This is an optimization exercise on Yosys and OpenROAD, whose aim is small area and a short achievable clock period, not a production implementation. Where RTL was checked, it was by simulation tests only, not by an equivalence proof against the original. Not every run is shown, and edits may drop behaviour that the tests do not exercise. For runs 2 to 4, 10 and 11, only the layout was checked, not whether the RTL still works.

### flow/design.v
module comparator#(parameter WIDTH = 8)
(
	input [WIDTH-1:0]A, 
	input	[WIDTH-1:0]B,
	output reg [WIDTH-1:0]L,
	output reg [WIDTH-1:0] H
);
always@(*)
	begin
		if(A < B)
			begin 
				L <= A; 
				H <= B;
			end
		else 
			begin 
				L <= B; 
				H <= A; 
			end
	end
endmodule  
module cableUnit#(parameter WIDTH = 8)
(
	input [WIDTH-1:0]in,
	output [WIDTH-1:0]out
);
assign out = in ;
endmodule
module m_interface#(parameter WIDTH = 1,parameter n = 4)
(
	input [2*n*WIDTH-1:0]in,
	output [n*WIDTH-1:0]outOdd,
	output [n*WIDTH-1:0]outEven
);
wire [(n/2)*WIDTH-1:0] tempAodd; 
wire [(n/2)*WIDTH-1:0] tempAeven; 
wire [(n/2)*WIDTH-1:0] tempBodd; 
wire [(n/2)*WIDTH-1:0] tempBeven; 
assign outOdd = {tempBodd,tempAodd}; 
assign outEven = {tempBeven,tempAeven}; 
genvar i;
generate
	for(i = 0; i < n-1; i = i + 2) 
		begin :oddValues
			if(i == 0) 
				begin 
					cableUnit#(.WIDTH(WIDTH)) unita(in[WIDTH-1:0],tempAodd[WIDTH-1:0]);
					cableUnit#(.WIDTH(WIDTH)) unitb(in[(n+1)*WIDTH-1:n*WIDTH],tempBodd[WIDTH-1:0]);	
				end 
			else 
				begin 
					cableUnit#(.WIDTH(WIDTH)) unita1(in[(i+1)*WIDTH-1:i*WIDTH],tempAodd[((i/2)+1)*WIDTH-1:(i/2)*WIDTH]); 
					cableUnit#(.WIDTH(WIDTH)) unitb2(in[(i+1+n)*WIDTH-1:(i+n)*WIDTH],tempBodd[((i/2)+1)*WIDTH-1:(i/2)*WIDTH]); 
				end
		end
endgenerate
genvar j;
generate
	for(j = 1; j < n; j = j + 2) 
		begin :evenValues
			cableUnit#(.WIDTH(WIDTH)) unita1(in[(j+1)*WIDTH-1:j*WIDTH],tempAeven[(((j-1)/2)+1)*WIDTH-1:((j-1)/2)*WIDTH]); 
			cableUnit#(.WIDTH(WIDTH)) unitb2(in[(j+1+n)*WIDTH-1:(j+n)*WIDTH],tempBeven[(((j-1)/2)+1)*WIDTH-1:((j-1)/2)*WIDTH]); 		
		end
endgenerate
endmodule
module m_2to4#(parameter WIDTH = 4)
(
	input [4*WIDTH-1:0]inba,
	output [4*WIDTH-1:0]c,
	output [WIDTH-1:0]a1_t,
	output [WIDTH-1:0]b1_t,
	output [WIDTH-1:0]a2_t,
	output [WIDTH-1:0]b2_t
);
localparam n = 2; 
wire [n*WIDTH-1:0] tempbaOdd;
wire [n*WIDTH-1:0] tempbaEven;
wire [n*WIDTH-1:0] tempCodd; 
wire [n*WIDTH-1:0] tempCeven;
assign c[WIDTH-1:0] = tempCodd[WIDTH-1:0]; 
assign c[(2*n)*WIDTH-1:(2*n-1)*WIDTH] = tempCeven[n*WIDTH-1:(n-1)*WIDTH]; 
assign a1_t = tempbaOdd[WIDTH-1:0];
assign b1_t = tempbaOdd[2*WIDTH-1:WIDTH];
assign a2_t = tempbaEven[WIDTH-1:0];
assign b2_t = tempbaEven[2*WIDTH-1:WIDTH];
m_interface#(.WIDTH(WIDTH),.n(n)) inInterface
(
	.in(inba),
	.outOdd(tempbaOdd),
	.outEven(tempbaEven)
);
generate 
	genvar i; 
		for(i = 0; i < n; i = i + 1)
			begin:oddEvenMerge 
				if(i == 0)
					begin 
					comparator#(.WIDTH(WIDTH)) comparator_0
					(
						.A(tempbaOdd[WIDTH-1:0]),
						.B(tempbaOdd[2*WIDTH-1:WIDTH]),
						.L(tempCodd[WIDTH-1:0]),
						.H(tempCodd[n*WIDTH-1:(n-1)*WIDTH])
					);				
					end
				else
					begin 
						comparator#(.WIDTH(WIDTH)) comparator_1
					(
						.A(tempbaEven[WIDTH-1:0]),
						.B(tempbaEven[2*WIDTH-1:WIDTH]),
						.L(tempCeven[WIDTH-1:0]),
						.H(tempCeven[n*WIDTH-1:(n-1)*WIDTH])
					);							
					end
			end
	endgenerate
generate 
	genvar j; 
		for(j = 0; j < n-1; j = j + 1)
			begin:finalComparators 
				comparator#(.WIDTH(WIDTH)) comparator_2
					(
						.A(tempCodd[n*WIDTH-1:(n-1)*WIDTH]),
						.B(tempCeven[WIDTH-1:0]),
						.L(c[2*WIDTH-1:WIDTH]),
						.H(c[3*WIDTH-1:2*WIDTH])
					);						
			end
	endgenerate	
endmodule
module m_4to8#(parameter WIDTH = 3)
(
	input [(2*4*WIDTH)-1:0]inba,
	output [(2*4*WIDTH)-1:0]c
);
localparam n = 4; 
wire [2*(n/2)*WIDTH-1:0] tempbaOdd; 
wire [2*(n/2)*WIDTH-1:0] tempbaEven; 
wire [n*WIDTH-1:0] tempCodd; 
wire [n*WIDTH-1:0] tempCeven;
assign c[WIDTH-1:0] = tempCodd[WIDTH-1:0];  
assign c[(2*n*WIDTH)-1:(2*n-1)*WIDTH] = tempCeven[n*WIDTH-1:(n-1)*WIDTH]; 
m_interface#(.WIDTH(WIDTH),.n(n)) inInterface
(
	.in(inba),
	.outOdd(tempbaOdd),
	.outEven(tempbaEven)
);
generate 
	genvar i; 
		for(i = 0; i < 2; i = i + 1)
			begin:oddEvenMerge 
				if(i == 0)
					begin 
					m_2to4#(.WIDTH(WIDTH)) m_2to4_0
					(
						.inba(tempbaOdd),
						.c(tempCodd)
					);				
					end
				else
					begin 
						m_2to4#(.WIDTH(WIDTH)) m_2to4_1
					(
						.inba(tempbaEven),
						.c(tempCeven)
					);						
					end
			end
	endgenerate
generate 
	genvar j; 
		for(j = 1; j < n; j = j + 1)
			begin:finalComparators 
				comparator#(.WIDTH(WIDTH)) comparator_0
					(
						.A(tempCodd[(j+1)*WIDTH-1:j*WIDTH]),
						.B(tempCeven[(j*WIDTH)-1:(j-1)*WIDTH]),
						.L(c[(2*j*WIDTH)-1:(2*j-1)*WIDTH]),
						.H(c[((2*j+1)*WIDTH)-1:(2*j)*WIDTH])
					);						
			end
	endgenerate
wire [1*WIDTH-1:0*WIDTH]c1 = c[1*WIDTH-1:0*WIDTH];
wire [1*WIDTH-1:0*WIDTH]c2 = c[2*WIDTH-1:1*WIDTH];
wire [1*WIDTH-1:0*WIDTH]c3 = c[3*WIDTH-1:2*WIDTH];
wire [1*WIDTH-1:0*WIDTH]c4 = c[4*WIDTH-1:3*WIDTH];
wire [1*WIDTH-1:0*WIDTH]c5 = c[5*WIDTH-1:4*WIDTH];
wire [1*WIDTH-1:0*WIDTH]c6 = c[6*WIDTH-1:5*WIDTH];
wire [1*WIDTH-1:0*WIDTH]c7 = c[7*WIDTH-1:6*WIDTH];
wire [1*WIDTH-1:0*WIDTH]c8 = c[8*WIDTH-1:7*WIDTH];	
endmodule
module regLoad#(parameter WIDTH = 3,parameter n = 2)
(
	input clk,
	input rst,
	input [1:0]load,
	input [2*n*WIDTH-1:0]inba,
	output[2*n*WIDTH-1:0]y
);
reg [n*WIDTH-1:0]tempa,tempb; 
assign y = {tempb,tempa};
always@(posedge clk,negedge rst)
	begin 
		if(!rst)
			begin 
				tempa <= 0; 
				tempb <= 0; 
			end
		else if(load[0])
			begin 
				tempa <= inba[n*WIDTH-1:0];
			end
		else if(load[1])
			begin 
				tempb <= inba[2*n*WIDTH-1:n*WIDTH];
			end
		else 
			begin
				tempa <= tempa; 
				tempb <= tempb; 
			end
	end
endmodule
module m_4to8_r#(parameter WIDTH = 3)
(
	input clk,
	input rst,
	input [1:0]load,
	input [(2*4*WIDTH)-1:0]inba,
	output [(2*4*WIDTH)-1:0]c
);
localparam n = 4; 
wire [(2*n*WIDTH)-1:0]tempba;
wire [2*(n/2)*WIDTH-1:0] tempbaOdd; 
wire [2*(n/2)*WIDTH-1:0] tempbaEven; 
wire [n*WIDTH-1:0] tempCodd; 
wire [n*WIDTH-1:0] tempCeven;
assign c[WIDTH-1:0] = tempCodd[WIDTH-1:0];  
assign c[(2*n*WIDTH)-1:(2*n-1)*WIDTH] = tempCeven[n*WIDTH-1:(n-1)*WIDTH]; 
regLoad#(.WIDTH(WIDTH),.n(n)) register
(
	.clk(clk),
	.rst(rst),
	.load(load),
	.inba(inba),
	.y(tempba)
);
m_interface#(.WIDTH(WIDTH),.n(n)) inInterface
(
	.in(tempba),
	.outOdd(tempbaOdd),
	.outEven(tempbaEven)
);
generate 
	genvar i; 
		for(i = 0; i < 2; i = i + 1)
			begin:oddEvenMerge 
				if(i == 0)
					begin 
					m_2to4#(.WIDTH(WIDTH)) m_2to4_0
					(
						.inba(tempbaOdd),
						.c(tempCodd)
					);				
					end
				else
					begin 
						m_2to4#(.WIDTH(WIDTH)) m_2to4_1
					(
						.inba(tempbaEven),
						.c(tempCeven)
					);						
					end
			end
	endgenerate
generate 
	genvar j; 
		for(j = 1; j < n; j = j + 1)
			begin:finalComparators 
				comparator#(.WIDTH(WIDTH)) comparator_0
					(
						.A(tempCodd[(j+1)*WIDTH-1:j*WIDTH]),
						.B(tempCeven[(j*WIDTH)-1:(j-1)*WIDTH]),
						.L(c[(2*j*WIDTH)-1:(2*j-1)*WIDTH]),
						.H(c[((2*j+1)*WIDTH)-1:(2*j)*WIDTH])
					);						
			end
	endgenerate
wire [1*WIDTH-1:0*WIDTH]c1 = c[1*WIDTH-1:0*WIDTH];
wire [1*WIDTH-1:0*WIDTH]c2 = c[2*WIDTH-1:1*WIDTH];
wire [1*WIDTH-1:0*WIDTH]c3 = c[3*WIDTH-1:2*WIDTH];
wire [1*WIDTH-1:0*WIDTH]c4 = c[4*WIDTH-1:3*WIDTH];
wire [1*WIDTH-1:0*WIDTH]c5 = c[5*WIDTH-1:4*WIDTH];
wire [1*WIDTH-1:0*WIDTH]c6 = c[6*WIDTH-1:5*WIDTH];
wire [1*WIDTH-1:0*WIDTH]c7 = c[7*WIDTH-1:6*WIDTH];
wire [1*WIDTH-1:0*WIDTH]c8 = c[8*WIDTH-1:7*WIDTH];	
endmodule
module m_8to16_r#(parameter WIDTH = 3,parameter n = 8)
(
	input clk,
	input rst,
	input [1:0]load,
	input [(2*n*WIDTH)-1:0]inba,
	output [(2*n*WIDTH)-1:0]c
);
wire [(2*n*WIDTH)-1:0]tempba;
wire [2*(n/2)*WIDTH-1:0] tempbaOdd; 
wire [2*(n/2)*WIDTH-1:0] tempbaEven; 
wire [n*WIDTH-1:0] tempCodd; 
wire [n*WIDTH-1:0] tempCeven;
assign c[WIDTH-1:0] = tempCodd[WIDTH-1:0];  
assign c[(2*n*WIDTH)-1:(2*n-1)*WIDTH] = tempCeven[n*WIDTH-1:(n-1)*WIDTH]; 
regLoad#(.WIDTH(WIDTH),.n(n)) register
(
	.clk(clk),
	.rst(rst),
	.load(load),
	.inba(inba),
	.y(tempba)
);
m_interface#(.WIDTH(WIDTH),.n(n)) inInterface
(
	.in(tempba),
	.outOdd(tempbaOdd),
	.outEven(tempbaEven)
);
generate 
	genvar i; 
		for(i = 0; i < 2; i = i + 1)
			begin:oddEvenMerge 
				if(i == 0)
					begin 
					m_4to8#(.WIDTH(WIDTH)) m_2to4_0
					(
						.inba(tempbaOdd),
						.c(tempCodd)
					);				
					end
				else
					begin 
						m_4to8#(.WIDTH(WIDTH)) m_2to4_1
					(
						.inba(tempbaEven),
						.c(tempCeven)
					);						
					end
			end
	endgenerate
generate 
	genvar j; 
		for(j = 1; j < n; j = j + 1)
			begin:finalComparators 
				comparator#(.WIDTH(WIDTH)) comparator_0
					(
						.A(tempCodd[(j+1)*WIDTH-1:j*WIDTH]),
						.B(tempCeven[(j*WIDTH)-1:(j-1)*WIDTH]),
						.L(c[(2*j*WIDTH)-1:(2*j-1)*WIDTH]),
						.H(c[((2*j+1)*WIDTH)-1:(2*j)*WIDTH])
					);						
			end
	endgenerate
wire [1*WIDTH-1:0*WIDTH]c1 = c[1*WIDTH-1:0*WIDTH];
wire [1*WIDTH-1:0*WIDTH]c2 = c[2*WIDTH-1:1*WIDTH];
wire [1*WIDTH-1:0*WIDTH]c3 = c[3*WIDTH-1:2*WIDTH];
wire [1*WIDTH-1:0*WIDTH]c4 = c[4*WIDTH-1:3*WIDTH];
wire [1*WIDTH-1:0*WIDTH]c5 = c[5*WIDTH-1:4*WIDTH];
wire [1*WIDTH-1:0*WIDTH]c6 = c[6*WIDTH-1:5*WIDTH];
wire [1*WIDTH-1:0*WIDTH]c7 = c[7*WIDTH-1:6*WIDTH];
wire [1*WIDTH-1:0*WIDTH]c8 = c[8*WIDTH-1:7*WIDTH];	
wire [1*WIDTH-1:0*WIDTH]c9 = c[9*WIDTH-1:8*WIDTH];
wire [1*WIDTH-1:0*WIDTH]c10 = c[10*WIDTH-1:9*WIDTH];
wire [1*WIDTH-1:0*WIDTH]c11 = c[11*WIDTH-1:10*WIDTH];
wire [1*WIDTH-1:0*WIDTH]c12 = c[12*WIDTH-1:11*WIDTH];
wire [1*WIDTH-1:0*WIDTH]c13 = c[13*WIDTH-1:12*WIDTH];
wire [1*WIDTH-1:0*WIDTH]c14 = c[14*WIDTH-1:13*WIDTH];
wire [1*WIDTH-1:0*WIDTH]c15 = c[15*WIDTH-1:14*WIDTH];
wire [1*WIDTH-1:0*WIDTH]c16 = c[16*WIDTH-1:15*WIDTH];
wire [1*WIDTH-1:0*WIDTH]a1 = tempbaOdd[1*WIDTH-1:0*WIDTH];
wire [1*WIDTH-1:0*WIDTH]a3 = tempbaOdd[2*WIDTH-1:1*WIDTH];
wire [1*WIDTH-1:0*WIDTH]a5 = tempbaOdd[3*WIDTH-1:2*WIDTH];
wire [1*WIDTH-1:0*WIDTH]a7 = tempbaOdd[4*WIDTH-1:3*WIDTH];
wire [1*WIDTH-1:0*WIDTH]a2 = tempbaEven[1*WIDTH-1:0*WIDTH];
wire [1*WIDTH-1:0*WIDTH]a4 = tempbaEven[2*WIDTH-1:1*WIDTH];
wire [1*WIDTH-1:0*WIDTH]a6 = tempbaEven[3*WIDTH-1:2*WIDTH];
wire [1*WIDTH-1:0*WIDTH]a8 = tempbaEven[4*WIDTH-1:3*WIDTH];
wire [1*WIDTH-1:0*WIDTH]b1 = inba[9*WIDTH-1:8*WIDTH];
wire [1*WIDTH-1:0*WIDTH]b2 = inba[10*WIDTH-1:9*WIDTH];
wire [1*WIDTH-1:0*WIDTH]b3 = inba[11*WIDTH-1:10*WIDTH];
wire [1*WIDTH-1:0*WIDTH]b4 = inba[12*WIDTH-1:11*WIDTH];
endmodule
module sortingNetwork4#
(
parameter WIDTH = 16)
(
	input [WIDTH-1:0]d1, 
	input [WIDTH-1:0]d2,
	input [WIDTH-1:0]d3,
	input [WIDTH-1:0]d4,
	output [4*WIDTH-1:0]d
);
wire [WIDTH-1:0]y1,y2,y3,y4; 
wire [WIDTH-1:0] tempMinComp0;
wire [WIDTH-1:0] tempMinComp1;
wire [WIDTH-1:0] tempMinComp2;
wire [WIDTH-1:0] tempMinComp3;
wire [WIDTH-1:0] tempMaxComp0;
wire [WIDTH-1:0] tempMaxComp1;
wire [WIDTH-1:0] tempMaxComp2;
wire [WIDTH-1:0] tempMaxComp3;
assign d = {y4,y3,y2,y1};
comparator#(.WIDTH(WIDTH)) comparator0
(
	.A(d1),
	.B(d2),
	.L(tempMinComp0),
	.H(tempMaxComp0)
);
comparator#(.WIDTH(WIDTH)) comparator1
(
	.A(d3),
	.B(d4),
	.L(tempMinComp1),
	.H(tempMaxComp1)
);
comparator#(.WIDTH(WIDTH)) comparator2
(
	.A(tempMinComp0),
	.B(tempMaxComp1),
	.L(tempMinComp2),
	.H(tempMaxComp2)
);
comparator#(.WIDTH(WIDTH)) comparator3
(
	.A(tempMaxComp0),
	.B(tempMinComp1),
	.L(tempMinComp3),
	.H(tempMaxComp3)
);
comparator#(.WIDTH(WIDTH)) comparator4
(
	.A(tempMinComp2),
	.B(tempMinComp3),
	.L(y1),
	.H(y2)
);
comparator#(.WIDTH(WIDTH)) comparator5
(
	.A(tempMaxComp3),
	.B(tempMaxComp2),
	.L(y3),
	.H(y4)
);
endmodule
module ctrlUnit_sorter
(
	input clk,
	input rst,
	input [1:0]M,
	input start,
	output reg done,
	output reg [1:0]loadQPSK,
	output reg [1:0]loadQAM16,
	output reg loadOutQPSK,
	output loadOutQAM16
);
parameter M_QPSK = 2'b00;
parameter M_QAM16 = 2'b01;
reg [1:0]countGroups;
reg fullQAM16;
assign loadOutQAM16 = fullQAM16;
always@(*)
	begin
		loadQPSK = 2'b00;
		loadOutQPSK = 1'b0;
		if(start)
			begin
				if(M[0])
					loadQPSK = countGroups[0] ? 2'b10:2'b01;
				else
					loadOutQPSK = 1'b1;
			end
	end
always@(posedge clk, negedge rst)
	begin
		if(!rst)
			begin
				countGroups <= 0;
				loadQAM16 <= 0;
				fullQAM16 <= 0;
				done <= 0;
			end
		else
			begin
				if(start && M[0])
					countGroups <= countGroups + 1;
				if(start && M[0] && countGroups[0])
					loadQAM16 <= countGroups[1] ? 2'b10:2'b01;
				else
					loadQAM16 <= 2'b00;
				fullQAM16 <= loadQAM16[1];
				done <= fullQAM16 | loadOutQPSK;
			end
	end
endmodule
module sorter#
(
	parameter WIDTH = 16
)
(
	input clk,
	input rst,
	input [WIDTH-1:0] d1,
	input [WIDTH-1:0] d2,
	input [WIDTH-1:0] d3,
	input [WIDTH-1:0] d4,
	input start,
	input [1:0]M,
	output done,
	output reg [4*WIDTH-1:0]y
);
wire [4*WIDTH-1:0]tempyQPSK;
wire [8*WIDTH-1:0]tempinba8to16;
wire [16*WIDTH-1:0]tempc_QAM16;
wire [1:0]loadQPSK;
wire [1:0]loadQAM16;
wire loadOutQPSK;
wire loadOutQAM16;
sortingNetwork4#(.WIDTH(WIDTH)) sortingNetwork
(
	.d1(d1),
	.d2(d2),
	.d3(d3),
	.d4(d4),
	.d(tempyQPSK)
);
m_4to8_r#(.WIDTH(WIDTH)) _4to8
(
	 .clk(clk),
	 .rst(rst),
	 .load(loadQPSK),
	 .inba({tempyQPSK,tempyQPSK}),
	 .c(tempinba8to16)
);
m_8to16_r#(.WIDTH(WIDTH)) _8to16
(
	 .clk(clk),
	 .rst(rst),
	 .load(loadQAM16),
	 .inba({tempinba8to16,tempinba8to16}),
	 .c(tempc_QAM16)
);
always@(posedge clk, negedge rst)
	begin
		if(!rst)
			y <= 0;
		else if(loadOutQAM16)
			y <= tempc_QAM16[4*WIDTH-1:0];
		else if(loadOutQPSK)
			y <= tempyQPSK;
	end
ctrlUnit_sorter controlUnit
(
	.clk(clk),
	.rst(rst),
	.start(start),
	.M(M),
	.done(done),
	.loadQPSK(loadQPSK),
	.loadQAM16(loadQAM16),
	.loadOutQPSK(loadOutQPSK),
	.loadOutQAM16(loadOutQAM16)
);
endmodule
### flow/run.sh
#!/bin/bash
# synth_recipe.tcl (not shown) runs the flow's synth.tcl, then flattens the netlist and writes it again
# the make line also repeats each setting of config.mk as NAME=value (left out here)
make -C /OpenROAD-flow-scripts/flow DESIGN_CONFIG=/design/flow/config.mk WORK_HOME=/design/flow/orfs CLKGATE_MAP_FILE= SYNTH_SCRIPT=/design/flow/synth_recipe.tcl finish
### flow/config.mk
export PLATFORM = sky130hd
export DESIGN_NAME = sorter
export DESIGN_NICKNAME = sorter
export VERILOG_FILES = /design/flow/design.v
export SDC_FILE = /design/flow/constraint.sdc
export NUM_CORES = 4
export LEC_CHECK = 0
export CAP_MARGIN = 20
export CORE_MARGIN = 2
export CORE_UTILIZATION = 40
export SLEW_MARGIN = 20
### flow/constraint.sdc
create_clock -name core_clock -period 10.0 [get_ports {clk}]
set_input_delay 2.0000 -clock core_clock [delete_from_list [all_inputs] [get_ports {clk}]]
set_output_delay 2.0000 -clock core_clock [all_outputs]
set_load 0.01 [all_outputs]
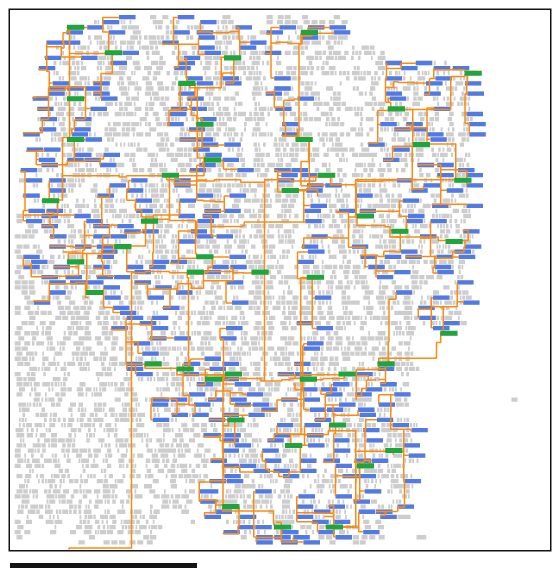
(run_1/clock_map.png)
Bar = 100 um.
[green] cells driving clock nets | count: 45
[blue] flip-flops | count: 390
[orange] clock wires | length: 6010 um
routed clock nets	46

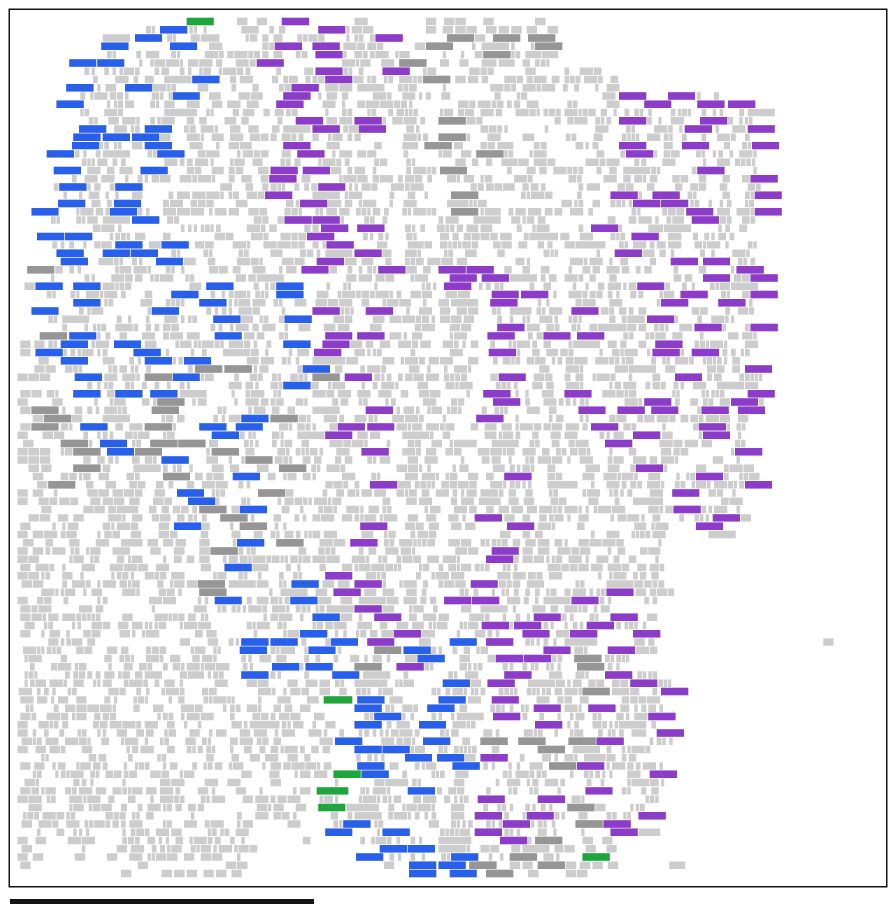
(run_1/hierarchy.png)
Bar = 100 um. Other sequential cells in the stronger grey, the rest of the logic in the fainter grey.
colour	scope	placed flops
green	controlUnit	6
blue	_4to8	128
purple	_8to16	192

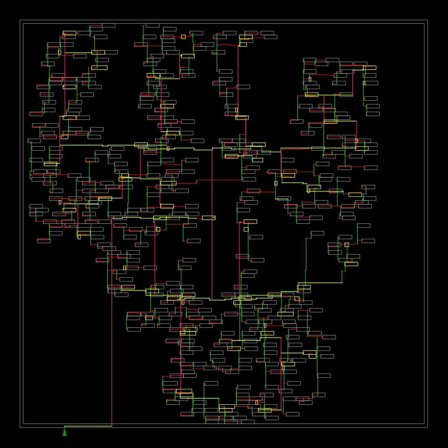
(run_1/final_clocks.png)
seq_cells: 390
clk sinks: 390
# clk buffers: 63

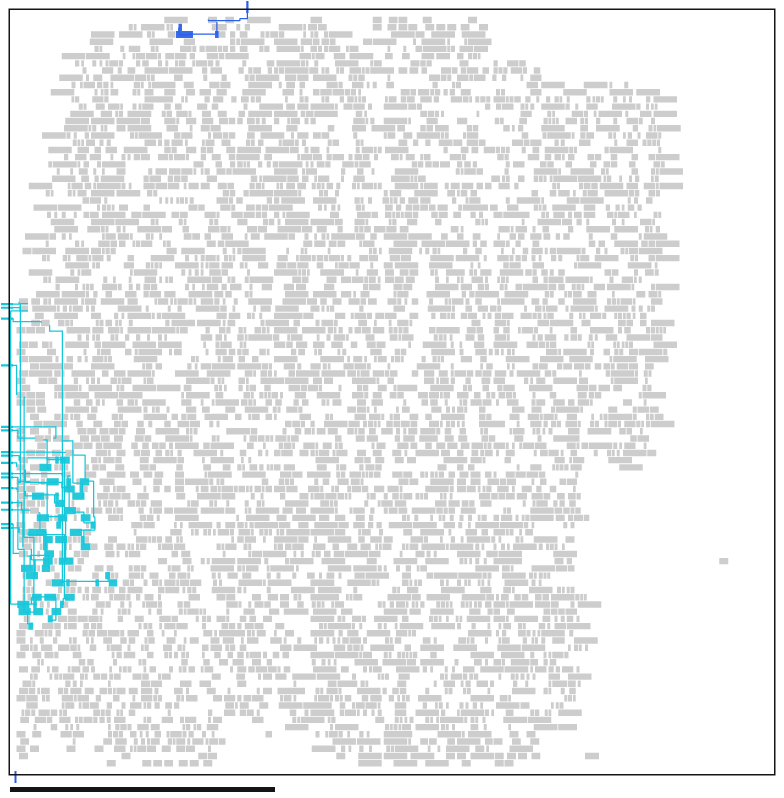
(run_1/port_nets.png)
Bar = 100 um.
colour	port	bits	direction	end cells	buffers	wire
blue	M	2	input	3	1	40.5 um
cyan	d1	16	input	50	16	1010 um

run 1: per-layer routing:
| layer | vias up | share of wire |
|---|---|---|
| met4 | 0 | 0.050 |
| met2 | 857 | 0.46 |
| li1 | 14000 | - |
| met1 | 13900 | 0.44 |
| met3 | 203 | 0.052 |
| met5 | - | 0 |
run 1: layout make-up:
| cell class | instances | area share |
|---|---|---|
| Multi-Input combinational cell | 2849 | 0.550 |
| Clock buffer | 63 | 0.0334 |
| Timing Repair Buffer | 330 | 0.0769 |
| Clock inverter | 15 | 0.00680 |
| Tap cell | 1060 | 0.0353 |
| Inverter | 373 | 0.0373 |
| Sequential cell | 390 | 0.260 |
run 1: metrics by stage:
stage	util	hold WS, ns	setup slack [ns]
CTS	0.467	0.470	0.108
global placement	0.448	0.462	0.371
finish	0.468	0.464	0.748
global route	0.468	0.494	0.0505
floorplan	-	0.367	1.34
detailed placement	0.448	0.460	0.182
run 1: state kept, by name, summed over array words and instances, names as in the netlist, 2 cells and up:
signal                   count
y                           64
_8to16.register.tempa       96
controlUnit.countGroups      2
_4to8.register.tempa        64
_8to16.register.tempb       96
_4to8.register.tempb        64
controlUnit.loadQAM16        2
run 1: kinds of logic after synthesis:
| logic type | count (synthesis) |
|---|---|
| fa+ha+maj | 402 |
| buf+inv | 559 |
| flops | 390 |
| xor+xnor | 1 |
| compound gates | 1128 |
| mux | 422 |
| simple gates | 894 |
run 1: worst max-delay path: cells and delay by family (launching register included):
kind | cells | cell delay, ns
AOI/OAI and AO/OA | 23 | 4.58
adders and majority gates | 4 | 1.19
buffers and inverters | 6 | 1.00
DFF | 1 | 0.42
muxes | 2 | 0.88
and+or+nand+nor | 6 | 0.99
run 1: cells in the mapped netlist (13+ instances only):
master / number / area (um^2)
and2_1: 21 / 131
mux2_2: 106 / 1190
a21oi_1: 317 / 1590
o2bb2ai_1: 15 / 131
nor2_1: 277 / 1040
o221ai_1: 21 / 184
nand2b_1: 28 / 175
o21ai_0: 361 / 1810
clkbuf_1: 147 / 552
a211oi_1: 20 / 150
nor3_1: 36 / 180
o21ai_1: 33 / 165
a21o_1: 99 / 743
o22ai_1: 13 / 81.3
a22oi_1: 48 / 360
nand4_1: 70 / 438
a221oi_1: 20 / 175
ha_1: 402 / 5030
nand3_1: 23 / 115
nor2b_1: 18 / 113
buf_1: 13 / 48.8
o211ai_1: 51 / 383
inv_1: 372 / 1400
a31oi_1: 20 / 125
buf_2: 21 / 105
o21a_1: 18 / 135
nand2_1: 370 / 1390
dfrtp_1: 390 / 9760
mux2i_1: 306 / 3060
run 1: how the worst max path moves through the flow:
| stage | from | endpoint | depth (start not counted) | slack [ns] |
|---|---|---|---|---|
| after floorplan | _8to16.register.tempa[10] | y[33] | 43 | 1.34 |
| after global placement | _8to16.register.tempa[10] | y[39] | 41 | 0.37 |
| after detailed placement | _8to16.register.tempa[10] | y[41] | 41 | 0.18 |
| after CTS | _8to16.register.tempa[10] | y[16] | 41 | 0.11 |
| after global routing | _8to16.register.tempb[21] | y[50] | 40 | 0.05 |
| final | _8to16.register.tempa[10] | y[39] | 41 | 0.75 |
run 1: what timing repair did:
action / in CTS / in global routing
endpoints found under the hold margin: 0 / 0
buffers inserted: 0 / 4
resized for setup: 0 / 12
setup endpoints to repair: 0 / 48
==> summary.txt, run 1 <==
outcome=complete, no violations; period utilisation layout=0.925; later-pin clock latency in the skew report=roughly 0.63 ns; DR WL/cell=around 23 um; area of the multi-input gates=roughly 21000 um^2; startpoint types=flip-flop; core area=about 80000 um^2; compound-gate portion of the synthesized area=0.217; slew margin rel.=0.228; Worst R2R End=y[39]; Clock Skews=0.0660 ns; CTS tree=built; post-synthesis cell count=roughly 3.8k; fillcell total=roughly 7.9k; RSZ-0062 raised after global routing=false; Most used DFF post-synth=dfrtp_1; commonest cells after routing, fill and taps aside=ha_1 (402), dfrtp_1 (388), inv_1 (372); H-tree levels=2; Setup TNS=0 ns; Yosys cell types=between 80 and 90; CTS max path bufs=3; Die Ht=about 290 um; share of cells above drive strength 1=0.112; fraction of registers with async set/reset=1.00; fin nets=around 4.5k; Total Wirelength=about 120000 um; Mapped Nets=about 4.3k; placed cell area=~36000 um^2; Worst Hold End=controlUnit.loadQAM16[0]; DR iter-0 viols=about 2.4k; Max Cap Violations=0; post-route ant nets=0; die outline area=about 83000 um^2; root buffer cell=clkbuf_16; hold path cells=1; dpl hpwl=around 90000 um; FF/Latch Area=~9800 um^2; Mapped Avg Cell Area=about 8.5 um^2; sequential fraction of the synthesis area=0.302; worst-margin pin slew=between 1 and 1.5 ns; total track usage=0.277; Most Used Layer, Global Route=met2; combinational family with the most area after synthesis=compound AO/OA/AOI/OAI gates; TritonRoute pass-1 iters=6; via-per-instance ratio=between 5 and 6; flop-to-flop setup slack=roughly 0.75 ns; leading cell type in the layout, fill and taps excluded=ha_1; post-synthesis simple-gate area fraction=0.122; clock period minus worst slack=between 9 and 10 ns; final hold violation count=0; slowest CP cell=mux2i_1; post-route insts no fill=slightly above 5k; FMAX=between 100 and 150 MHz; met1 Usage GRT=0.372; Worst Path Required=about 10 ns; Data arrival, critical path=around 9.7 ns; synth warn=5; largest net degree at the start of global routing=between 150 and 200; placed cell count=~5k; Hold Path Class=reg2reg; fin area=roughly 38000 um^2; mapped cell area=~32000 um^2; starting density of the core=0.403; Yosys reg bits=just under 400; HP Start=controlUnit.countGroups[1]; antenna violations before repair=3; Post-Synth XOR/XNOR Area=0.000271; grt ovf=0; DRC errors left=0; R2R Path Start=_8to16.register.tempa[10]; Critical Path Max Stage Delay=0.53 ns; Worst Reg2Reg Path Length in Cells=41; Synth Area in Adders=0.156; Final setup viols=0; die width=288 um; CTS Hold Bufs=0; Top Ports=around 130; Final GP Congestion=a little over 1; GR Util met3=0.0262; mux cell area share after synthesis=0.135; CTS clk-pin slew, worst paths=0.07 ns; Syn-to-layout area delta=16.3%; met2 usage in global routing=0.455; number of antenna diodes=0; vias in the first global route=roughly 27k; Port Buf Inserts=approximately 130
==> inputs of run 2 (changes only) <==
==> flow/design.v (replaced) <==
module sorter#
(
	parameter WIDTH = 16
)
(
	input clk,
	input rst,
	input [WIDTH-1:0] d1,
	input [WIDTH-1:0] d2,
	input [WIDTH-1:0] d3,
	input [WIDTH-1:0] d4,
	input start,
	input [1:0]M,
	output reg done,
	output [4*WIDTH-1:0]y
);
function le;
	input [WIDTH-1:0] a;
	input [WIDTH-1:0] b;
	reg [WIDTH-1:0] gg, pp;
	integer w, x;
	begin
		gg = b & ~a;
		pp = b | ~a;
		for(w = WIDTH; w > 1; w = w / 2)
			for(x = 0; x < w / 2; x = x + 1)
				begin
					gg[x] = gg[2*x+1] | (pp[2*x+1] & gg[2*x]);
					pp[x] = pp[2*x+1] & pp[2*x];
				end
		le = gg[0] | pp[0];
	end
endfunction
reg [1:0] cnt;       
reg v_r;             
reg first_r;         
reg last_r;          
wire first = ~M[0] | (cnt == 2'd0);
wire last  = ~M[0] | (cnt == 2'd3);
always@(posedge clk, negedge rst)
	begin
		if(!rst)
			begin
				cnt <= 0;
				v_r <= 0;
				first_r <= 0;
				last_r <= 0;
				done <= 0;
			end
		else
			begin
				if(start && M[0])
					cnt <= cnt + 1'b1;
				v_r <= start;
				first_r <= start & first;
				last_r <= start & last;
				done <= last_r;
			end
	end
wire [WIDTH-1:0] d [0:3];
assign d[0] = d1;
assign d[1] = d2;
assign d[2] = d3;
assign d[3] = d4;
reg bf [0:3][0:3];    
reg [1:0] r [0:3];    
reg [WIDTH-1:0] hn [0:3];
integer i, j, k, p;
always@(*)
	begin
		for(i = 0; i < 4; i = i + 1)
			for(j = 0; j < 4; j = j + 1)
				if(i < j)
					bf[i][j] = le(d[i], d[j]);
				else if(i > j)
					bf[i][j] = ~le(d[j], d[i]);
				else
					bf[i][j] = 1'b0;
		for(j = 0; j < 4; j = j + 1)
			begin
				r[j] = 0;
				for(i = 0; i < 4; i = i + 1)
					if(i != j)
						r[j] = r[j] + bf[i][j];
			end
		for(p = 0; p < 4; p = p + 1)
			begin
				hn[p] = 0;
				for(j = 0; j < 4; j = j + 1)
					hn[p] = hn[p] | ({WIDTH{r[j] == p}} & d[j]);
			end
	end
reg [WIDTH-1:0] h [0:3];
always@(posedge clk)
	begin
		h[0] <= hn[0];
		h[1] <= hn[1];
		h[2] <= hn[2];
		h[3] <= hn[3];
	end
reg [WIDTH-1:0] s [0:3];
assign y = {s[3], s[2], s[1], s[0]};
reg c [0:3][0:3];
reg sel;
reg [WIDTH-1:0] nxt [0:3];
always@(*)
	begin
		for(k = 0; k < 4; k = k + 1)
			for(j = 0; j < 4; j = j + 1)
				c[k][j] = (k + j <= 3) ? (~v_r | (~first_r & le(s[k], h[j]))) : 1'b0;
		for(p = 0; p < 4; p = p + 1)
			begin
				nxt[p] = 0;
				for(k = 0; k <= p; k = k + 1)
					begin
						sel = c[k][p-k];
						if(p - k >= 1)
							sel = sel & ~c[k][p-k-1];
						nxt[p] = nxt[p] | ({WIDTH{sel}} & s[k]);
					end
				for(j = 0; j <= p; j = j + 1)
					begin
						sel = ~c[p-j][j];
						if(p - j >= 1)
							sel = sel & c[p-j-1][j];
						nxt[p] = nxt[p] | ({WIDTH{sel}} & h[j]);
					end
			end
	end
always@(posedge clk)
	begin
		s[0] <= nxt[0];
		s[1] <= nxt[1];
		s[2] <= nxt[2];
		s[3] <= nxt[3];
	end
endmodule
==> flow/flow/run.sh (new file) <==
#!/bin/bash
# Standard ORFS layout, with two changes: port buffers use the small
# buf_1 cell (repair resizes them where timing needs it), and timing repair
# aims for extra setup slack.
set -euo pipefail
MARGIN=$(cat flow/margin.txt)
bash standard.sh \
	"BUFFER_PORTS_ARGS=-buffer_cell sky130_fd_sc_hd__buf_1" \
	"SETUP_SLACK_MARGIN=$MARGIN" \
	finish > standard.log 2>&1
==> flow/flow/margin.txt (new file) <==
6
==> flow/standard.sh (new file) <==
#!/bin/bash
# synth_recipe.tcl (not shown) runs the flow's synth.tcl, then flattens the netlist and writes it again
# the make line also repeats each setting of config.mk as NAME=value (left out here)
make -C /OpenROAD-flow-scripts/flow DESIGN_CONFIG=/design/flow/config.mk WORK_HOME=/design/flow/orfs CLKGATE_MAP_FILE= SYNTH_SCRIPT=/design/flow/synth_recipe.tcl "${@:-finish}"
--- a/flow/config.mk
+++ b/flow/config.mk
@@ -9,3 +9,3 @@
 export CORE_MARGIN = 2
-export CORE_UTILIZATION = 40
+export CORE_UTILIZATION = 30
 export SLEW_MARGIN = 20
removed: flow/run.sh
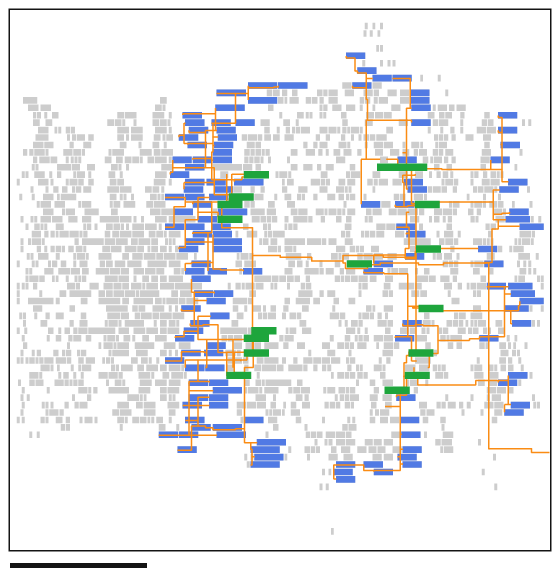
(run_2/clock_map.png)
Bar = 50 um.
[green] cells driving clock nets | count: 17
[orange] clock wires | length: 1970 um
[blue] flip-flops | count: 134
routed clock nets	18

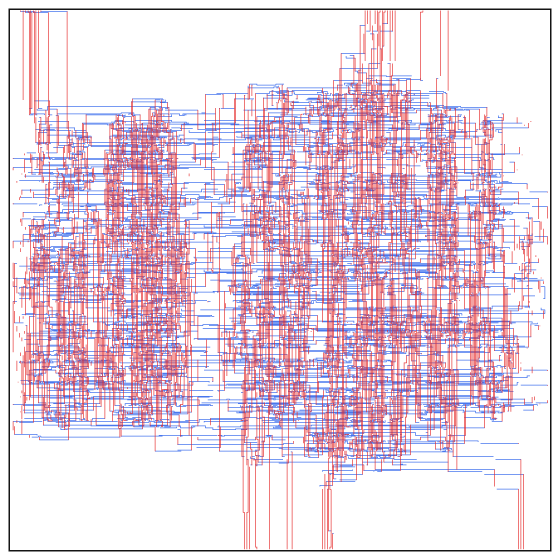
(run_2/metal_stack.png)
Only two layers are drawn.
colour	layer	wire length
red	met2	22.1 mm
blue	met1	21.5 mm

==> run 2 against run 1 <==
Against the previous run:
- sequential share of layout area shrank 4.6 points
- critical path type is now in2reg
- die area shrank 53%
- sequential cell count shrank 256
- worst setup slack gained 4.1 ns
- cell area shrank 64%
- still clean on timing, DRC and antenna
- register-to-register slack gained 5.4 ns
- maximum frequency grew 79%
==> summary.txt, run 2 <==
outcome=complete, no violations; share of cells above drive strength 1=0.161; fraction of registers with async set/reset=0.0448; CTS max path bufs=2; top cell type's share of synthesized area=0.199; Mapped Avg Cell Area=between 7 and 8 um^2; Top Ports=between 100 and 150; DR WL/cell=approximately 25 um; Top Layer Used=met5; Clock Skews=~0.009 ns; Worst R2R End=s[2][12]; startpoint types=primary input; setup ws final=between 4 and 5 ns; leading cell type in the layout, fill and taps excluded=nand2_1; grt ovf=0; TritonRoute pass-1 iters=6; Final GP Congestion=roughly 0.97; commonest cells after routing, fill and taps aside=nand2_1 (135), inv_1 (131), buf_1 (119); most common library cells after synthesis=nand2_1 (136), a22oi_1 (135), inv_1 (132), dfxtp_1 (112), clkbuf_1 (89); Synth Area in Adders=0.0679; sequential fraction of the synthesis area=0.255; RSZ-0062 raised after global routing=true; fin nets=1576; compound-gate portion of the synthesized area=0.405; Yosys reg bits=~130; crit path to=h[1][14]; crit path launch=d3[0]; Post-Synth XOR/XNOR Area=0.000779; post-route ant nets=0; post-route insts no fill=between 1.5k and 2k; DR iter-0 viols=1754; Data arrival, critical path=5.54 ns; final core utilization=0.364; clock period minus worst slack=5.18 ns; dpl hpwl=36600 um; Yosys cell types=90; post-synthesis simple-gate area fraction=0.168; Final setup viols=0; total track usage=0.248; largest net degree at the start of global routing=39; CTS tree=built; pre-CTS WS=3.56 ns; top-count cell post-synth=nand2_1; root buffer cell=clkbuf_16; via-per-instance ratio=6.49; Metal-1 WL=roughly 21000 um; later-pin clock latency in the skew report=0.42 ns; H-tree levels=4; Mapped Nets=1514; R2R Path Start=h[0][9]; die width=198 um; CTS clk-pin slew, worst paths=about 0.070 ns; FF/Latch Area=approximately 2900 um^2; metal2 WL=roughly 22000 um; clk sinks=roughly 130; Hold Path Class=reg2reg; DRC errors left=0; post-synthesis cell count=roughly 1.4k; vias in the first global route=~12k; synth top area cells=dfxtp_1 (20%), a22oi_1 (9.0%), a221o_1 (5.6%); Syn-to-layout area delta=19.1%; Most used DFF post-synth=dfxtp_1; synth warn=8; Worst Path Required=10.36 ns; fillcell total=3835; Die Ht=just under 200 um; Port Buf Inserts=~130; CTS Hold Bufs=0; antenna violations before repair=1; final hold violation count=0; number of antenna diodes=0; die outline area=around 40000 um^2; Setup TNS=0 ns; mux cell area share after synthesis=0.00200; starting density of the core=0.306; period utilisation layout=0.518; Total Wirelength=50000 um; Worst Reg2Reg Path Length in Cells=8; core area=roughly 37000 um^2; routed wl met3=between 4000 and 5000 um; area of the multi-input gates=7810 um^2; area leader, netlist=dfxtp_1; slew margin rel.=0.328; FMAX=a little under 200 MHz; combinational family with the most area after synthesis=compound AO/OA/AOI/OAI gates; mapped cell area=between 10000 and 15000 um^2; worst-margin pin slew=1.00 ns
## run 2: cell count changes in the layout (fill, tap and decap cells not counted), moves of 104 or more
cell,before,now
dfrtp_1,388,6
dfxtp_1,0,112
o21ai_0,359,47
nand2_1,366,135
mux2_2,106,2
mux2i_1,305,0
clkdlybuf4s50_1,131,0
buf_4,192,21
ha_1,402,2
a21oi_1,306,54
buf_1,0,119
nor2_1,275,43
inv_1,372,131
## run 2: worst max-delay path, cell delays in order
cell and delay (ns):
buf_8 0.10, nor2b_4 0.11, maj3_2 0.29, maj3_2 0.29, maj3_2 0.29, maj3_2 0.29
maj3_2 0.29, maj3_2 0.32, nand2_4 0.09, a311o_1 0.20, fa_2 0.50, buf_6 0.15
nor2b_4 0.18, buf_12 0.14, buf_8 0.12, a22oi_2 0.05, nand2_1 0.13
## run 2: final cells by class
cell class / instances / share of cell area
tap: 468 / 0.0437
clock inverter: 15 / 0.0120
timing repair buffer: 173 / 0.0763
inverter: 137 / 0.0384
multi-input combinational: 1038 / 0.583
clock buffer: 17 / 0.0318
sequential: 134 / 0.214
## run 2: per-layer routing
| layer | global-route usage | up-vias |
|---|---|---|
| met5 | 0 | - |
| met4 | 0.0894 | 2 |
| met3 | 0.0418 | 132 |
| met2 | 0.390 | 835 |
| met1 | 0.341 | 6218 |
| li1 | - | 5685 |
## run 2: timing repair
item	CTS	global route
pin swaps	47	37
buffers inserted	16	4
cloned	6	1
gates resized for setup	80	50
setup endpoints to repair	64	81
## run 2: cells by family (layout without fill, tap and decap cells)
kind of cell	count (synthesis)	count (layout)
compound gates	579	579
xor+xnor	1	1
fa+ha+maj	70	70
buf+inv	270	342
flops	134	134
mux	2	2
simple gates	383	386
## run 2: how the worst min path moves through the flow
stage,to,cells past startpoint,from,slack (ns)
finish,done,0,last_r,0.36
global route,done,0,last_r,0.36
CTS,done,0,last_r,0.35
detailed placement,done,0,last_r,0.34
global placement,done,0,last_r,0.34
floorplan,done,0,last_r,0.33
## run 2: metrics by stage
stage	hold slack [ns]	instance area, um^2
2_1_floorplan	0.331	11600
3_3_place_gp	0.339	12000
3_5_place_dp	0.343	12000
4_1_cts	0.355	13200
5_1_grt	0.358	13400
6_report	0.355	13400
==> inputs of run 3 (changes only) <==
--- a/flow/design.v
+++ b/flow/design.v
@@ -65,3 +65,4 @@
 reg bf [0:3][0:3];    
-reg [1:0] r [0:3];    
+reg oh [0:3][0:3];    
+reg x0, x1, x2;
 reg [WIDTH-1:0] hn [0:3];
@@ -80,6 +81,9 @@
 			begin
-				r[j] = 0;
-				for(i = 0; i < 4; i = i + 1)
-					if(i != j)
-						r[j] = r[j] + bf[i][j];
+				x0 = bf[(j+1)%4][j];
+				x1 = bf[(j+2)%4][j];
+				x2 = bf[(j+3)%4][j];
+				oh[j][0] = ~x0 & ~x1 & ~x2;
+				oh[j][1] = (x0 & ~x1 & ~x2) | (~x0 & x1 & ~x2) | (~x0 & ~x1 & x2);
+				oh[j][2] = (~x0 & x1 & x2) | (x0 & ~x1 & x2) | (x0 & x1 & ~x2);
+				oh[j][3] = x0 & x1 & x2;
 			end
@@ -89,3 +93,3 @@
 				for(j = 0; j < 4; j = j + 1)
-					hn[p] = hn[p] | ({WIDTH{r[j] == p}} & d[j]);
+					hn[p] = hn[p] | ({WIDTH{oh[j][p]}} & d[j]);
 			end
==> run 3 against run 2 <==
Against the previous run:
- still clean on timing, DRC and antenna
- sequential cell count is the same
- die area fell by 5.5%
- synthesized area fell by 5.6%
- cell area decreased by 3.4%
- maximum frequency up 27%
- register-to-register slack worse by 0.03 ns
- wire length decreased by 3.0%
- count of clock-buffer cells in the layout unchanged
- non-clock buffer count up 8
- critical path type unchanged
- critical endpoint is now h[2][4]
==> summary.txt, run 3 <==
fin area=roughly 13000 um^2; vias in the first global route=around 12k; Setup TNS=0 ns; Yosys cell types=between 80 and 90; final hold slack=0.349 ns; FMAX=245 MHz; CTS tree=built; via-per-instance ratio=~6.6; Most Used Layer, Global Route=met2; starting density of the core=0.306; most common library cells after synthesis=inv_1 (139), dfxtp_1 (112), nand2_1 (109), a222oi_1 (84), clkbuf_1 (59); CTS Hold Bufs=0; final hold violation count=0; Mapped Avg Cell Area=8.02 um^2; Mapped Nets=around 1.4k; die width=~190 um; period utilisation layout=0.408; Worst Path Required=slightly above 10 ns; H-tree levels=4; synth top area cells=dfxtp_1 (21%), a222oi_1 (7.9%), maj3_1 (5.2%); Most used DFF post-synth=dfxtp_1; post-synthesis cell count=around 1.3k; met2 usage in global routing=0.379; total track usage=0.253; dpl hpwl=between 30000 and 40000 um; outcome=complete, no violations; die outline area=36900 um^2; commonest cells after routing, fill and taps aside=inv_1 (126), dfxtp_1 (112), nand2_1 (107); mapped cell area=between 10000 and 15000 um^2; DR WL/cell=25.9 um; post-route ant nets=0; Final GP Congestion=0.947; fraction of registers with async set/reset=0.0448
==> run 3: per-layer routing <==
metal,wire length [um],vias up
met1,19500,5856
met3,5890,165
met2,20900,982
li1,-,5330
met5,0,-
met4,2210,0
==> run 3: repair_timing <==
item	in CTS	in global routing
pin swaps	27	33
gates resized for setup	106	70
setup endpoints to repair	64	74
setup buffers	27	10
gates cloned	2	3
==> run 3: worst max-delay path, cell delays in order <==
cell      delay (ns)
buf_1           0.26
inv_2           0.13
a22oi_1         0.24
nand3_2         0.09
o211ai_1        0.27
a21oi_4         0.15
buf_12          0.16
buf_12          0.12
xnor2_4         0.30
a21oi_4         0.17
a22o_1          0.20
a221o_1         0.28
==> run 3: per-stage QoR <==
stage	utilization	cells	worst slack, ns
6_report	0.373	1872	5.92
5_1_grt	0.373	1872	5.83
4_1_cts	0.363	1859	5.93
3_5_place_dp	0.327	1799	4.77
3_3_place_gp	0.327	1799	4.69
2_1_floorplan	-	1324	5.79
==> run 3: area by class of cell <==
type / count / area (um^2)
clock buffer: 17 / 425
sequential: 134 / 2870
fill: 3619 / 21800
multi-input combinational: 921 / 7090
tap: 455 / 569
inverter: 150 / 576
timing repair buffer: 181 / 1210
clock inverter: 14 / 188
==> run 3: cell families after synthesis <==
family / share of synthesized area
AND/OR/NAND/NOR: 0.152
buffers and inverters: 0.106
adder cells (fa/ha/maj): 0.0637
AO/OA/AOI/OAI: 0.395
flip-flops: 0.270
XOR/XNOR: 0.00483
multiplexers: 0.00789
==> run 3: path summary, 6_finish.rpt <==
kind | startpoint | endpoint | slack [ns] | cells past startpoint
max | d4[8] | h[2][4] | 5.92 | 12
min in group asynchronous | rst | done | 1.45 | 1
max in group asynchronous | rst | cnt[1] | 8.32 | 1
max reg2reg | s[1][14] | s[2][4] | 6.08 | 9
min reg2reg | last_r | done | 0.35 | 0
min | last_r | done | 0.35 | 0
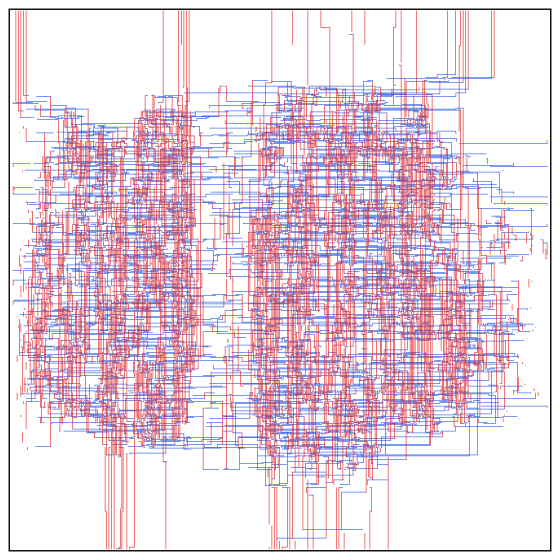
(run_3/metal_stack.png)
Only two layers are drawn.
colour	layer	wire length
red	met2	20.9 mm
blue	met1	19500 um

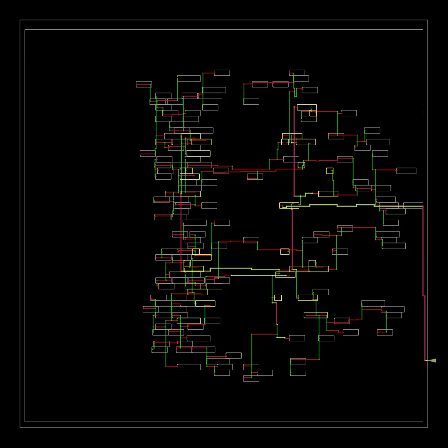
(run_3/final_clocks.png)
later-pin clock latency in the skew report: 0.42 ns
seq_cells: 134
Clock Skews: 0.0186 ns

==> inputs of run 4 (changes only) <==
--- a/flow/design.v
+++ b/flow/design.v
@@ -1 +1,22 @@
+module comparator#(parameter WIDTH = 16)
+(
+	input [WIDTH-1:0] a,
+	input [WIDTH-1:0] b,
+	output o
+);
+reg [WIDTH-1:0] gg, pp;
+integer w, x;
+always@(*)
+	begin
+		gg = b & ~a;
+		pp = b | ~a;
+		for(w = WIDTH; w > 1; w = w / 2)
+			for(x = 0; x < w / 2; x = x + 1)
+				begin
+					gg[x] = gg[2*x+1] | (pp[2*x+1] & gg[2*x]);
+					pp[x] = pp[2*x+1] & pp[2*x];
+				end
+	end
+assign o = gg[0] | pp[0];
+endmodule
 module sorter#
@@ -16,19 +37,2 @@
 );
-function le;
-	input [WIDTH-1:0] a;
-	input [WIDTH-1:0] b;
-	reg [WIDTH-1:0] gg, pp;
-	integer w, x;
-	begin
-		gg = b & ~a;
-		pp = b | ~a;
-		for(w = WIDTH; w > 1; w = w / 2)
-			for(x = 0; x < w / 2; x = x + 1)
-				begin
-					gg[x] = gg[2*x+1] | (pp[2*x+1] & gg[2*x]);
-					pp[x] = pp[2*x+1] & pp[2*x];
-				end
-		le = gg[0] | pp[0];
-	end
-endfunction
 reg [1:0] cnt;       
@@ -64,2 +68,11 @@
 assign d[3] = d4;
+wire le_d [0:3][0:3];
+genvar gi, gj;
+generate
+	for(gi = 0; gi < 4; gi = gi + 1)
+		for(gj = gi + 1; gj < 4; gj = gj + 1)
+			begin: cmp_d
+				comparator#(.WIDTH(WIDTH)) u(.a(d[gi]), .b(d[gj]), .o(le_d[gi][gj]));
+			end
+endgenerate
 reg bf [0:3][0:3];    
@@ -74,5 +87,5 @@
 				if(i < j)
-					bf[i][j] = le(d[i], d[j]);
+					bf[i][j] = le_d[i][j];
 				else if(i > j)
-					bf[i][j] = ~le(d[j], d[i]);
+					bf[i][j] = ~le_d[j][i];
 				else
@@ -107,2 +120,10 @@
 reg c [0:3][0:3];
+wire le_sh [0:3][0:3];
+generate
+	for(gi = 0; gi < 4; gi = gi + 1)
+		for(gj = 0; gi + gj < 4; gj = gj + 1)
+			begin: cmp_sh
+				comparator#(.WIDTH(WIDTH)) u(.a(s[gi]), .b(h[gj]), .o(le_sh[gi][gj]));
+			end
+endgenerate
 reg sel;
@@ -113,3 +134,3 @@
 			for(j = 0; j < 4; j = j + 1)
-				c[k][j] = (k + j <= 3) ? (~v_r | (~first_r & le(s[k], h[j]))) : 1'b0;
+				c[k][j] = (k + j <= 3) ? (~v_r | (~first_r & le_sh[k][j])) : 1'b0;
 		for(p = 0; p < 4; p = p + 1)
--- a/flow/config.mk
+++ b/flow/config.mk
@@ -11 +11,3 @@
 export SLEW_MARGIN = 20
+export SYNTH_HIERARCHICAL = 1
+export SYNTH_MINIMUM_KEEP_SIZE = 0
==> run 4 against run 3 <==
Against the previous run:
- still clean
- via count shrank 4.7%
- count of clock-buffer cells in the layout is the same
- clock skew down 0.0064 ns
- sequential cell count unchanged
- critical endpoint is now h[2][13]
- largest cell class unchanged
- highest routed layer unchanged
==> summary.txt, run 4 <==
outcome=complete, no violations; root buffer cell=clkbuf_16; fin area=~13000 um^2; synth top area cells=dfxtp_1 (20%), a222oi_1 (8.5%), inv_1 (6.6%); HP Start=last_r; core area=37400 um^2; Data arrival, critical path=approximately 4.3 ns; DR WL/cell=19.7 um; CTS Hold Bufs=0; crit path launch=d2[6]; CP delay by family, top=compound AO/OA/AOI/OAI gates; Final GP Congestion=0.887; Worst Reg2Reg Path Length in Cells=9; die width=198 um; vias in the first global route=between 10k and 15k; worst path bufs/invs=3; FF/Latch Area=around 2900 um^2; Worst Path Required=10.30 ns; area of the multi-input gates=around 7500 um^2; post-synthesis cell count=between 1k and 1.5k; Yosys reg bits=around 130; fillcell total=3996; placed cell area=about 12000 um^2; Yosys cell types=52; Setup TNS=0 ns; slew margin rel.=0.235; fin nets=roughly 1.6k; top-count cell post-synth=inv_1; starting density of the core=0.303; TritonRoute pass-1 iters=7; WP depth=12; Worst R2R End=s[2][2]; post-route insts no fill=around 2.0k; leading cell type in the layout, fill and taps excluded=inv_1; R2R Path Start=h[0][6]; largest net degree at the start of global routing=33; startpoint types=primary input; Die Ht=between 150 and 200 um; Top Ports=between 100 and 150; DR iter-0 viols=about 1.6k; crit path to=h[2][13]; clock period minus worst slack=4.03 ns; hold path cells=0; final hold violation count=0; CTS max path bufs=2; Most used DFF post-synth=dfxtp_1; synth warn=22; Mapped Nets=between 1k and 1.5k; crit-path cells=buf_2 > nand2b_4 > maj3_2 > nand3_1 > a31oi_2 > o211ai_1 > buf_4 > xor2_4 > mux2i_4 > buf_12 > a22o_1 > a221o_1; Max Cap Violations=0; later-pin clock latency in the skew report=0.42 ns; Mapped Avg Cell Area=8.15 um^2; setup ws final=5.97 ns; row cnt=71; FMAX=approximately 250 MHz; Total Wirelength=40200 um; DRC errors left=0; Syn-to-layout area delta=16.6%; share of cells above drive strength 1=0.145; Critical Path Max Stage Delay=0.30 ns; Port Buf Inserts=about 130; pre-CTS WS=between 4 and 5 ns; CTS clk-pin slew, worst paths=about 0.060 ns; post-route ant nets=0; total track usage=0.200; fraction of registers with async set/reset=0.0448; worst-margin pin slew=approximately 1.1 ns; grt ovf=0; kind of end point of the critical path=flip-flop; placed cell count=slightly below 2k; mapped cell area=between 10000 and 15000 um^2; area leader, netlist=dfxtp_1; CTS tree=built; number of antenna diodes=0; period utilisation layout=0.403; clk sinks=134; top cell type's share of synthesized area=0.198; RSZ-0062 raised after global routing=true; most common library cells after synthesis=inv_1 (200), nand2b_1 (115), dfxtp_1 (112), a222oi_1 (96), a22oi_1 (92); dpl hpwl=~31000 um; commonest cells after routing, fill and taps aside=inv_1 (200), nand2b_1 (115), dfxtp_1 (112); Hold Path Class=reg2reg; Clock Skews=0.0122 ns; via-per-instance ratio=between 5 and 6; slowest CP cell=maj3_2; H-tree levels=4; sequential fraction of the synthesis area=0.253; flop-to-flop setup slack=between 6 and 7 ns; antenna violations before repair=0; die outline area=a little under 40000 um^2; Final setup viols=0
-- run 4: cell count changes in the layout (fill, tap and decap cells not counted), sizes merged, moves of 17 or more --
cell	before	now
a21o	17	0
a21oi	49	19
a22o	36	66
a22oi	52	92
buf	170	139
inv	156	211
nand2	109	80
nand2b	40	147
nand3	33	64
nor3b	4	26
o221ai	31	0
o22ai	37	16
-- run 4: cell type report --
class	instances	area share
clock buffers	17	0.0322
clock inverters	15	0.00994
repair buffers	165	0.0642
multi-input cells	998	0.571
well taps	511	0.0484
inverters	201	0.0571
flip-flops and latches	134	0.217
-- run 4: worst register-to-register path: stages (launching register included) --
cell and delay (ns):
dfxtp_1 0.80, nand2b_1 0.23, nand3_1 0.09, a21oi_1 0.12
a31oi_1 0.15, o211ai_1 0.34, inv_1 0.16, nor3_2 0.87
a222oi_1 0.23, nand2_1 0.14
-- run 4: worst min path at each step --
stage	end	slack (ns)
global placement	done	0.34
CTS	done	0.37
global route	done	0.37
floorplan	done	0.33
finish	done	0.36
detailed placement	done	0.34
-- run 4: per-layer routing --
layer,share of wire,wire [um],GRT usage
met1,0.45,18100,0.287
met2,0.46,18300,0.318
met3,0.073,2930,0.0192
met4,0.020,811,0.0529
met5,0,0,0
-- run 4: repair_timing --
item / in CTS / in global routing
setup buffers: 27 / 3
pin swaps: 13 / 5
cloned: 0 / 0
gates resized for setup: 53 / 38
setup endpoints to repair: 64 / 64
-- run 4: cell families after synthesis --
logic type,synth area share
compound gates,0.316
xor+xnor,0.00519
fa+ha+maj,0.0764
buf+inv,0.0954
flops,0.253
mux,0.00221
simple gates,0.252
-- run 4: through the flow --
| stage | hold WS (ns) | utilization |
|---|---|---|
| floorplan | 0.331 | - |
| global placement | 0.343 | 0.325 |
| detailed placement | 0.341 | 0.326 |
| CTS | 0.365 | 0.351 |
| global route | 0.371 | 0.354 |
| finish | 0.362 | 0.354 |
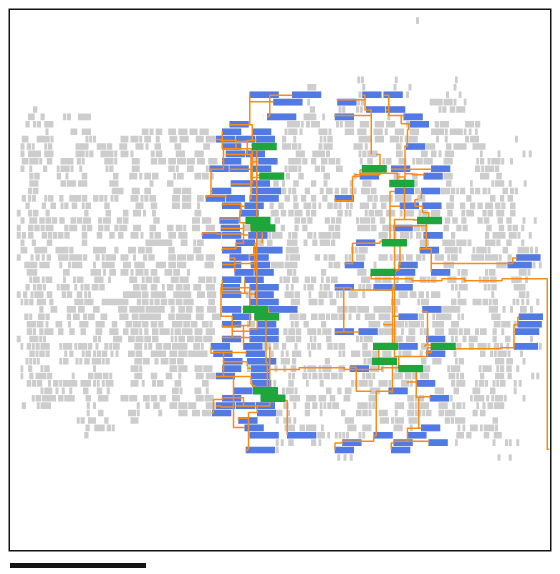
(run_4/clock_map.png)
Bar = 50 um.
[orange] clock wires | length: 1660 um
[blue] flip-flops | count: 134
[green] cells driving clock nets | count: 17
routed clock nets	18

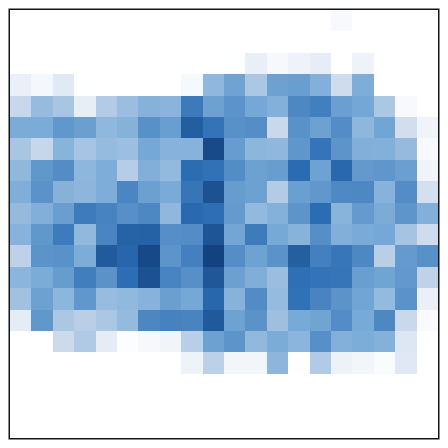
(run_4/density.png)
The die is cut into 20 by 20 equal tiles; white is low, dark blue is high, 0 to 100% covered.
mean over tiles	32%
emptiest ninth of the die	south-west
densest ninth of the die	centre
nearly empty tiles	34%

==> inputs of run 5 (changes only) <==
--- a/flow/design.v
+++ b/flow/design.v
@@ -80,3 +80,2 @@
 reg x0, x1, x2;
-reg [WIDTH-1:0] hn [0:3];
 integer i, j, k, p;
@@ -102,7 +101,12 @@
 			end
-		for(p = 0; p < 4; p = p + 1)
+	end
+reg [WIDTH-1:0] g [0:3];
+reg oh_r [0:3][0:3];
+always@(posedge clk)
+	begin
+		for(j = 0; j < 4; j = j + 1)
 			begin
-				hn[p] = 0;
-				for(j = 0; j < 4; j = j + 1)
-					hn[p] = hn[p] | ({WIDTH{oh[j][p]}} & d[j]);
+				g[j] <= d[j];
+				for(p = 0; p < 4; p = p + 1)
+					oh_r[j][p] <= oh[j][p];
 			end
@@ -110,8 +114,10 @@
 reg [WIDTH-1:0] h [0:3];
-always@(posedge clk)
+always@(*)
 	begin
-		h[0] <= hn[0];
-		h[1] <= hn[1];
-		h[2] <= hn[2];
-		h[3] <= hn[3];
+		for(p = 0; p < 4; p = p + 1)
+			begin
+				h[p] = 0;
+				for(j = 0; j < 4; j = j + 1)
+					h[p] = h[p] | ({WIDTH{oh_r[j][p]}} & g[j]);
+			end
 	end
==> flow/flow/margin.txt (replaced) <==
6.5
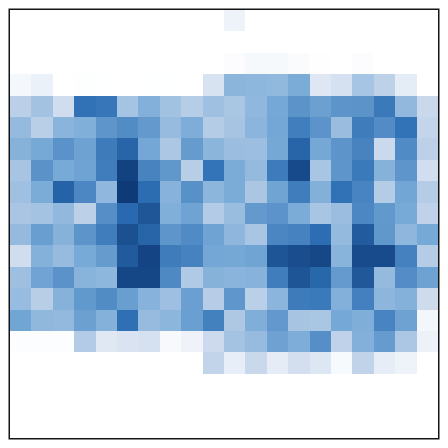
(run_5/density.png)
The die is cut into 20 by 20 equal tiles; white is low, dark blue is high, 0 to 100% covered.
fullest tile	96%
tiles over 75% full	6.2%
emptiest ninth of the die	south-west

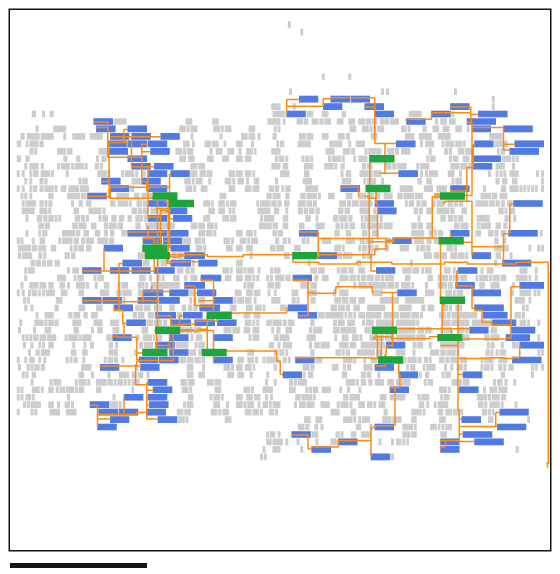
(run_5/clock_map.png)
Bar = 50 um.
[green] cells driving clock nets | count: 17
[blue] flip-flops | count: 150
[orange] clock wires | length: 2200 um
routed clock nets	18

==> run 5 against run 4 <==
Against the previous run:
- still clean on timing, DRC and antenna
- register-to-register slack got worse by 0.22 ns
- utilization fell by 0.13 points
- critical path depth fell by 3
- sequential share of layout area rose by 3.1 points
- cell count fell by 2.9%
- cell area fell by 2.2%
- critical endpoint is now oh_r[10]
- largest cell class unchanged
==> summary.txt, run 5 <==
synth top area cells=dfxtp_1 (23%), a22oi_1 (15%), inv_1 (6.8%); fraction of registers with async set/reset=0.0400; Setup TNS=0 ns; Total Wirelength=around 41000 um; core area=36700 um^2; number of synthesized flops with an enable pin=16; crit-path cells=clkbuf_2 > nand2b_4 > maj3_2 > nand3_1 > a31oi_1 > o211ai_1 > nand2b_1 > nand3_1 > o21ai_0; worst-margin pin slew=approximately 0.78 ns; starting density of the core=0.305; fin nets=about 1.6k; Mapped Avg Cell Area=8.15 um^2; final hold violation count=0; critical path class=in2reg; CTS Hold Bufs=0; Final setup viols=0; largest net degree at the start of global routing=17; Syn-to-layout area delta=15.6%; total track usage=0.211; final core utilization=0.352; FF/Latch Area=around 3200 um^2; Crit Path Max Fanout=7; number of antenna diodes=0; die outline area=between 30000 and 40000 um^2; CTS tree=built; most common library cells after synthesis=a22oi_1 (227), inv_1 (204), dfxtp_1 (128), nand2b_1 (114), nand2_1 (100); via-per-instance ratio=around 5.9; DRC errors left=0; clock buffer count from CTS=17; Yosys reg bits=150; DR WL/cell=around 21 um; TritonRoute pass-1 iters=9; Max Cap Violations=0; die width=between 150 and 200 um; Top Ports=roughly 130; Critical Path Max Stage Delay=roughly 0.52 ns; Die Ht=between 150 and 200 um; Port Buf Inserts=between 100 and 150; Yosys cell types=47; FMAX=around 290 MHz; H-tree levels=4; Mapped Nets=between 1k and 1.5k; vias in the first global route=around 11k; Final GP Congestion=approximately 0.91; top cell type's share of synthesized area=0.229; grt ovf=0; DR iter-0 viols=~1.6k; CTS clk-pin slew, worst paths=roughly 0.07 ns; CTS max path bufs=2; later-pin clock latency in the skew report=between 0.4 and 0.5 ns; slew margin rel.=0.476; leading cell type in the layout, fill and taps excluded=a22oi_1; share of cells above drive strength 1=0.112; Data arrival, critical path=~3.7 ns; sequential fraction of the synthesis area=0.285; clk sinks=150; HP Start=last_r; slowest CP cell=o211ai_1; synth warn=24; Worst Path Required=a little over 10 ns; root buffer cell=clkbuf_16; post-synthesis cell count=around 1.4k; top-count cell post-synth=a22oi_1; commonest cells after routing, fill and taps aside=a22oi_1 (227), inv_1 (204), buf_1 (122); Clock Skews=~0.012 ns; CP most frequent cell=nand3_1; crit path launch=d3[6]; period utilisation layout=0.342; clock period minus worst slack=3.42 ns; first-pass GRT wire length=about 64000 um; mapped cell area=about 11000 um^2; antenna violations before repair=0; Hold Path Class=reg2reg; kind of end point of the critical path=flip-flop; via count=11.7k; outcome=complete, no violations; R2R Path Start=oh_r[5]; post-route ant nets=0; Final Slew Violations=0; dpl hpwl=between 30000 and 40000 um; row cnt=70; startpoint types=primary input; fillcell total=about 3.8k; Most used DFF post-synth=dfxtp_1; area of the multi-input gates=between 6000 and 7000 um^2; RSZ-0062 raised after global routing=true; area leader, netlist=dfxtp_1
## run 5: cell count changes after synthesis, sizes merged, moves of 16 or more
cell | before | now
a22o | 66 | 1
a22oi | 92 | 227
nor2 | 55 | 36
clkbuf | 22 | 40
buf | 36 | 17
a221o | 34 | 0
dfxtp | 112 | 128
nand2 | 80 | 100
and2 | 18 | 0
a222oi | 96 | 65
nor3b | 26 | 9
## run 5: stage by stage
step	instance area [um^2]	hold slack [ns]	cells	setup slack, ns
6_report	12900	0.344	1981	6.58
3_3_place_gp	12000	0.343	1922	5.89
2_1_floorplan	11200	0.331	1373	6.63
4_1_cts	12800	0.347	1975	6.53
5_1_grt	12900	0.357	1981	6.47
3_5_place_dp	12000	0.339	1922	5.87
## run 5: path summary, 6_finish.rpt
check / cells past startpoint / slack, ns / to
worst max-delay path: 9 / 6.58 / oh_r[10]
worst min-delay path: 0 / 0.34 / done
worst max register to register: 11 / 6.60 / s[2][13]
worst min register to register: 0 / 0.34 / done
max in group asynchronous: 1 / 8.34 / last_r
min in group asynchronous: 1 / 1.42 / done
## run 5: cells by family after synthesis
family / after synthesis / share of synthesized area
flip-flops: 150 / 0.285
AND/OR/NAND/NOR: 431 / 0.236
buffers and inverters: 261 / 0.0972
XOR/XNOR: 4 / 0.00313
multiplexers: 1 / 0.00101
adder cells (fa/ha/maj): 82 / 0.0774
AO/OA/AOI/OAI: 444 / 0.300
## run 5: timing repair
action                     CTS  global route
resized for setup           17            13
pin swaps                    6             6
setup buffers               21             6
gates cloned                 0             0
setup endpoints to repair   60            56
## run 5: worst max-delay path, delay by kind of cell
family,cells,cell delay [ns]
adders and majority gates,1,0.30
buffers and inverters,1,0.18
AOI/OAI and AO/OA,3,0.66
and+or+nand+nor,4,0.59
## run 5: metal layers
layer  vias to the layer above  wire (um)  global-route usage
met1                      5642      18300               0.305
met5                         -          0                   0
met2                       682      18200               0.323
met4                         0        734              0.0590
li1                       5353          -                   -
met3                        51       4240              0.0343
## run 5: layout make-up
| type | instances | area share |
|---|---|---|
| Clock buffer | 18 | 0.0348 |
| Sequential cell | 150 | 0.248 |
| Timing Repair Buffer | 165 | 0.0643 |
| Inverter | 204 | 0.0592 |
| Multi-Input combinational cell | 962 | 0.536 |
| Clock inverter | 14 | 0.0124 |
| Tap cell | 468 | 0.0453 |
==> inputs of run 6 (changes only) <==
--- a/flow/design.v
+++ b/flow/design.v
@@ -2,3 +2,3 @@
 (
-	input [WIDTH-1:0] a,
+	input [WIDTH-1:0] na,
 	input [WIDTH-1:0] b,
@@ -10,4 +10,25 @@
 	begin
-		gg = b & ~a;
-		pp = b | ~a;
+		gg = b & na;
+		pp = b | na;
+		for(w = WIDTH; w > 1; w = w / 2)
+			for(x = 0; x < w / 2; x = x + 1)
+				begin
+					gg[x] = gg[2*x+1] | (pp[2*x+1] & gg[2*x]);
+					pp[x] = pp[2*x+1] & pp[2*x];
+				end
+	end
+assign o = gg[0] | pp[0];
+endmodule
+module comparator_nb#(parameter WIDTH = 16)
+(
+	input [WIDTH-1:0] a,
+	input [WIDTH-1:0] nb,
+	output o
+);
+reg [WIDTH-1:0] gg, pp;
+integer w, x;
+always@(*)
+	begin
+		gg = ~(nb | a);
+		pp = ~(nb & a);
 		for(w = WIDTH; w > 1; w = w / 2)
@@ -74,3 +95,3 @@
 			begin: cmp_d
-				comparator#(.WIDTH(WIDTH)) u(.a(d[gi]), .b(d[gj]), .o(le_d[gi][gj]));
+				comparator#(.WIDTH(WIDTH)) u(.na(~d[gi]), .b(d[gj]), .o(le_d[gi][gj]));
 			end
@@ -131,3 +152,3 @@
 			begin: cmp_sh
-				comparator#(.WIDTH(WIDTH)) u(.a(s[gi]), .b(h[gj]), .o(le_sh[gi][gj]));
+				comparator_nb#(.WIDTH(WIDTH)) u(.a(s[gi]), .nb(~h[gj]), .o(le_sh[gi][gj]));
 			end
--- a/flow/config.mk
+++ b/flow/config.mk
@@ -8,2 +8,3 @@
 export CAP_MARGIN = 20
+export CELL_PAD_IN_SITES_DETAIL_PLACEMENT = 1
 export CORE_MARGIN = 2
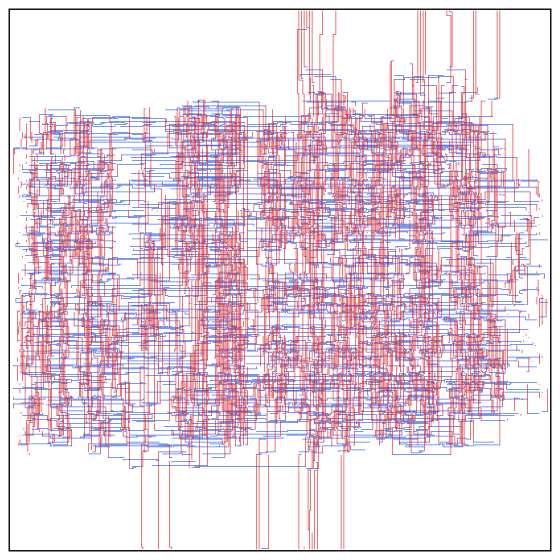
(run_6/metal_stack.png)
Only two layers are drawn.
colour	layer	wire length
red	met2	20.5 mm
blue	met1	19000 um

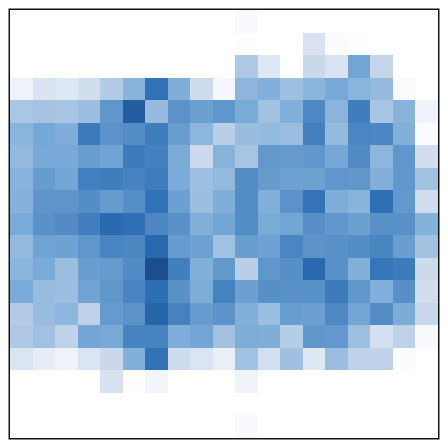
(run_6/density.png)
The die is cut into 19 by 19 equal tiles; white is low, dark blue is high, 0 to 100% covered.
tiles over 75% full	1.7%
fullest tile	88%
mean over tiles	34%
nearly empty tiles	29%

==> run 6 against run 5 <==
Against the previous run:
- still clean
- clock skew up 0.0026 ns
- synthesized area down 9.3%
- register-to-register slack worse by 0.05 ns
- first-iteration DRC count down 3.2%
- global-route usage up 2.6 points
- sequential cell count unchanged
==> summary.txt, run 6 <==
outcome=complete, no violations; kind of end point of the critical path=flip-flop; Max Cap Violations=0; Data arrival, critical path=approximately 3.8 ns; pre-CTS WS=5.86 ns; final hold violation count=0; fillcell total=approximately 4.0k; largest net degree at the start of global routing=17; core area=between 30000 and 40000 um^2; period utilisation layout=0.350; Final Slew Violations=0; Post-Synth XOR/XNOR Area=0.00345; area leader, netlist=dfxtp_1; fin area=roughly 13000 um^2; clk sinks=150; DRC errors left=0; dpl hpwl=31700 um; final hold slack=about 0.35 ns; Final GP Congestion=approximately 0.9; Mapped Nets=around 1.3k; Total Wirelength=around 44000 um; FF/Latch Area=roughly 3200 um^2; worst-margin pin slew=about 0.86 ns; via-per-instance ratio=6.65; Die Ht=about 190 um; die width=approximately 190 um; die outline area=35300 um^2; slowest CP cell=or3_4; starting density of the core=0.303; Worst Path Required=between 10 and 15 ns; Final setup viols=0; H-tree levels=4; TritonRoute pass-1 iters=13; post-synthesis simple-gate area fraction=0.104; fraction of registers with async set/reset=0.0400; area of the multi-input gates=between 6000 and 7000 um^2; CTS tree=built; CTS max path bufs=2; Worst Hold End=done; Hold Path Class=reg2reg; Yosys cell types=54; critical path class=in2reg; Port Buf Inserts=~130; Crit Path Max Fanout=5; Synth Area in Adders=0.00912; crit-path cells=buf_2 > inv_8 > or2_1 > maj3_2 > a21oi_2 > nor4_2 > or3_4 > buf_4 > nor3b_1; Top Ports=roughly 130; RSZ-0062 raised after global routing=true; combinational family with the most area after synthesis=compound AO/OA/AOI/OAI gates; post-route insts no fill=between 1.5k and 2k; mux cell area share after synthesis=0.00111; sequential fraction of the synthesis area=0.315; DR iter-0 viols=about 1.6k; fin nets=between 1k and 1.5k; root buffer cell=clkbuf_16; synth warn=25; Worst R2R End=s[3][15]; CTS Hold Bufs=0; DR WL/cell=~24 um; antenna violations before repair=0; vias in the first global route=roughly 12k; Yosys reg bits=150; CP delay by family, top=simple AND/OR/NAND/NOR gates; row cnt=67; compound-gate portion of the synthesized area=0.505; leading cell type in the layout, fill and taps excluded=dfxtp_1; top-count cell post-synth=dfxtp_1; FMAX=approximately 290 MHz; total track usage=0.237; later-pin clock latency in the skew report=roughly 0.44 ns; first-pass GRT wire length=67100 um; flop-to-flop setup slack=~6.6 ns; clock buffer count from CTS=17; top cell type's share of synthesized area=0.253; clock period minus worst slack=3.50 ns; grt ovf=0; Most used DFF post-synth=dfxtp_1; post-synthesis cell count=1207; hold path cells=0; Clock Skews=0.0142 ns; setup ws final=~6.5 ns; Worst Reg2Reg Path Length in Cells=12; number of synthesized flops with an enable pin=16; R2R Path Start=oh_r[14]; slew margin rel.=0.430; Setup TNS=0 ns; number of antenna diodes=0; startpoint types=primary input; worst path bufs/invs=3; placed cell area=11200 um^2; HP Start=last_r; Critical Path Max Stage Delay=0.45 ns; Syn-to-layout area delta=23.3%; synth top area cells=dfxtp_1 (25%), a22o_1 (6.1%), a22oi_1 (5.4%); post-route ant nets=0; commonest cells after routing, fill and taps aside=dfxtp_1 (112), o21ai_0 (102), buf_1 (99)
[run 6: cell types whose count changed after synthesis, sizes merged, moves of 30 or more]
| cell | delta |
|---|---|
| a21oi | +50 |
| a221oi | +30 |
| a22o | +70 |
| a22oi | -154 |
| a31oi | +32 |
| inv | -117 |
| maj3 | -74 |
| nand2 | -35 |
| nand2b | -144 |
| nand3 | -44 |
| nor2b | -47 |
| o21ai | +72 |
| o22ai | +57 |
[run 6: routing by layer]
| layer | wire length, um | global-route usage | vias up |
|---|---|---|---|
| li1 | - | - | 5336 |
| met1 | 19000 | 0.324 | 5971 |
| met2 | 20500 | 0.383 | 697 |
| met3 | 3890 | 0.0363 | 87 |
| met4 | 1090 | 0.0775 | 0 |
| met5 | 0 | 0 | - |
[run 6: worst max path at each step]
stage / start / to / depth (start not counted) / slack [ns]
5_1_grt: d2[5] / oh_r[7] / 9 / 6.41
4_1_cts: oh_r[8] / s[3][3] / 12 / 6.42
3_5_place_dp: d4[14] / oh_r[13] / 8 / 5.86
3_3_place_gp: d4[14] / oh_r[5] / 9 / 5.89
2_1_floorplan: d1[14] / oh_r[2] / 9 / 6.44
6_report: d2[5] / oh_r[7] / 9 / 6.50
[run 6: cell families (layout without fill, tap and decap cells)]
logic type | after synthesis | after routing
muxes | 1 | 1
and+or+nand+nor | 209 | 210
DFF | 150 | 150
AOI/OAI and AO/OA | 685 | 685
buffers and inverters | 150 | 313
adders and majority gates | 8 | 8
xor gates and xnor gates | 4 | 4
[run 6: worst reg2reg max path, delay by kind of cell, from the launching register on]
kind,cells,cell delay [ns]
DFF,1,0.47
buffers and inverters,2,0.42
and+or+nand+nor,3,0.85
AOI/OAI and AO/OA,7,1.58
[run 6: cell type report]
cell class	count	share of cell area
clock buffer	17	0.0340
sequential	150	0.259
timing repair buffer	194	0.0839
tap	448	0.0448
multi-input combinational	908	0.540
clock inverter	15	0.0105
inverter	87	0.0278
[run 6: what timing repair did]
action | 4_1_cts | 5_1_grt
setup buffers | 7 | 29
resized for setup | 48 | 79
endpoints found under the hold margin | 0 | 0
pin swaps | 1 | 20
gates cloned | 0 | 1
setup endpoints to repair | 76 | 78
==> run_6/clock_map.png <==
Bar = 50 um.
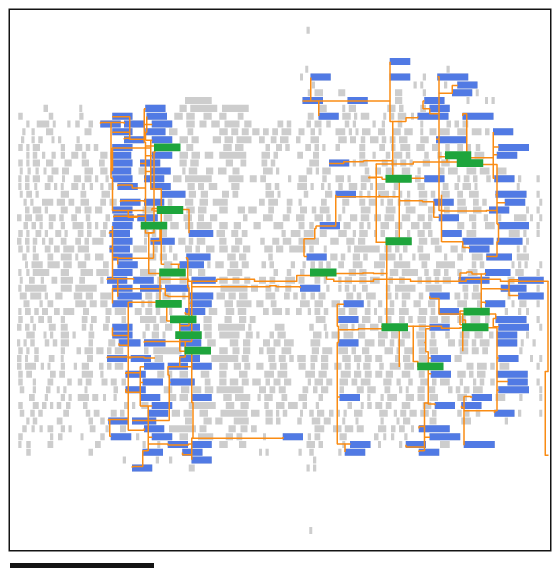

==> inputs of run 7 (changes only) <==
--- a/flow/config.mk
+++ b/flow/config.mk
@@ -8,3 +8,2 @@
 export CAP_MARGIN = 20
-export CELL_PAD_IN_SITES_DETAIL_PLACEMENT = 1
 export CORE_MARGIN = 2
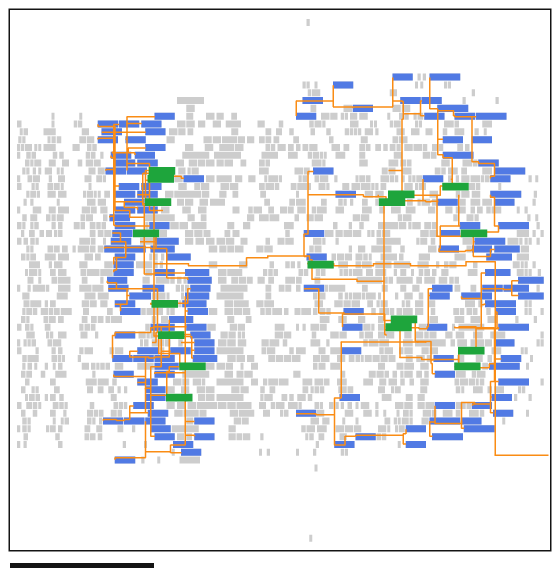
(run_7/clock_map.png)
Bar = 50 um.
[blue] flip-flops | count: 150
[orange] clock wires | length: 2080 um
[green] cells driving clock nets | count: 17
routed clock nets	18

==> run 7 against run 6 <==
Against the previous run:
- still clean
- hold slack is essentially flat
- synthesized cell count is the same
- count of clock-buffer cells in the layout rose by 4
- first-iteration DRC count rose by 11%
- largest cell class unchanged
==> summary.txt, run 7 <==
Mapped Avg Cell Area=8.41 um^2; Synth Area in Adders=0.00912; Final Slew Violations=0; first-pass GRT wire length=approximately 62000 um; Post-Synth XOR/XNOR Area=0.00345; final hold slack=between 0.3 and 0.4 ns; post-synthesis simple-gate area fraction=0.104; Crit Path Max Fanout=7; Worst Path Required=just over 10 ns; worst path bufs/invs=2; slowest CP cell=or3_4; RSZ-0062 raised after global routing=true; Setup TNS=0 ns; post-route ant nets=0; HP Start=last_r; die width=between 150 and 200 um; post-synthesis cell count=between 1k and 1.5k; synth warn=25; clock buffer count from CTS=17; Port Buf Inserts=132; total track usage=0.219; root buffer cell=clkbuf_16; outcome=complete, no violations; placed cell count=approximately 1.8k; later-pin clock latency in the skew report=0.43 ns; CTS max path bufs=2; hold path cells=0; via-per-instance ratio=between 6 and 7; area of the multi-input gates=around 6700 um^2; Final GP Congestion=about 0.91; core area=between 30000 and 40000 um^2; setup ws final=roughly 6.5 ns; period utilisation layout=0.347; Worst Reg2Reg Path Length in Cells=9; sequential fraction of the synthesis area=0.315; area leader, netlist=dfxtp_1; commonest cells after routing, fill and taps aside=dfxtp_1 (114), buf_1 (106), o21ai_0 (103); number of antenna diodes=0; vias in the first global route=10.7k; share of cells above drive strength 1=0.151; DR iter-0 viols=about 1.7k; worst-margin pin slew=~1.0 ns; flop-to-flop setup slack=around 6.6 ns; Most used DFF post-synth=dfxtp_1; top cell type's share of synthesized area=0.253; largest net degree at the start of global routing=17; dpl hpwl=slightly below 30000 um; die outline area=between 30000 and 40000 um^2; antenna violations before repair=0; Top Ports=between 100 and 150; Worst R2R End=s[3][3]; Die Ht=~190 um; Yosys reg bits=150; clock period minus worst slack=roughly 3.5 ns; fillcell total=between 3k and 4k; Data arrival, critical path=~3.8 ns; DRC errors left=0; number of synthesized flops with an enable pin=16; Critical Path Max Stage Delay=0.44 ns; R2R Path Start=oh_r[11]; top-count cell post-synth=dfxtp_1; mapped cell area=just over 10000 um^2; synth top area cells=dfxtp_1 (25%), a22o_1 (6.1%), a22oi_1 (5.4%); row cnt=between 60 and 70; fraction of registers with async set/reset=0.0400; TritonRoute pass-1 iters=10; compound-gate portion of the synthesized area=0.505; critical path class=in2reg; Max Cap Violations=0; final hold violation count=0; starting density of the core=0.303; crit-path cells=buf_2 > inv_1 > or2_1 > maj3_2 > a21oi_2 > nor4_2 > or3_4 > xor2_2 > o21a_1; slew margin rel.=0.301; CP delay by family, top=simple AND/OR/NAND/NOR gates; Mapped Nets=1278; Yosys cell types=54; H-tree levels=4; DR WL/cell=about 22 um
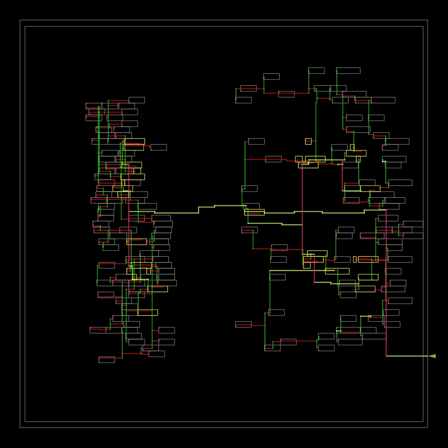
(run_7/final_clocks.png)
clk sinks: 150
Clock Skews: 0.0128 ns

-- run 7: cell counts after synthesis --
Identical to the previous run, type by type.
-- run 7: worst max-delay path by stage --
stage                         from        to  depth (start not counted)
final                        d3[5]  oh_r[13]                          9
after global routing      oh_r[14]  s[3][15]                         12
after CTS                    d2[5]   oh_r[6]                          9
after detailed placement    d4[14]   oh_r[5]                          9
after global placement      d4[14]   oh_r[5]                          9
after floorplan             d1[14]   oh_r[2]                          9
-- run 7: per-layer routing --
layer	wire, um	part of all wire	vias to the layer above	global-route usage
li1	-	-	5291	-
met1	17500	0.43	5642	0.322
met2	17700	0.44	742	0.334
met3	4230	0.11	68	0.0284
met4	873	0.022	0	0.0627
met5	0	0	-	0
-- run 7: kinds of logic after synthesis --
group           Yosys count
compound gates          685
xor+xnor                  4
fa+ha+maj                 8
buf+inv                 150
flops                   150
mux                       1
simple gates            209
-- run 7: layout make-up --
cell class	instances	share of cell area
clock inverters	11	0.00983
repair buffers	175	0.0735
clock buffers	21	0.0382
flip-flops and latches	150	0.262
multi-input cells	907	0.543
inverters	87	0.0279
well taps	448	0.0454
-- run 7: through the flow --
step                 util  instance area [um^2]
floorplan               -                 10200
global placement    0.333                 11100
detailed placement  0.334                 11200
CTS                 0.358                 12000
global route        0.369                 12400
finish              0.369                 12400
-- run 7: what timing repair did --
| item | 4_1_cts | 5_1_grt |
|---|---|---|
| setup endpoints to repair | 58 | 57 |
| gates resized for setup | 38 | 67 |
| pin swaps | 0 | 10 |
| setup buffers | 1 | 16 |
==> run_7/port_nets.png <==
Bar = 50 um.
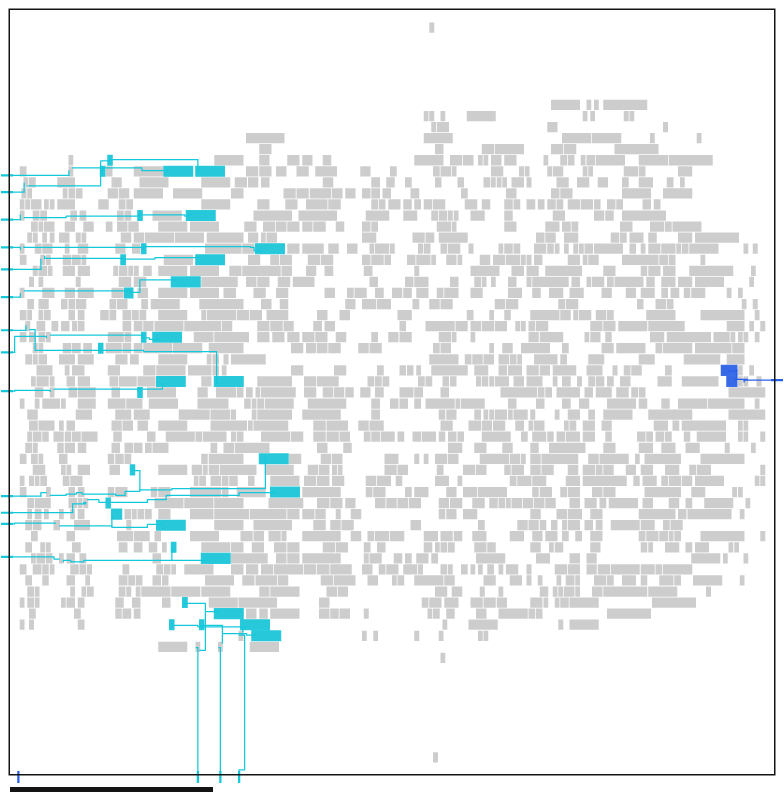

==> inputs of run 8 (changes only) <==
==> flow/flow/margin.txt (replaced) <==
6.6
--- a/flow/config.mk
+++ b/flow/config.mk
@@ -10,2 +10,3 @@
 export CORE_UTILIZATION = 30
+export CTS_BUF_LIST = sky130_fd_sc_hd__clkbuf_8
 export SLEW_MARGIN = 20
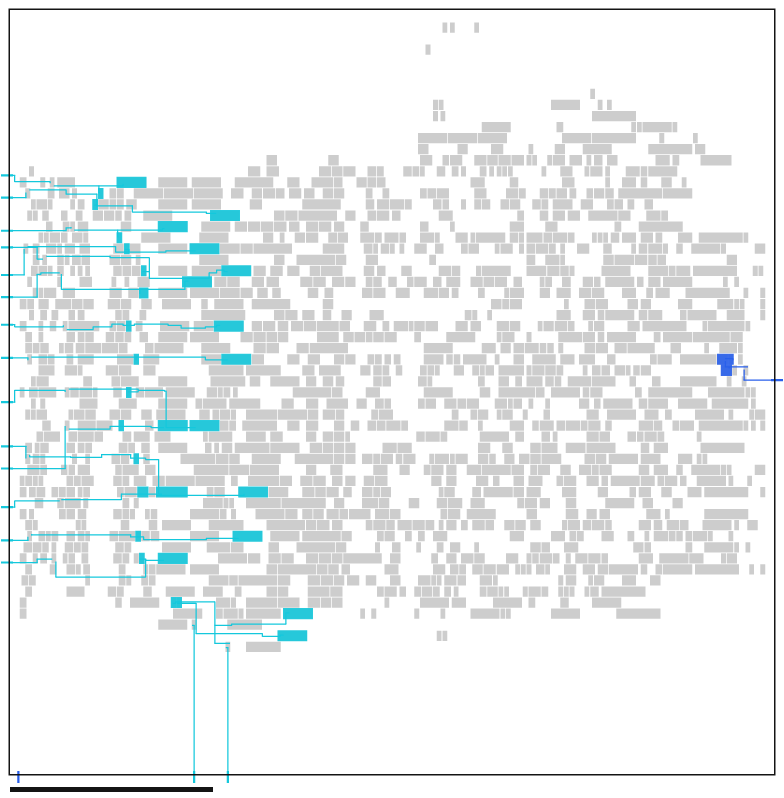
(run_8/port_nets.png)
Bar = 50 um.
colour	port	bits	direction	end cells	buffers	wire
cyan	d1	16	input	32	16	880 um
blue	M	2	input	3	1	18.6 um

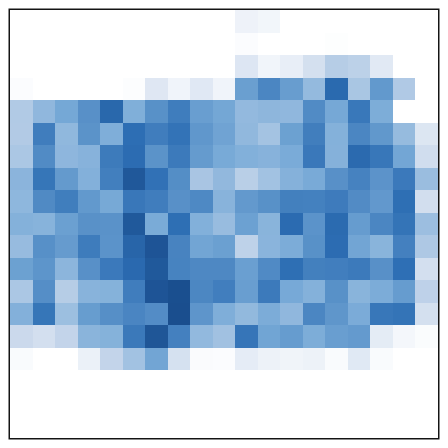
(run_8/density.png)
The die is cut into 19 by 19 equal tiles; white is low, dark blue is high, 0 to 100% covered.
tiles over 75% full	5.0%
nearly empty tiles	33%
emptiest ninth of the die	south-east

==> run 8 against run 7 <==
Against the previous run:
- critical endpoint unchanged
- still clean on timing, DRC and antenna
- count of clock-buffer cells in the layout shrank 4
- cell area is 1.6% higher
- utilization up 0.58 points
==> summary.txt, run 8 <==
later-pin clock latency in the skew report=approximately 0.47 ns; number of antenna diodes=0; outcome=complete, no violations; top-count cell post-synth=dfxtp_1; Total Wirelength=40400 um; via count=~12k; slew margin rel.=0.460; RSZ-0062 raised after global routing=true; Syn-to-layout area delta=23.6%; first-pass GRT wire length=between 60000 and 70000 um; CTS Hold Bufs=0; via-per-instance ratio=~6.5; clk sinks=150; starting density of the core=0.303; share of cells above drive strength 1=0.192; fin area=about 13000 um^2; synth warn=25; fin nets=~1.4k; DRC errors left=0; DR iter-0 viols=1720; Final GP Congestion=between 0.9 and 1; Setup TNS=0 ns; grt ovf=0; Crit Path Max Fanout=7; DR WL/cell=around 22 um; die width=approximately 190 um; clock buffer count from CTS=17; clock period minus worst slack=about 3.4 ns; most common library cells after synthesis=dfxtp_1 (128), o21ai_0 (104), inv_1 (87), a22oi_1 (73), o22ai_1 (73); Worst Path Required=10.36 ns; worst-margin pin slew=around 0.81 ns; post-synthesis cell count=between 1k and 1.5k; CTS max path bufs=2; Final setup viols=0; largest net degree at the start of global routing=17; fillcell total=roughly 3.4k; Port Buf Inserts=about 130; Mapped Nets=roughly 1.3k; Die Ht=roughly 190 um; TritonRoute pass-1 iters=8; Max Cap Violations=0; critical path class=in2reg; Yosys cell types=54; Data arrival, critical path=between 3 and 4 ns; antenna violations before repair=0; FMAX=~290 MHz; Clock Skews=between 0.015 and 0.02 ns; Hold Path Class=reg2reg; Mapped Avg Cell Area=between 8 and 9 um^2; post-route ant nets=0; Top Ports=roughly 130; root buffer cell=clkbuf_8; total track usage=0.216; fraction of registers with async set/reset=0.0400; commonest cells after routing, fill and taps aside=dfxtp_1 (110), o21ai_0 (101), buf_1 (96); H-tree levels=4; sequential fraction of the synthesis area=0.315; number of synthesized flops with an enable pin=16; Final Slew Violations=0; row cnt=67; leading cell type in the layout, fill and taps excluded=dfxtp_1; Most used DFF post-synth=dfxtp_1; CTS tree=built; dpl hpwl=29100 um; period utilisation layout=0.340; top cell type's share of synthesized area=0.253; core area=between 30000 and 40000 um^2; mapped cell area=10100 um^2; kind of end point of the critical path=flip-flop; final hold violation count=0; placed cell area=roughly 11000 um^2; CTS clk-pin slew, worst paths=roughly 0.090 ns; vias in the first global route=~10k; final hold slack=approximately 0.36 ns; die outline area=~35000 um^2; synth top area cells=dfxtp_1 (25%), a22o_1 (6.1%), a22oi_1 (5.4%); Yosys reg bits=150; startpoint types=primary input; area leader, netlist=dfxtp_1
[run 8: area by class of cell]
type / instances / area (um^2) / share of cell area
Clock buffer: 17 / 234 / 0.0187
Multi-Input combinational cell: 909 / 6820 / 0.544
Sequential cell: 150 / 3250 / 0.259
Inverter: 87 / 350 / 0.0279
Timing Repair Buffer: 206 / 1140 / 0.0910
Clock inverter: 15 / 193 / 0.0154
Tap cell: 448 / 561 / 0.0447
[run 8: routing by layer]
| layer | global-route usage | routed length (um) |
|---|---|---|
| met1 | 0.322 | 17800 |
| met2 | 0.322 | 17500 |
| met3 | 0.0354 | 4470 |
| met4 | 0.0557 | 713 |
| met5 | 0 | 0 |
[run 8: final timing paths]
check | startpoint | to | slack [ns] | cells after the start
max | d4[5] | oh_r[13] | 6.60 | 8
min | last_r | done | 0.36 | 0
max reg2reg | oh_r[10] | s[3][15] | 6.69 | 12
min reg2reg | last_r | done | 0.36 | 0
max in group asynchronous | rst | v_r | 8.38 | 1
min in group asynchronous | rst | first_r | 1.38 | 1
[run 8: timing repair]
item | in CTS | in global routing
endpoints found under the setup margin | 82 | 82
pin swaps | 0 | 13
setup buffers | 9 | 42
gates resized for setup | 50 | 86
cloned | 0 | 2
[run 8: critical path, cell delays in order]
cell,delay (ns)
buf_1,0.16
or2_1,0.27
maj3_2,0.30
a21oi_2,0.16
nor4_4,0.08
or3_4,0.44
xor2_2,0.17
o21a_1,0.18
[run 8: metrics by stage]
stage / cells / setup slack (ns) / utilization
final: 1832 / 6.60 / 0.375
after floorplan: 1207 / 6.44 / -
after CTS: 1787 / 6.57 / 0.355
after global routing: 1832 / 6.54 / 0.375
after global placement: 1745 / 5.94 / 0.333
after detailed placement: 1746 / 5.90 / 0.333
[run 8: kinds of logic after synthesis]
kind of cell             count (synthesis)  share of synthesized area
adder cells (fa/ha/maj)                  8                    0.00912
AND/OR/NAND/NOR                        209                      0.104
AO/OA/AOI/OAI                          685                      0.505
multiplexers                             1                    0.00111
buffers and inverters                  150                     0.0626
XOR/XNOR                                 4                    0.00345
flip-flops                             150                      0.315
==> inputs of run 9 (changes only) <==
==> flow/run.sh (new file) <==
#!/bin/bash
# synth_recipe.tcl (not shown) runs the flow's synth.tcl, then flattens the netlist and writes it again
# the make line also repeats each setting of config.mk as NAME=value (left out here)
make -C /OpenROAD-flow-scripts/flow DESIGN_CONFIG=/design/flow/config.mk WORK_HOME=/design/flow/orfs CLKGATE_MAP_FILE= SYNTH_SCRIPT=/design/flow/synth_recipe.tcl finish
--- a/flow/config.mk
+++ b/flow/config.mk
@@ -11,2 +11,3 @@
 export CTS_BUF_LIST = sky130_fd_sc_hd__clkbuf_8
+export SETUP_SLACK_MARGIN = 5
 export SLEW_MARGIN = 20
removed: flow/flow/run.sh
removed: flow/flow/margin.txt
removed: flow/standard.sh
==> run 9 against run 8 <==
Against the previous run:
- largest cell class unchanged
- synthesized cell count unchanged
- maximum frequency down 18%
==> summary.txt, run 9 <==
core area=~33000 um^2; final hold slack=around 0.36 ns; die outline area=35300 um^2; Worst Path Required=approximately 10 ns; outcome=complete, no violations; Port Buf Inserts=132; mapped cell area=~10000 um^2; synth warn=25; Most used DFF post-synth=dfxtp_1; top cell type's share of synthesized area=0.253; Final Slew Violations=0; Critical Path Max Stage Delay=0.89 ns; Setup TNS=0 ns; Mapped Nets=1278; WP depth=10; Total Wirelength=just under 40000 um; HP Start=last_r; leading cell type in the layout, fill and taps excluded=clkdlybuf4s50_1; Setup Fix Bufs, Post-CTS=0; area of the multi-input gates=approximately 6300 um^2; number of synthesized flops with an enable pin=16; CTS tree=built; Die Ht=188 um; post-route ant nets=0; number of antenna diodes=0; crit-path cells=a22o_1 > a221oi_1 > a222oi_1 > a22o_1 > o21ai_0 > nand3_1 > inv_1 > or3_1 > o221ai_1 > or4_1; DR iter-0 viols=about 1.6k; area leader, netlist=dfxtp_1; startpoint types=flip-flop; critical path class=reg2reg; total track usage=0.218; root buffer cell=clkbuf_8; R2R Path Start=oh_r[10]; later-pin clock latency in the skew report=between 0.4 and 0.5 ns; CP most frequent cell=a22o_1; most common library cells after synthesis=dfxtp_1 (128), o21ai_0 (104), inv_1 (87), a22oi_1 (73), o22ai_1 (73); via-per-instance ratio=roughly 6.4; synth top area cells=dfxtp_1 (25%), a22o_1 (6.1%), a22oi_1 (5.4%); RSZ-0062 raised after global routing=false; Final setup viols=0; cts repair resizes=0; dpl hpwl=~29000 um; CTS Hold Bufs=0; H-tree levels=4; clock period minus worst slack=4.15 ns; FF/Latch Area=~3200 um^2; fraction of registers with async set/reset=0.0400
## run 9: cell counts after synthesis
No cell type changed its count.
## run 9: cell families (layout without fill, tap and decap cells)
family | after synthesis | in the layout | synth area share
muxes | 1 | 1 | 0.00111
DFF | 150 | 150 | 0.315
buffers and inverters | 150 | 279 | 0.0626
AOI/OAI and AO/OA | 685 | 685 | 0.505
adders and majority gates | 8 | 8 | 0.00912
and+or+nand+nor | 209 | 209 | 0.104
xor gates and xnor gates | 4 | 4 | 0.00345
## run 9: worst max-delay path by stage
stage	start	endpoint	slack, ns
after CTS	oh_r[9]	s[3][3]	5.97
after global routing	oh_r[10]	s[3][7]	5.61
final	oh_r[10]	s[3][10]	5.85
after floorplan	d1[14]	oh_r[2]	6.22
after detailed placement	d4[14]	oh_r[1]	5.57
after global placement	d1[14]	oh_r[1]	5.53
## run 9: per-stage QoR
| step | cell area, um^2 | utilization | setup WS [ns] | std cells |
|---|---|---|---|---|
| after floorplan | 10100 | - | 6.22 | 1207 |
| after global placement | 11900 | 0.357 | 5.53 | 1749 |
| after detailed placement | 12000 | 0.357 | 5.57 | 1751 |
| after CTS | 12400 | 0.370 | 5.97 | 1783 |
| after global routing | 12400 | 0.371 | 5.61 | 1784 |
| final | 12400 | 0.371 | 5.85 | 1784 |
## run 9: final cells by class
class,instances,area share
timing repair buffer,160,0.124
clock buffer,17,0.0189
inverter,87,0.0263
sequential,150,0.258
clock inverter,15,0.0159
tap,448,0.0452
multi-input combinational,907,0.512
## run 9: routing by layer
metal	global-route usage	vias up	share of wire
li1	-	5260	-
met1	0.315	5515	0.45
met2	0.332	665	0.44
met3	0.0343	65	0.090
met4	0.0648	0	0.021
met5	0.00549	-	0
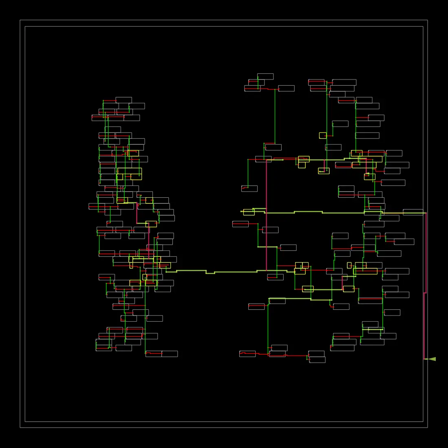
(run_9/final_clocks.png)
clock buffer count from CTS: 17
Clock Skews: 0.0258 ns
seq_cells: 150

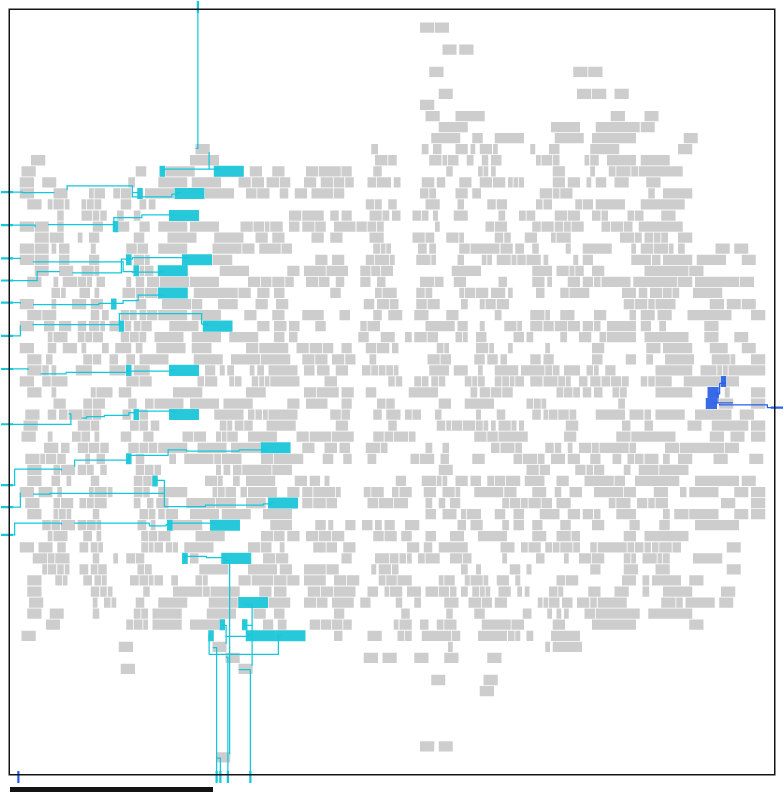
(run_9/port_nets.png)
Bar = 50 um.
colour	port	bits	direction	end cells	buffers	wire
blue	M	2	input	3	1	25.7 um
cyan	d1	16	input	32	16	801 um

==> inputs of run 10 (changes only) <==
==> flow/design.v (replaced) <==
module sorter#
(
	parameter WIDTH = 16
)
(
	input clk,
	input rst,
	input [WIDTH-1:0] d1,
	input [WIDTH-1:0] d2,
	input [WIDTH-1:0] d3,
	input [WIDTH-1:0] d4,
	input start,
	input [1:0]M,
	output reg done,
	output [4*WIDTH-1:0]y
);
reg [1:0] cnt;       
reg v_r;             
reg first_r;         
reg last_r;          
wire first = ~M[0] | (cnt == 2'd0);
wire last  = ~M[0] | (cnt == 2'd3);
always@(posedge clk, negedge rst)
	begin
		if(!rst)
			begin
				cnt <= 0;
				v_r <= 0;
				first_r <= 0;
				last_r <= 0;
				done <= 0;
			end
		else
			begin
				if(start && M[0])
					cnt <= cnt + 1'b1;
				v_r <= start;
				first_r <= start & first;
				last_r <= start & last;
				done <= last_r;
			end
	end
reg [WIDTH-1:0] g [0:3];
always@(posedge clk)
	begin
		g[0] <= d1;
		g[1] <= d2;
		g[2] <= d3;
		g[3] <= d4;
	end
reg [WIDTH-1:0] s [0:3];
assign y = {s[3], s[2], s[1], s[0]};
reg c [0:3][0:3];
reg b [0:3][0:3];
reg [2:0] ns;         
reg [2:0] ng;         
reg [WIDTH-1:0] nxt [0:3];
integer i, j, k, p;
always@(*)
	begin
		for(j = 0; j < 4; j = j + 1)
			for(k = 0; k < 4; k = k + 1)
				c[j][k] = ~v_r | (~first_r & (s[k] <= g[j]));
		for(i = 0; i < 4; i = i + 1)
			for(j = 0; j < 4; j = j + 1)
				b[i][j] = (i < j) ? (g[i] <= g[j]) : 1'b0;
		for(p = 0; p < 4; p = p + 1)
			nxt[p] = 0;
		for(j = 0; j < 4; j = j + 1)
			begin
				ns = c[j][0] + c[j][1] + c[j][2] + c[j][3];
				ng = 0;
				for(i = 0; i < 4; i = i + 1)
					if(i < j)
						ng = ng + b[i][j];
					else if(i > j)
						ng = ng + !b[j][i];
				for(p = 0; p < 4; p = p + 1)
					if(ns + ng == p)
						nxt[p] = nxt[p] | g[j];
			end
		for(k = 0; k < 4; k = k + 1)
			begin
				ng = !c[0][k] + !c[1][k] + !c[2][k] + !c[3][k];
				for(p = k; p < 4; p = p + 1)
					if(ng == p - k)
						nxt[p] = nxt[p] | s[k];
			end
	end
always@(posedge clk)
	begin
		s[0] <= nxt[0];
		s[1] <= nxt[1];
		s[2] <= nxt[2];
		s[3] <= nxt[3];
	end
endmodule
--- a/flow/config.mk
+++ b/flow/config.mk
@@ -9,7 +9,3 @@
 export CORE_MARGIN = 2
-export CORE_UTILIZATION = 30
-export CTS_BUF_LIST = sky130_fd_sc_hd__clkbuf_8
-export SETUP_SLACK_MARGIN = 5
+export CORE_UTILIZATION = 40
 export SLEW_MARGIN = 20
-export SYNTH_HIERARCHICAL = 1
-export SYNTH_MINIMUM_KEEP_SIZE = 0
==> run 10 against run 9 <==
Against the previous run:
- still clean
- worst setup slack worse by 2.1 ns
- die area is 0.22% higher
- via count is 19% higher
- wire length is 36% higher
- synthesized area is 34% higher
- critical path depth is 6 higher
- clock skew is 0.0064 ns lower
- utilization is 11 points higher
- cell area is 30% higher
- global-route usage is 8.2 points higher
- highest routed layer unchanged
==> summary.txt, run 10 <==
slew margin rel.=0.295; CTS tree=built; synth top area cells=ha_1 (33%), dfxtp_1 (19%), a22oi_1 (7.5%); Worst Path Required=approximately 10 ns; Port Buf Inserts=132; final hold violation count=0; Yosys reg bits=approximately 130; top cell type's share of synthesized area=0.334; post-route ant nets=0; clk sinks=~130; die outline area=approximately 35000 um^2; DR iter-0 viols=1621; biggest regs=g (64), s (64), cnt (2); Syn-to-layout area delta=18.5%; vias in the first global route=between 10k and 15k; Critical Path Max Stage Delay=0.90 ns; clock buffer count from CTS=17; core area=between 30000 and 40000 um^2; mapped cell area=roughly 14000 um^2; Max Cap Violations=0; fin nets=approximately 2.1k; period utilisation layout=0.628; cts repair resizes=0; number of antenna diodes=0; FF/Latch Area=2710 um^2; clock period minus worst slack=around 6.3 ns; synth warn=6; number of synthesized flops with an enable pin=0; DRC errors left=0; CP most frequent cell=fa_1; fillcell total=roughly 3.2k; Mapped Nets=1960; crit-path cells=inv_1 > ha_1 > a21o_1 > a21oi_1 > a21oi_1 > a2111oi_0 > a31oi_1 > fa_1 > inv_1 > fa_1 > inv_1 > fa_1 > fa_1 > and3_1 > a22oi_1 > nand2_1; Final GP Congestion=0.972; row cnt=67; area of the multi-input gates=~10000 um^2; sequential fraction of the synthesis area=0.200; area leader, netlist=ha_1; root buffer cell=clkbuf_16; Most used DFF post-synth=dfxtp_1; post-synthesis cell count=1509; FMAX=159 MHz; outcome=complete, no violations; Final Slew Violations=0; share of cells above drive strength 1=0.0478; starting density of the core=0.405; grt ovf=0; CTS Hold Bufs=0; top-count cell post-synth=ha_1; fraction of registers with async set/reset=0.0448; post-route insts no fill=roughly 2.1k; Total Wirelength=~54000 um; critical path class=reg2reg; Crit Path Max Fanout=16
-- run 10: cell count changes in the layout (fill, tap and decap cells not counted), moves of 62 or more --
cell / before / now
o21ai_0: 104 / 21
nand4_1: 4 / 71
ha_1: 2 / 362
nand3_1: 31 / 110
a22oi_1: 73 / 135
o22ai_1: 73 / 0
a21oi_1: 55 / 129
-- run 10: final cells by class --
cell class,instances,share of cell area
repair buffers,155,0.0929
inverters,100,0.0233
flip-flops and latches,134,0.169
clock inverters,12,0.00973
well taps,448,0.0349
clock buffers,18,0.0267
multi-input cells,1235,0.644
-- run 10: final timing paths --
kind,start,endpoint,depth (start not counted)
setup / recovery,g[0][10],s[0][2],16
hold / removal,last_r,done,0
setup reg to reg,g[0][10],s[0][2],16
hold reg to reg,last_r,done,0
max in group asynchronous,rst,cnt[0],1
min in group asynchronous,rst,done,1
-- run 10: stage by stage --
step	setup WS, ns	cell area (um^2)	util
global placement	3.92	15500	0.462
detailed placement	3.93	15500	0.463
floorplan	5.31	13600	-
global route	3.64	16100	0.481
finish	3.72	16100	0.481
CTS	3.91	16100	0.481
-- run 10: metal layers --
metal / up-vias / global-route usage / share of wire
met5: - / 0 / 0
met4: 0 / 0.151 / 0.048
met3: 135 / 0.0634 / 0.093
met2: 750 / 0.456 / 0.43
met1: 6568 / 0.399 / 0.43
li1: 6245 / - / -
-- run 10: worst reg2reg max path, cell delays in order, from the launching register on --
cell and delay, ns:
dfxtp_1 0.64, inv_1 0.22, ha_1 0.37, a21o_1 0.19, a21oi_1 0.14, a21oi_1 0.09, a2111oi_0 0.90, a31oi_1 0.34
fa_1 0.56, inv_1 0.06, fa_1 0.54, inv_1 0.06, fa_1 0.47, fa_1 0.62, and3_1 0.73, a22oi_1 0.20
nand2_1 0.11
-- run 10: cells by family (layout without fill, tap and decap cells) --
family,after synthesis,after routing,share of synthesized area
AOI/OAI and AO/OA,474,474,0.247
xor gates and xnor gates,1,1,0.000646
adders and majority gates,382,382,0.364
buffers and inverters,140,285,0.0398
DFF,134,134,0.200
muxes,1,1,0.000830
and+or+nand+nor,377,377,0.148
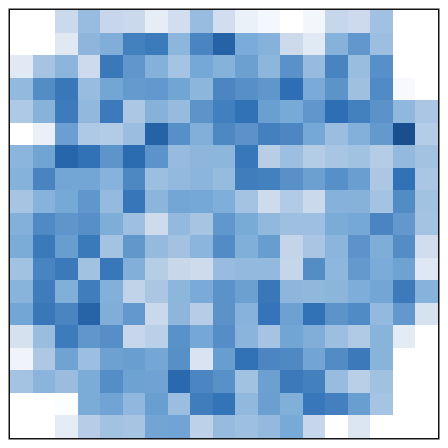
(run_10/density.png)
The die is cut into 19 by 19 equal tiles; white is low, dark blue is high, 0 to 100% covered.
fullest tile	88%
mean over tiles	44%
tiles over 75% full	2.5%
nearly empty tiles	8.0%

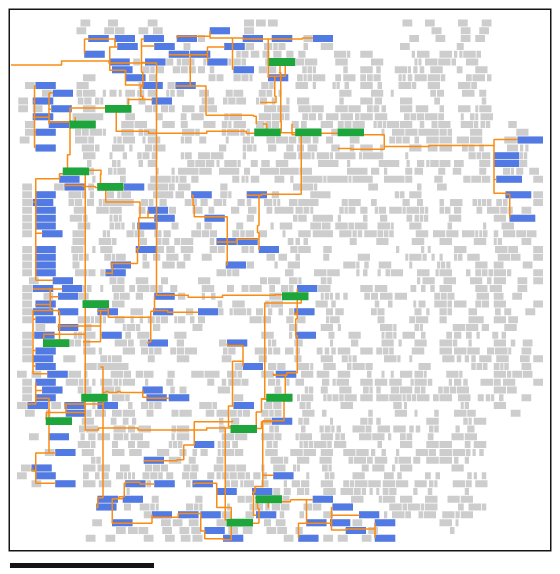
(run_10/clock_map.png)
Bar = 50 um.
[green] cells driving clock nets | count: 17
[orange] clock wires | length: 2130 um
[blue] flip-flops | count: 134
routed clock nets	18

==> inputs of run 11 (changes only) <==
--- a/flow/design.v
+++ b/flow/design.v
@@ -53,7 +53,28 @@
 reg c [0:3][0:3];
-reg b [0:3][0:3];
-reg [2:0] ns;         
-reg [2:0] ng;         
+reg bf [0:3][0:3];
+reg ps [0:3][0:4];    
+reg qg [0:3][0:3];    
+reg zs [0:3][0:3];    
+reg [1:0] n1;
+reg [2:0] n2;
+reg sel;
 reg [WIDTH-1:0] nxt [0:3];
-integer i, j, k, p;
+integer i, j, k, m, p;
+function le;
+	input [WIDTH-1:0] a;
+	input [WIDTH-1:0] b;
+	reg [WIDTH-1:0] gg, pp;
+	integer w, x;
+	begin
+		gg = b & ~a;
+		pp = b | ~a;
+		for(w = WIDTH; w > 1; w = w / 2)
+			for(x = 0; x < w / 2; x = x + 1)
+				begin
+					gg[x] = gg[2*x+1] | (pp[2*x+1] & gg[2*x]);
+					pp[x] = pp[2*x+1] & pp[2*x];
+				end
+		le = gg[0] | pp[0];
+	end
+endfunction
 always@(*)
@@ -62,20 +83,24 @@
 			for(k = 0; k < 4; k = k + 1)
-				c[j][k] = ~v_r | (~first_r & (s[k] <= g[j]));
+				c[j][k] = ~v_r | (~first_r & le(s[k], g[j]));
 		for(i = 0; i < 4; i = i + 1)
 			for(j = 0; j < 4; j = j + 1)
-				b[i][j] = (i < j) ? (g[i] <= g[j]) : 1'b0;
-		for(p = 0; p < 4; p = p + 1)
-			nxt[p] = 0;
+				if(i < j)
+					bf[i][j] = le(g[i], g[j]);
+				else if(i > j)
+					bf[i][j] = ~le(g[j], g[i]);
+				else
+					bf[i][j] = 1'b0;
 		for(j = 0; j < 4; j = j + 1)
 			begin
-				ns = c[j][0] + c[j][1] + c[j][2] + c[j][3];
-				ng = 0;
+				ps[j][0] = ~c[j][0];
+				for(m = 1; m < 4; m = m + 1)
+					ps[j][m] = c[j][m-1] & ~c[j][m];
+				ps[j][4] = c[j][3];
+				n1 = 0;
+				n2 = 0;
 				for(i = 0; i < 4; i = i + 1)
-					if(i < j)
-						ng = ng + b[i][j];
-					else if(i > j)
-						ng = ng + !b[j][i];
-				for(p = 0; p < 4; p = p + 1)
-					if(ns + ng == p)
-						nxt[p] = nxt[p] | g[j];
+					if(i != j)
+						n2 = n2 + bf[i][j];
+				for(m = 0; m < 4; m = m + 1)
+					qg[j][m] = (n2 == m);
 			end
@@ -83,6 +108,18 @@
 			begin
-				ng = !c[0][k] + !c[1][k] + !c[2][k] + !c[3][k];
-				for(p = k; p < 4; p = p + 1)
-					if(ng == p - k)
-						nxt[p] = nxt[p] | s[k];
+				n2 = !c[0][k] + !c[1][k] + !c[2][k] + !c[3][k];
+				for(m = 0; m < 4; m = m + 1)
+					zs[k][m] = (n2 == m);
+			end
+		for(p = 0; p < 4; p = p + 1)
+			begin
+				nxt[p] = 0;
+				for(j = 0; j < 4; j = j + 1)
+					begin
+						sel = 1'b0;
+						for(m = 0; m <= p; m = m + 1)
+							sel = sel | (ps[j][m] & qg[j][p-m]);
+						nxt[p] = nxt[p] | ({WIDTH{sel}} & g[j]);
+					end
+				for(k = 0; k <= p; k = k + 1)
+					nxt[p] = nxt[p] | ({WIDTH{zs[k][p-k]}} & s[k]);
 			end
--- a/flow/config.mk
+++ b/flow/config.mk
@@ -9,3 +9,3 @@
 export CORE_MARGIN = 2
-export CORE_UTILIZATION = 40
+export CORE_UTILIZATION = 30
 export SLEW_MARGIN = 20
==> run 11 against run 10 <==
Against the previous run:
- still clean on timing, DRC and antenna
- synthesized cell count is 8.6% higher
- worst setup slack worse by 0.11 ns
- register-to-register slack worse by 0.11 ns
- non-clock buffer count is 4 higher
- sequential share of layout area is 1.9 points higher
- cell count is 4.2% higher
- first-iteration DRC count is 31% higher
- count of clock-buffer cells in the layout is 2 higher
- die area is 20% higher
- highest routed layer unchanged
==> summary.txt, run 11 <==
core area=about 40000 um^2; root buffer cell=clkbuf_16; sequential fraction of the synthesis area=0.221; Setup TNS=0 ns; slew margin rel.=0.204; later-pin clock latency in the skew report=approximately 0.48 ns; post-synthesis cell count=1639; Mapped Nets=about 1.7k; area leader, netlist=dfxtp_1; total track usage=0.317; clock buffer count from CTS=17; synth warn=9; Clock Skews=between 0.015 and 0.02 ns; number of synthesized flops with an enable pin=0; share of cells above drive strength 1=0.0875; DR WL/cell=~31 um; die width=around 200 um; Crit Path Max Fanout=12; top cell type's share of synthesized area=0.209; fin nets=roughly 1.7k; fillcell total=roughly 4.3k; critical path class=reg2reg; via count=between 10k and 15k; cts repair resizes=0; startpoint types=flip-flop; Max Cap Violations=0; mapped cell area=approximately 12000 um^2; CTS max path bufs=2; CTS clk-pin slew, worst paths=0.07 ns; first-pass GRT wire length=slightly below 100000 um; outcome=complete, no violations; largest net degree at the start of global routing=59; via-per-instance ratio=roughly 6.7; H-tree levels=4; Worst Path Required=about 10 ns; Yosys cell types=just over 90; Data arrival, critical path=6.79 ns; Yosys reg bits=~130; commonest cells after routing, fill and taps aside=nand2_1 (172), clkdlybuf4s50_1 (132), dfxtp_1 (128); dpl hpwl=between 40000 and 50000 um; row cnt=between 70 and 80; DR iter-0 viols=between 2k and 2.5k; starting density of the core=0.302; Total Wirelength=about 68000 um; vias in the first global route=between 10k and 15k; most common library cells after synthesis=nand2_1 (173), dfxtp_1 (128), clkbuf_1 (102), inv_1 (92), o21ai_0 (85); antenna violations before repair=3; CTS tree=built; Final setup viols=0; Final Slew Violations=0; leading cell type in the layout, fill and taps excluded=nand2_1; Most used DFF post-synth=dfxtp_1; synth top area cells=dfxtp_1 (21%), nand2_1 (5.3%), maj3_1 (5.1%); kind of end point of the critical path=flip-flop; FMAX=roughly 160 MHz; TritonRoute pass-1 iters=8; Port Buf Inserts=between 100 and 150; Hold Path Class=reg2reg
## run 11: routing by layer
layer	track usage	vias to the layer above	routed length [um]
met5	0	-	0
met4	0.189	0	4220
met3	0.0810	242	7590
met2	0.484	1088	29900
met1	0.400	7163	26700
li1	-	6254	-
## run 11: worst max-delay path, stage by stage (launching register included)
cell	delay (ns)
dfxtp_1	0.72
inv_2	0.26
a222oi_1	0.43
nand2_1	0.30
a2111oi_1	1.01
o22ai_1	0.39
maj3_2	0.40
maj3_2	0.35
o21ai_0	0.25
fa_1	0.45
inv_1	0.07
ha_1	0.14
ha_1	0.26
nor3_4	0.63
buf_8	0.25
a22oi_1	0.08
nand2_1	0.09
a221oi_1	0.05
o211ai_1	0.14
## run 11: area by class of cell
| class | count | share of cell area |
|---|---|---|
| Antenna cell | 1 | 0.000173 |
| Clock inverter | 11 | 0.0119 |
| Timing Repair Buffer | 159 | 0.108 |
| Clock buffer | 20 | 0.0315 |
| Inverter | 116 | 0.0301 |
| Multi-Input combinational cell | 1218 | 0.584 |
| Sequential cell | 134 | 0.187 |
| Tap cell | 532 | 0.0460 |
## run 11: worst paths after layout
| path | end | slack (ns) | cells after the start | start |
|---|---|---|---|---|
| worst max register to register | s[3][4] | 3.61 | 18 | g[2][9] |
| worst max-delay path | s[3][4] | 3.61 | 18 | g[2][9] |
| worst min-delay path | done | 0.36 | 0 | last_r |
| min in group asynchronous | last_r | 1.77 | 1 | rst |
| max in group asynchronous | v_r | 8.00 | 1 | rst |
| worst min register to register | done | 0.36 | 0 | last_r |
## run 11: kinds of logic (layout without fill, tap and decap cells)
group / Yosys count / in the layout / share of synthesized area
xor+xnor: 1 / 1 / 0.000714
compound gates: 610 / 610 / 0.382
other cells: 0 / 1 / 0
simple gates: 507 / 507 / 0.204
fa+ha+maj: 98 / 98 / 0.0903
mux: 2 / 2 / 0.00173
buf+inv: 287 / 306 / 0.101
flops: 134 / 134 / 0.221
## run 11: through the flow
| step | instances | hold slack, ns | utilization | setup WS [ns] |
|---|---|---|---|---|
| after global placement | 2153 | 0.335 | 0.339 | 3.68 |
| after detailed placement | 2155 | 0.347 | 0.340 | 3.65 |
| after CTS | 2186 | 0.362 | 0.355 | 3.61 |
| after floorplan | 1639 | 0.331 | - | 5.57 |
| after global routing | 2190 | 0.369 | 0.357 | 3.41 |
| final | 2191 | 0.355 | 0.357 | 3.61 |
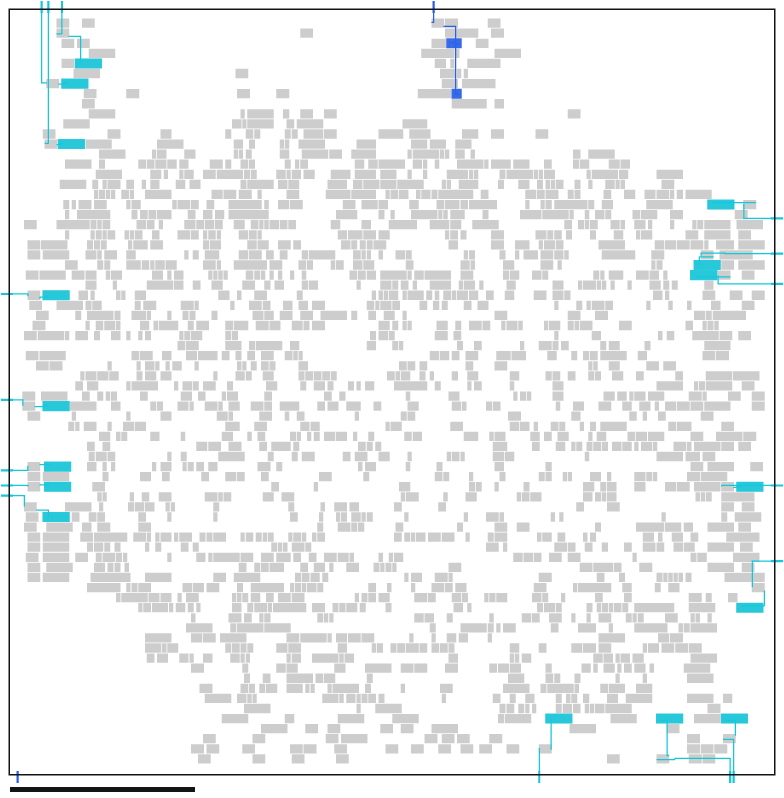
(run_11/port_nets.png)
Bar = 50 um.
colour	port	bits	direction	end cells	buffers	wire
blue	M	2	input	3	1	28.5 um
cyan	d1	16	input	16	16	304 um

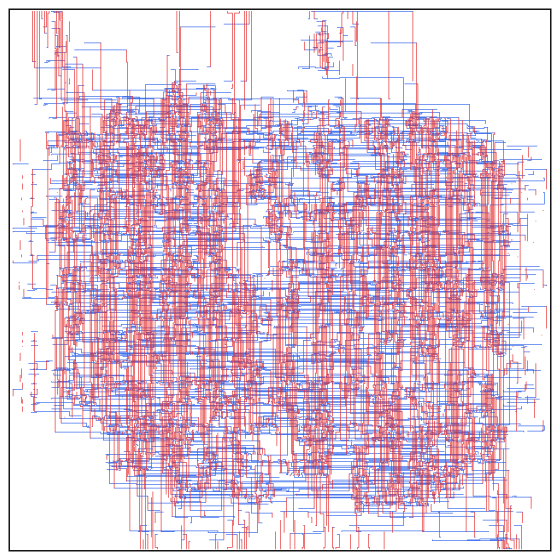
(run_11/metal_stack.png)
Only two layers are drawn.
colour	layer	wire length
blue	met1	26.7 mm
red	met2	29.9 mm

-- separate check: timing with driven ports --
The results above use ideal ports. As a check the final layouts listed here were re-extracted and re-timed, cells and wires unchanged. Step 1, drivers: a clkbuf_16 drives clk and a buf_2 each remaining input, both assumed. Step 2 also shifts input and output timing later by t, the mid clock arrival at the registers, as if the neighbouring blocks saw the same clock. Three values: ideal, step 1, step 2; two values: the first two.
run	t (ns)	setup WS [ns]	latest minus earliest clock arrival (ns)	worst slew at a driven data input, ns
run 1	0.664	0.748 / 0.748 / 0.514	0.070 / 0.070	0.08
run 2	0.469	4.818 / 4.820 / 4.351	0.009 / 0.009	0.06
run 3	0.459	5.921 / 5.936 / 5.477	0.018 / 0.019	0.08
run 4	0.462	5.972 / 5.977 / 5.516	0.012 / 0.013	0.05
run 5	0.477	6.585 / 6.568 / 6.129	0.011 / 0.012	0.04
run 6	0.477	6.501 / 6.524 / 6.053	0.014 / 0.014	0.04
run 7	0.476	6.534 / 6.525 / 6.088	0.013 / 0.012	0.04
run 8	0.504	6.600 / 6.585 / 6.122	0.015 / 0.015	0.04
run 9	0.505	5.850 / 5.850 / 5.514	0.026 / 0.026	0.04
run 10	0.501	3.718 / 3.718 / 3.718	0.020 / 0.020	0.03
run 11	0.520	3.606 / 3.606 / 3.606	0.019 / 0.019	0.04
After both steps every run listed still meets setup and hold. The setup slack of run 8, which loses most, moves by -0.015 ns with the drivers and by -0.478 ns with both steps.
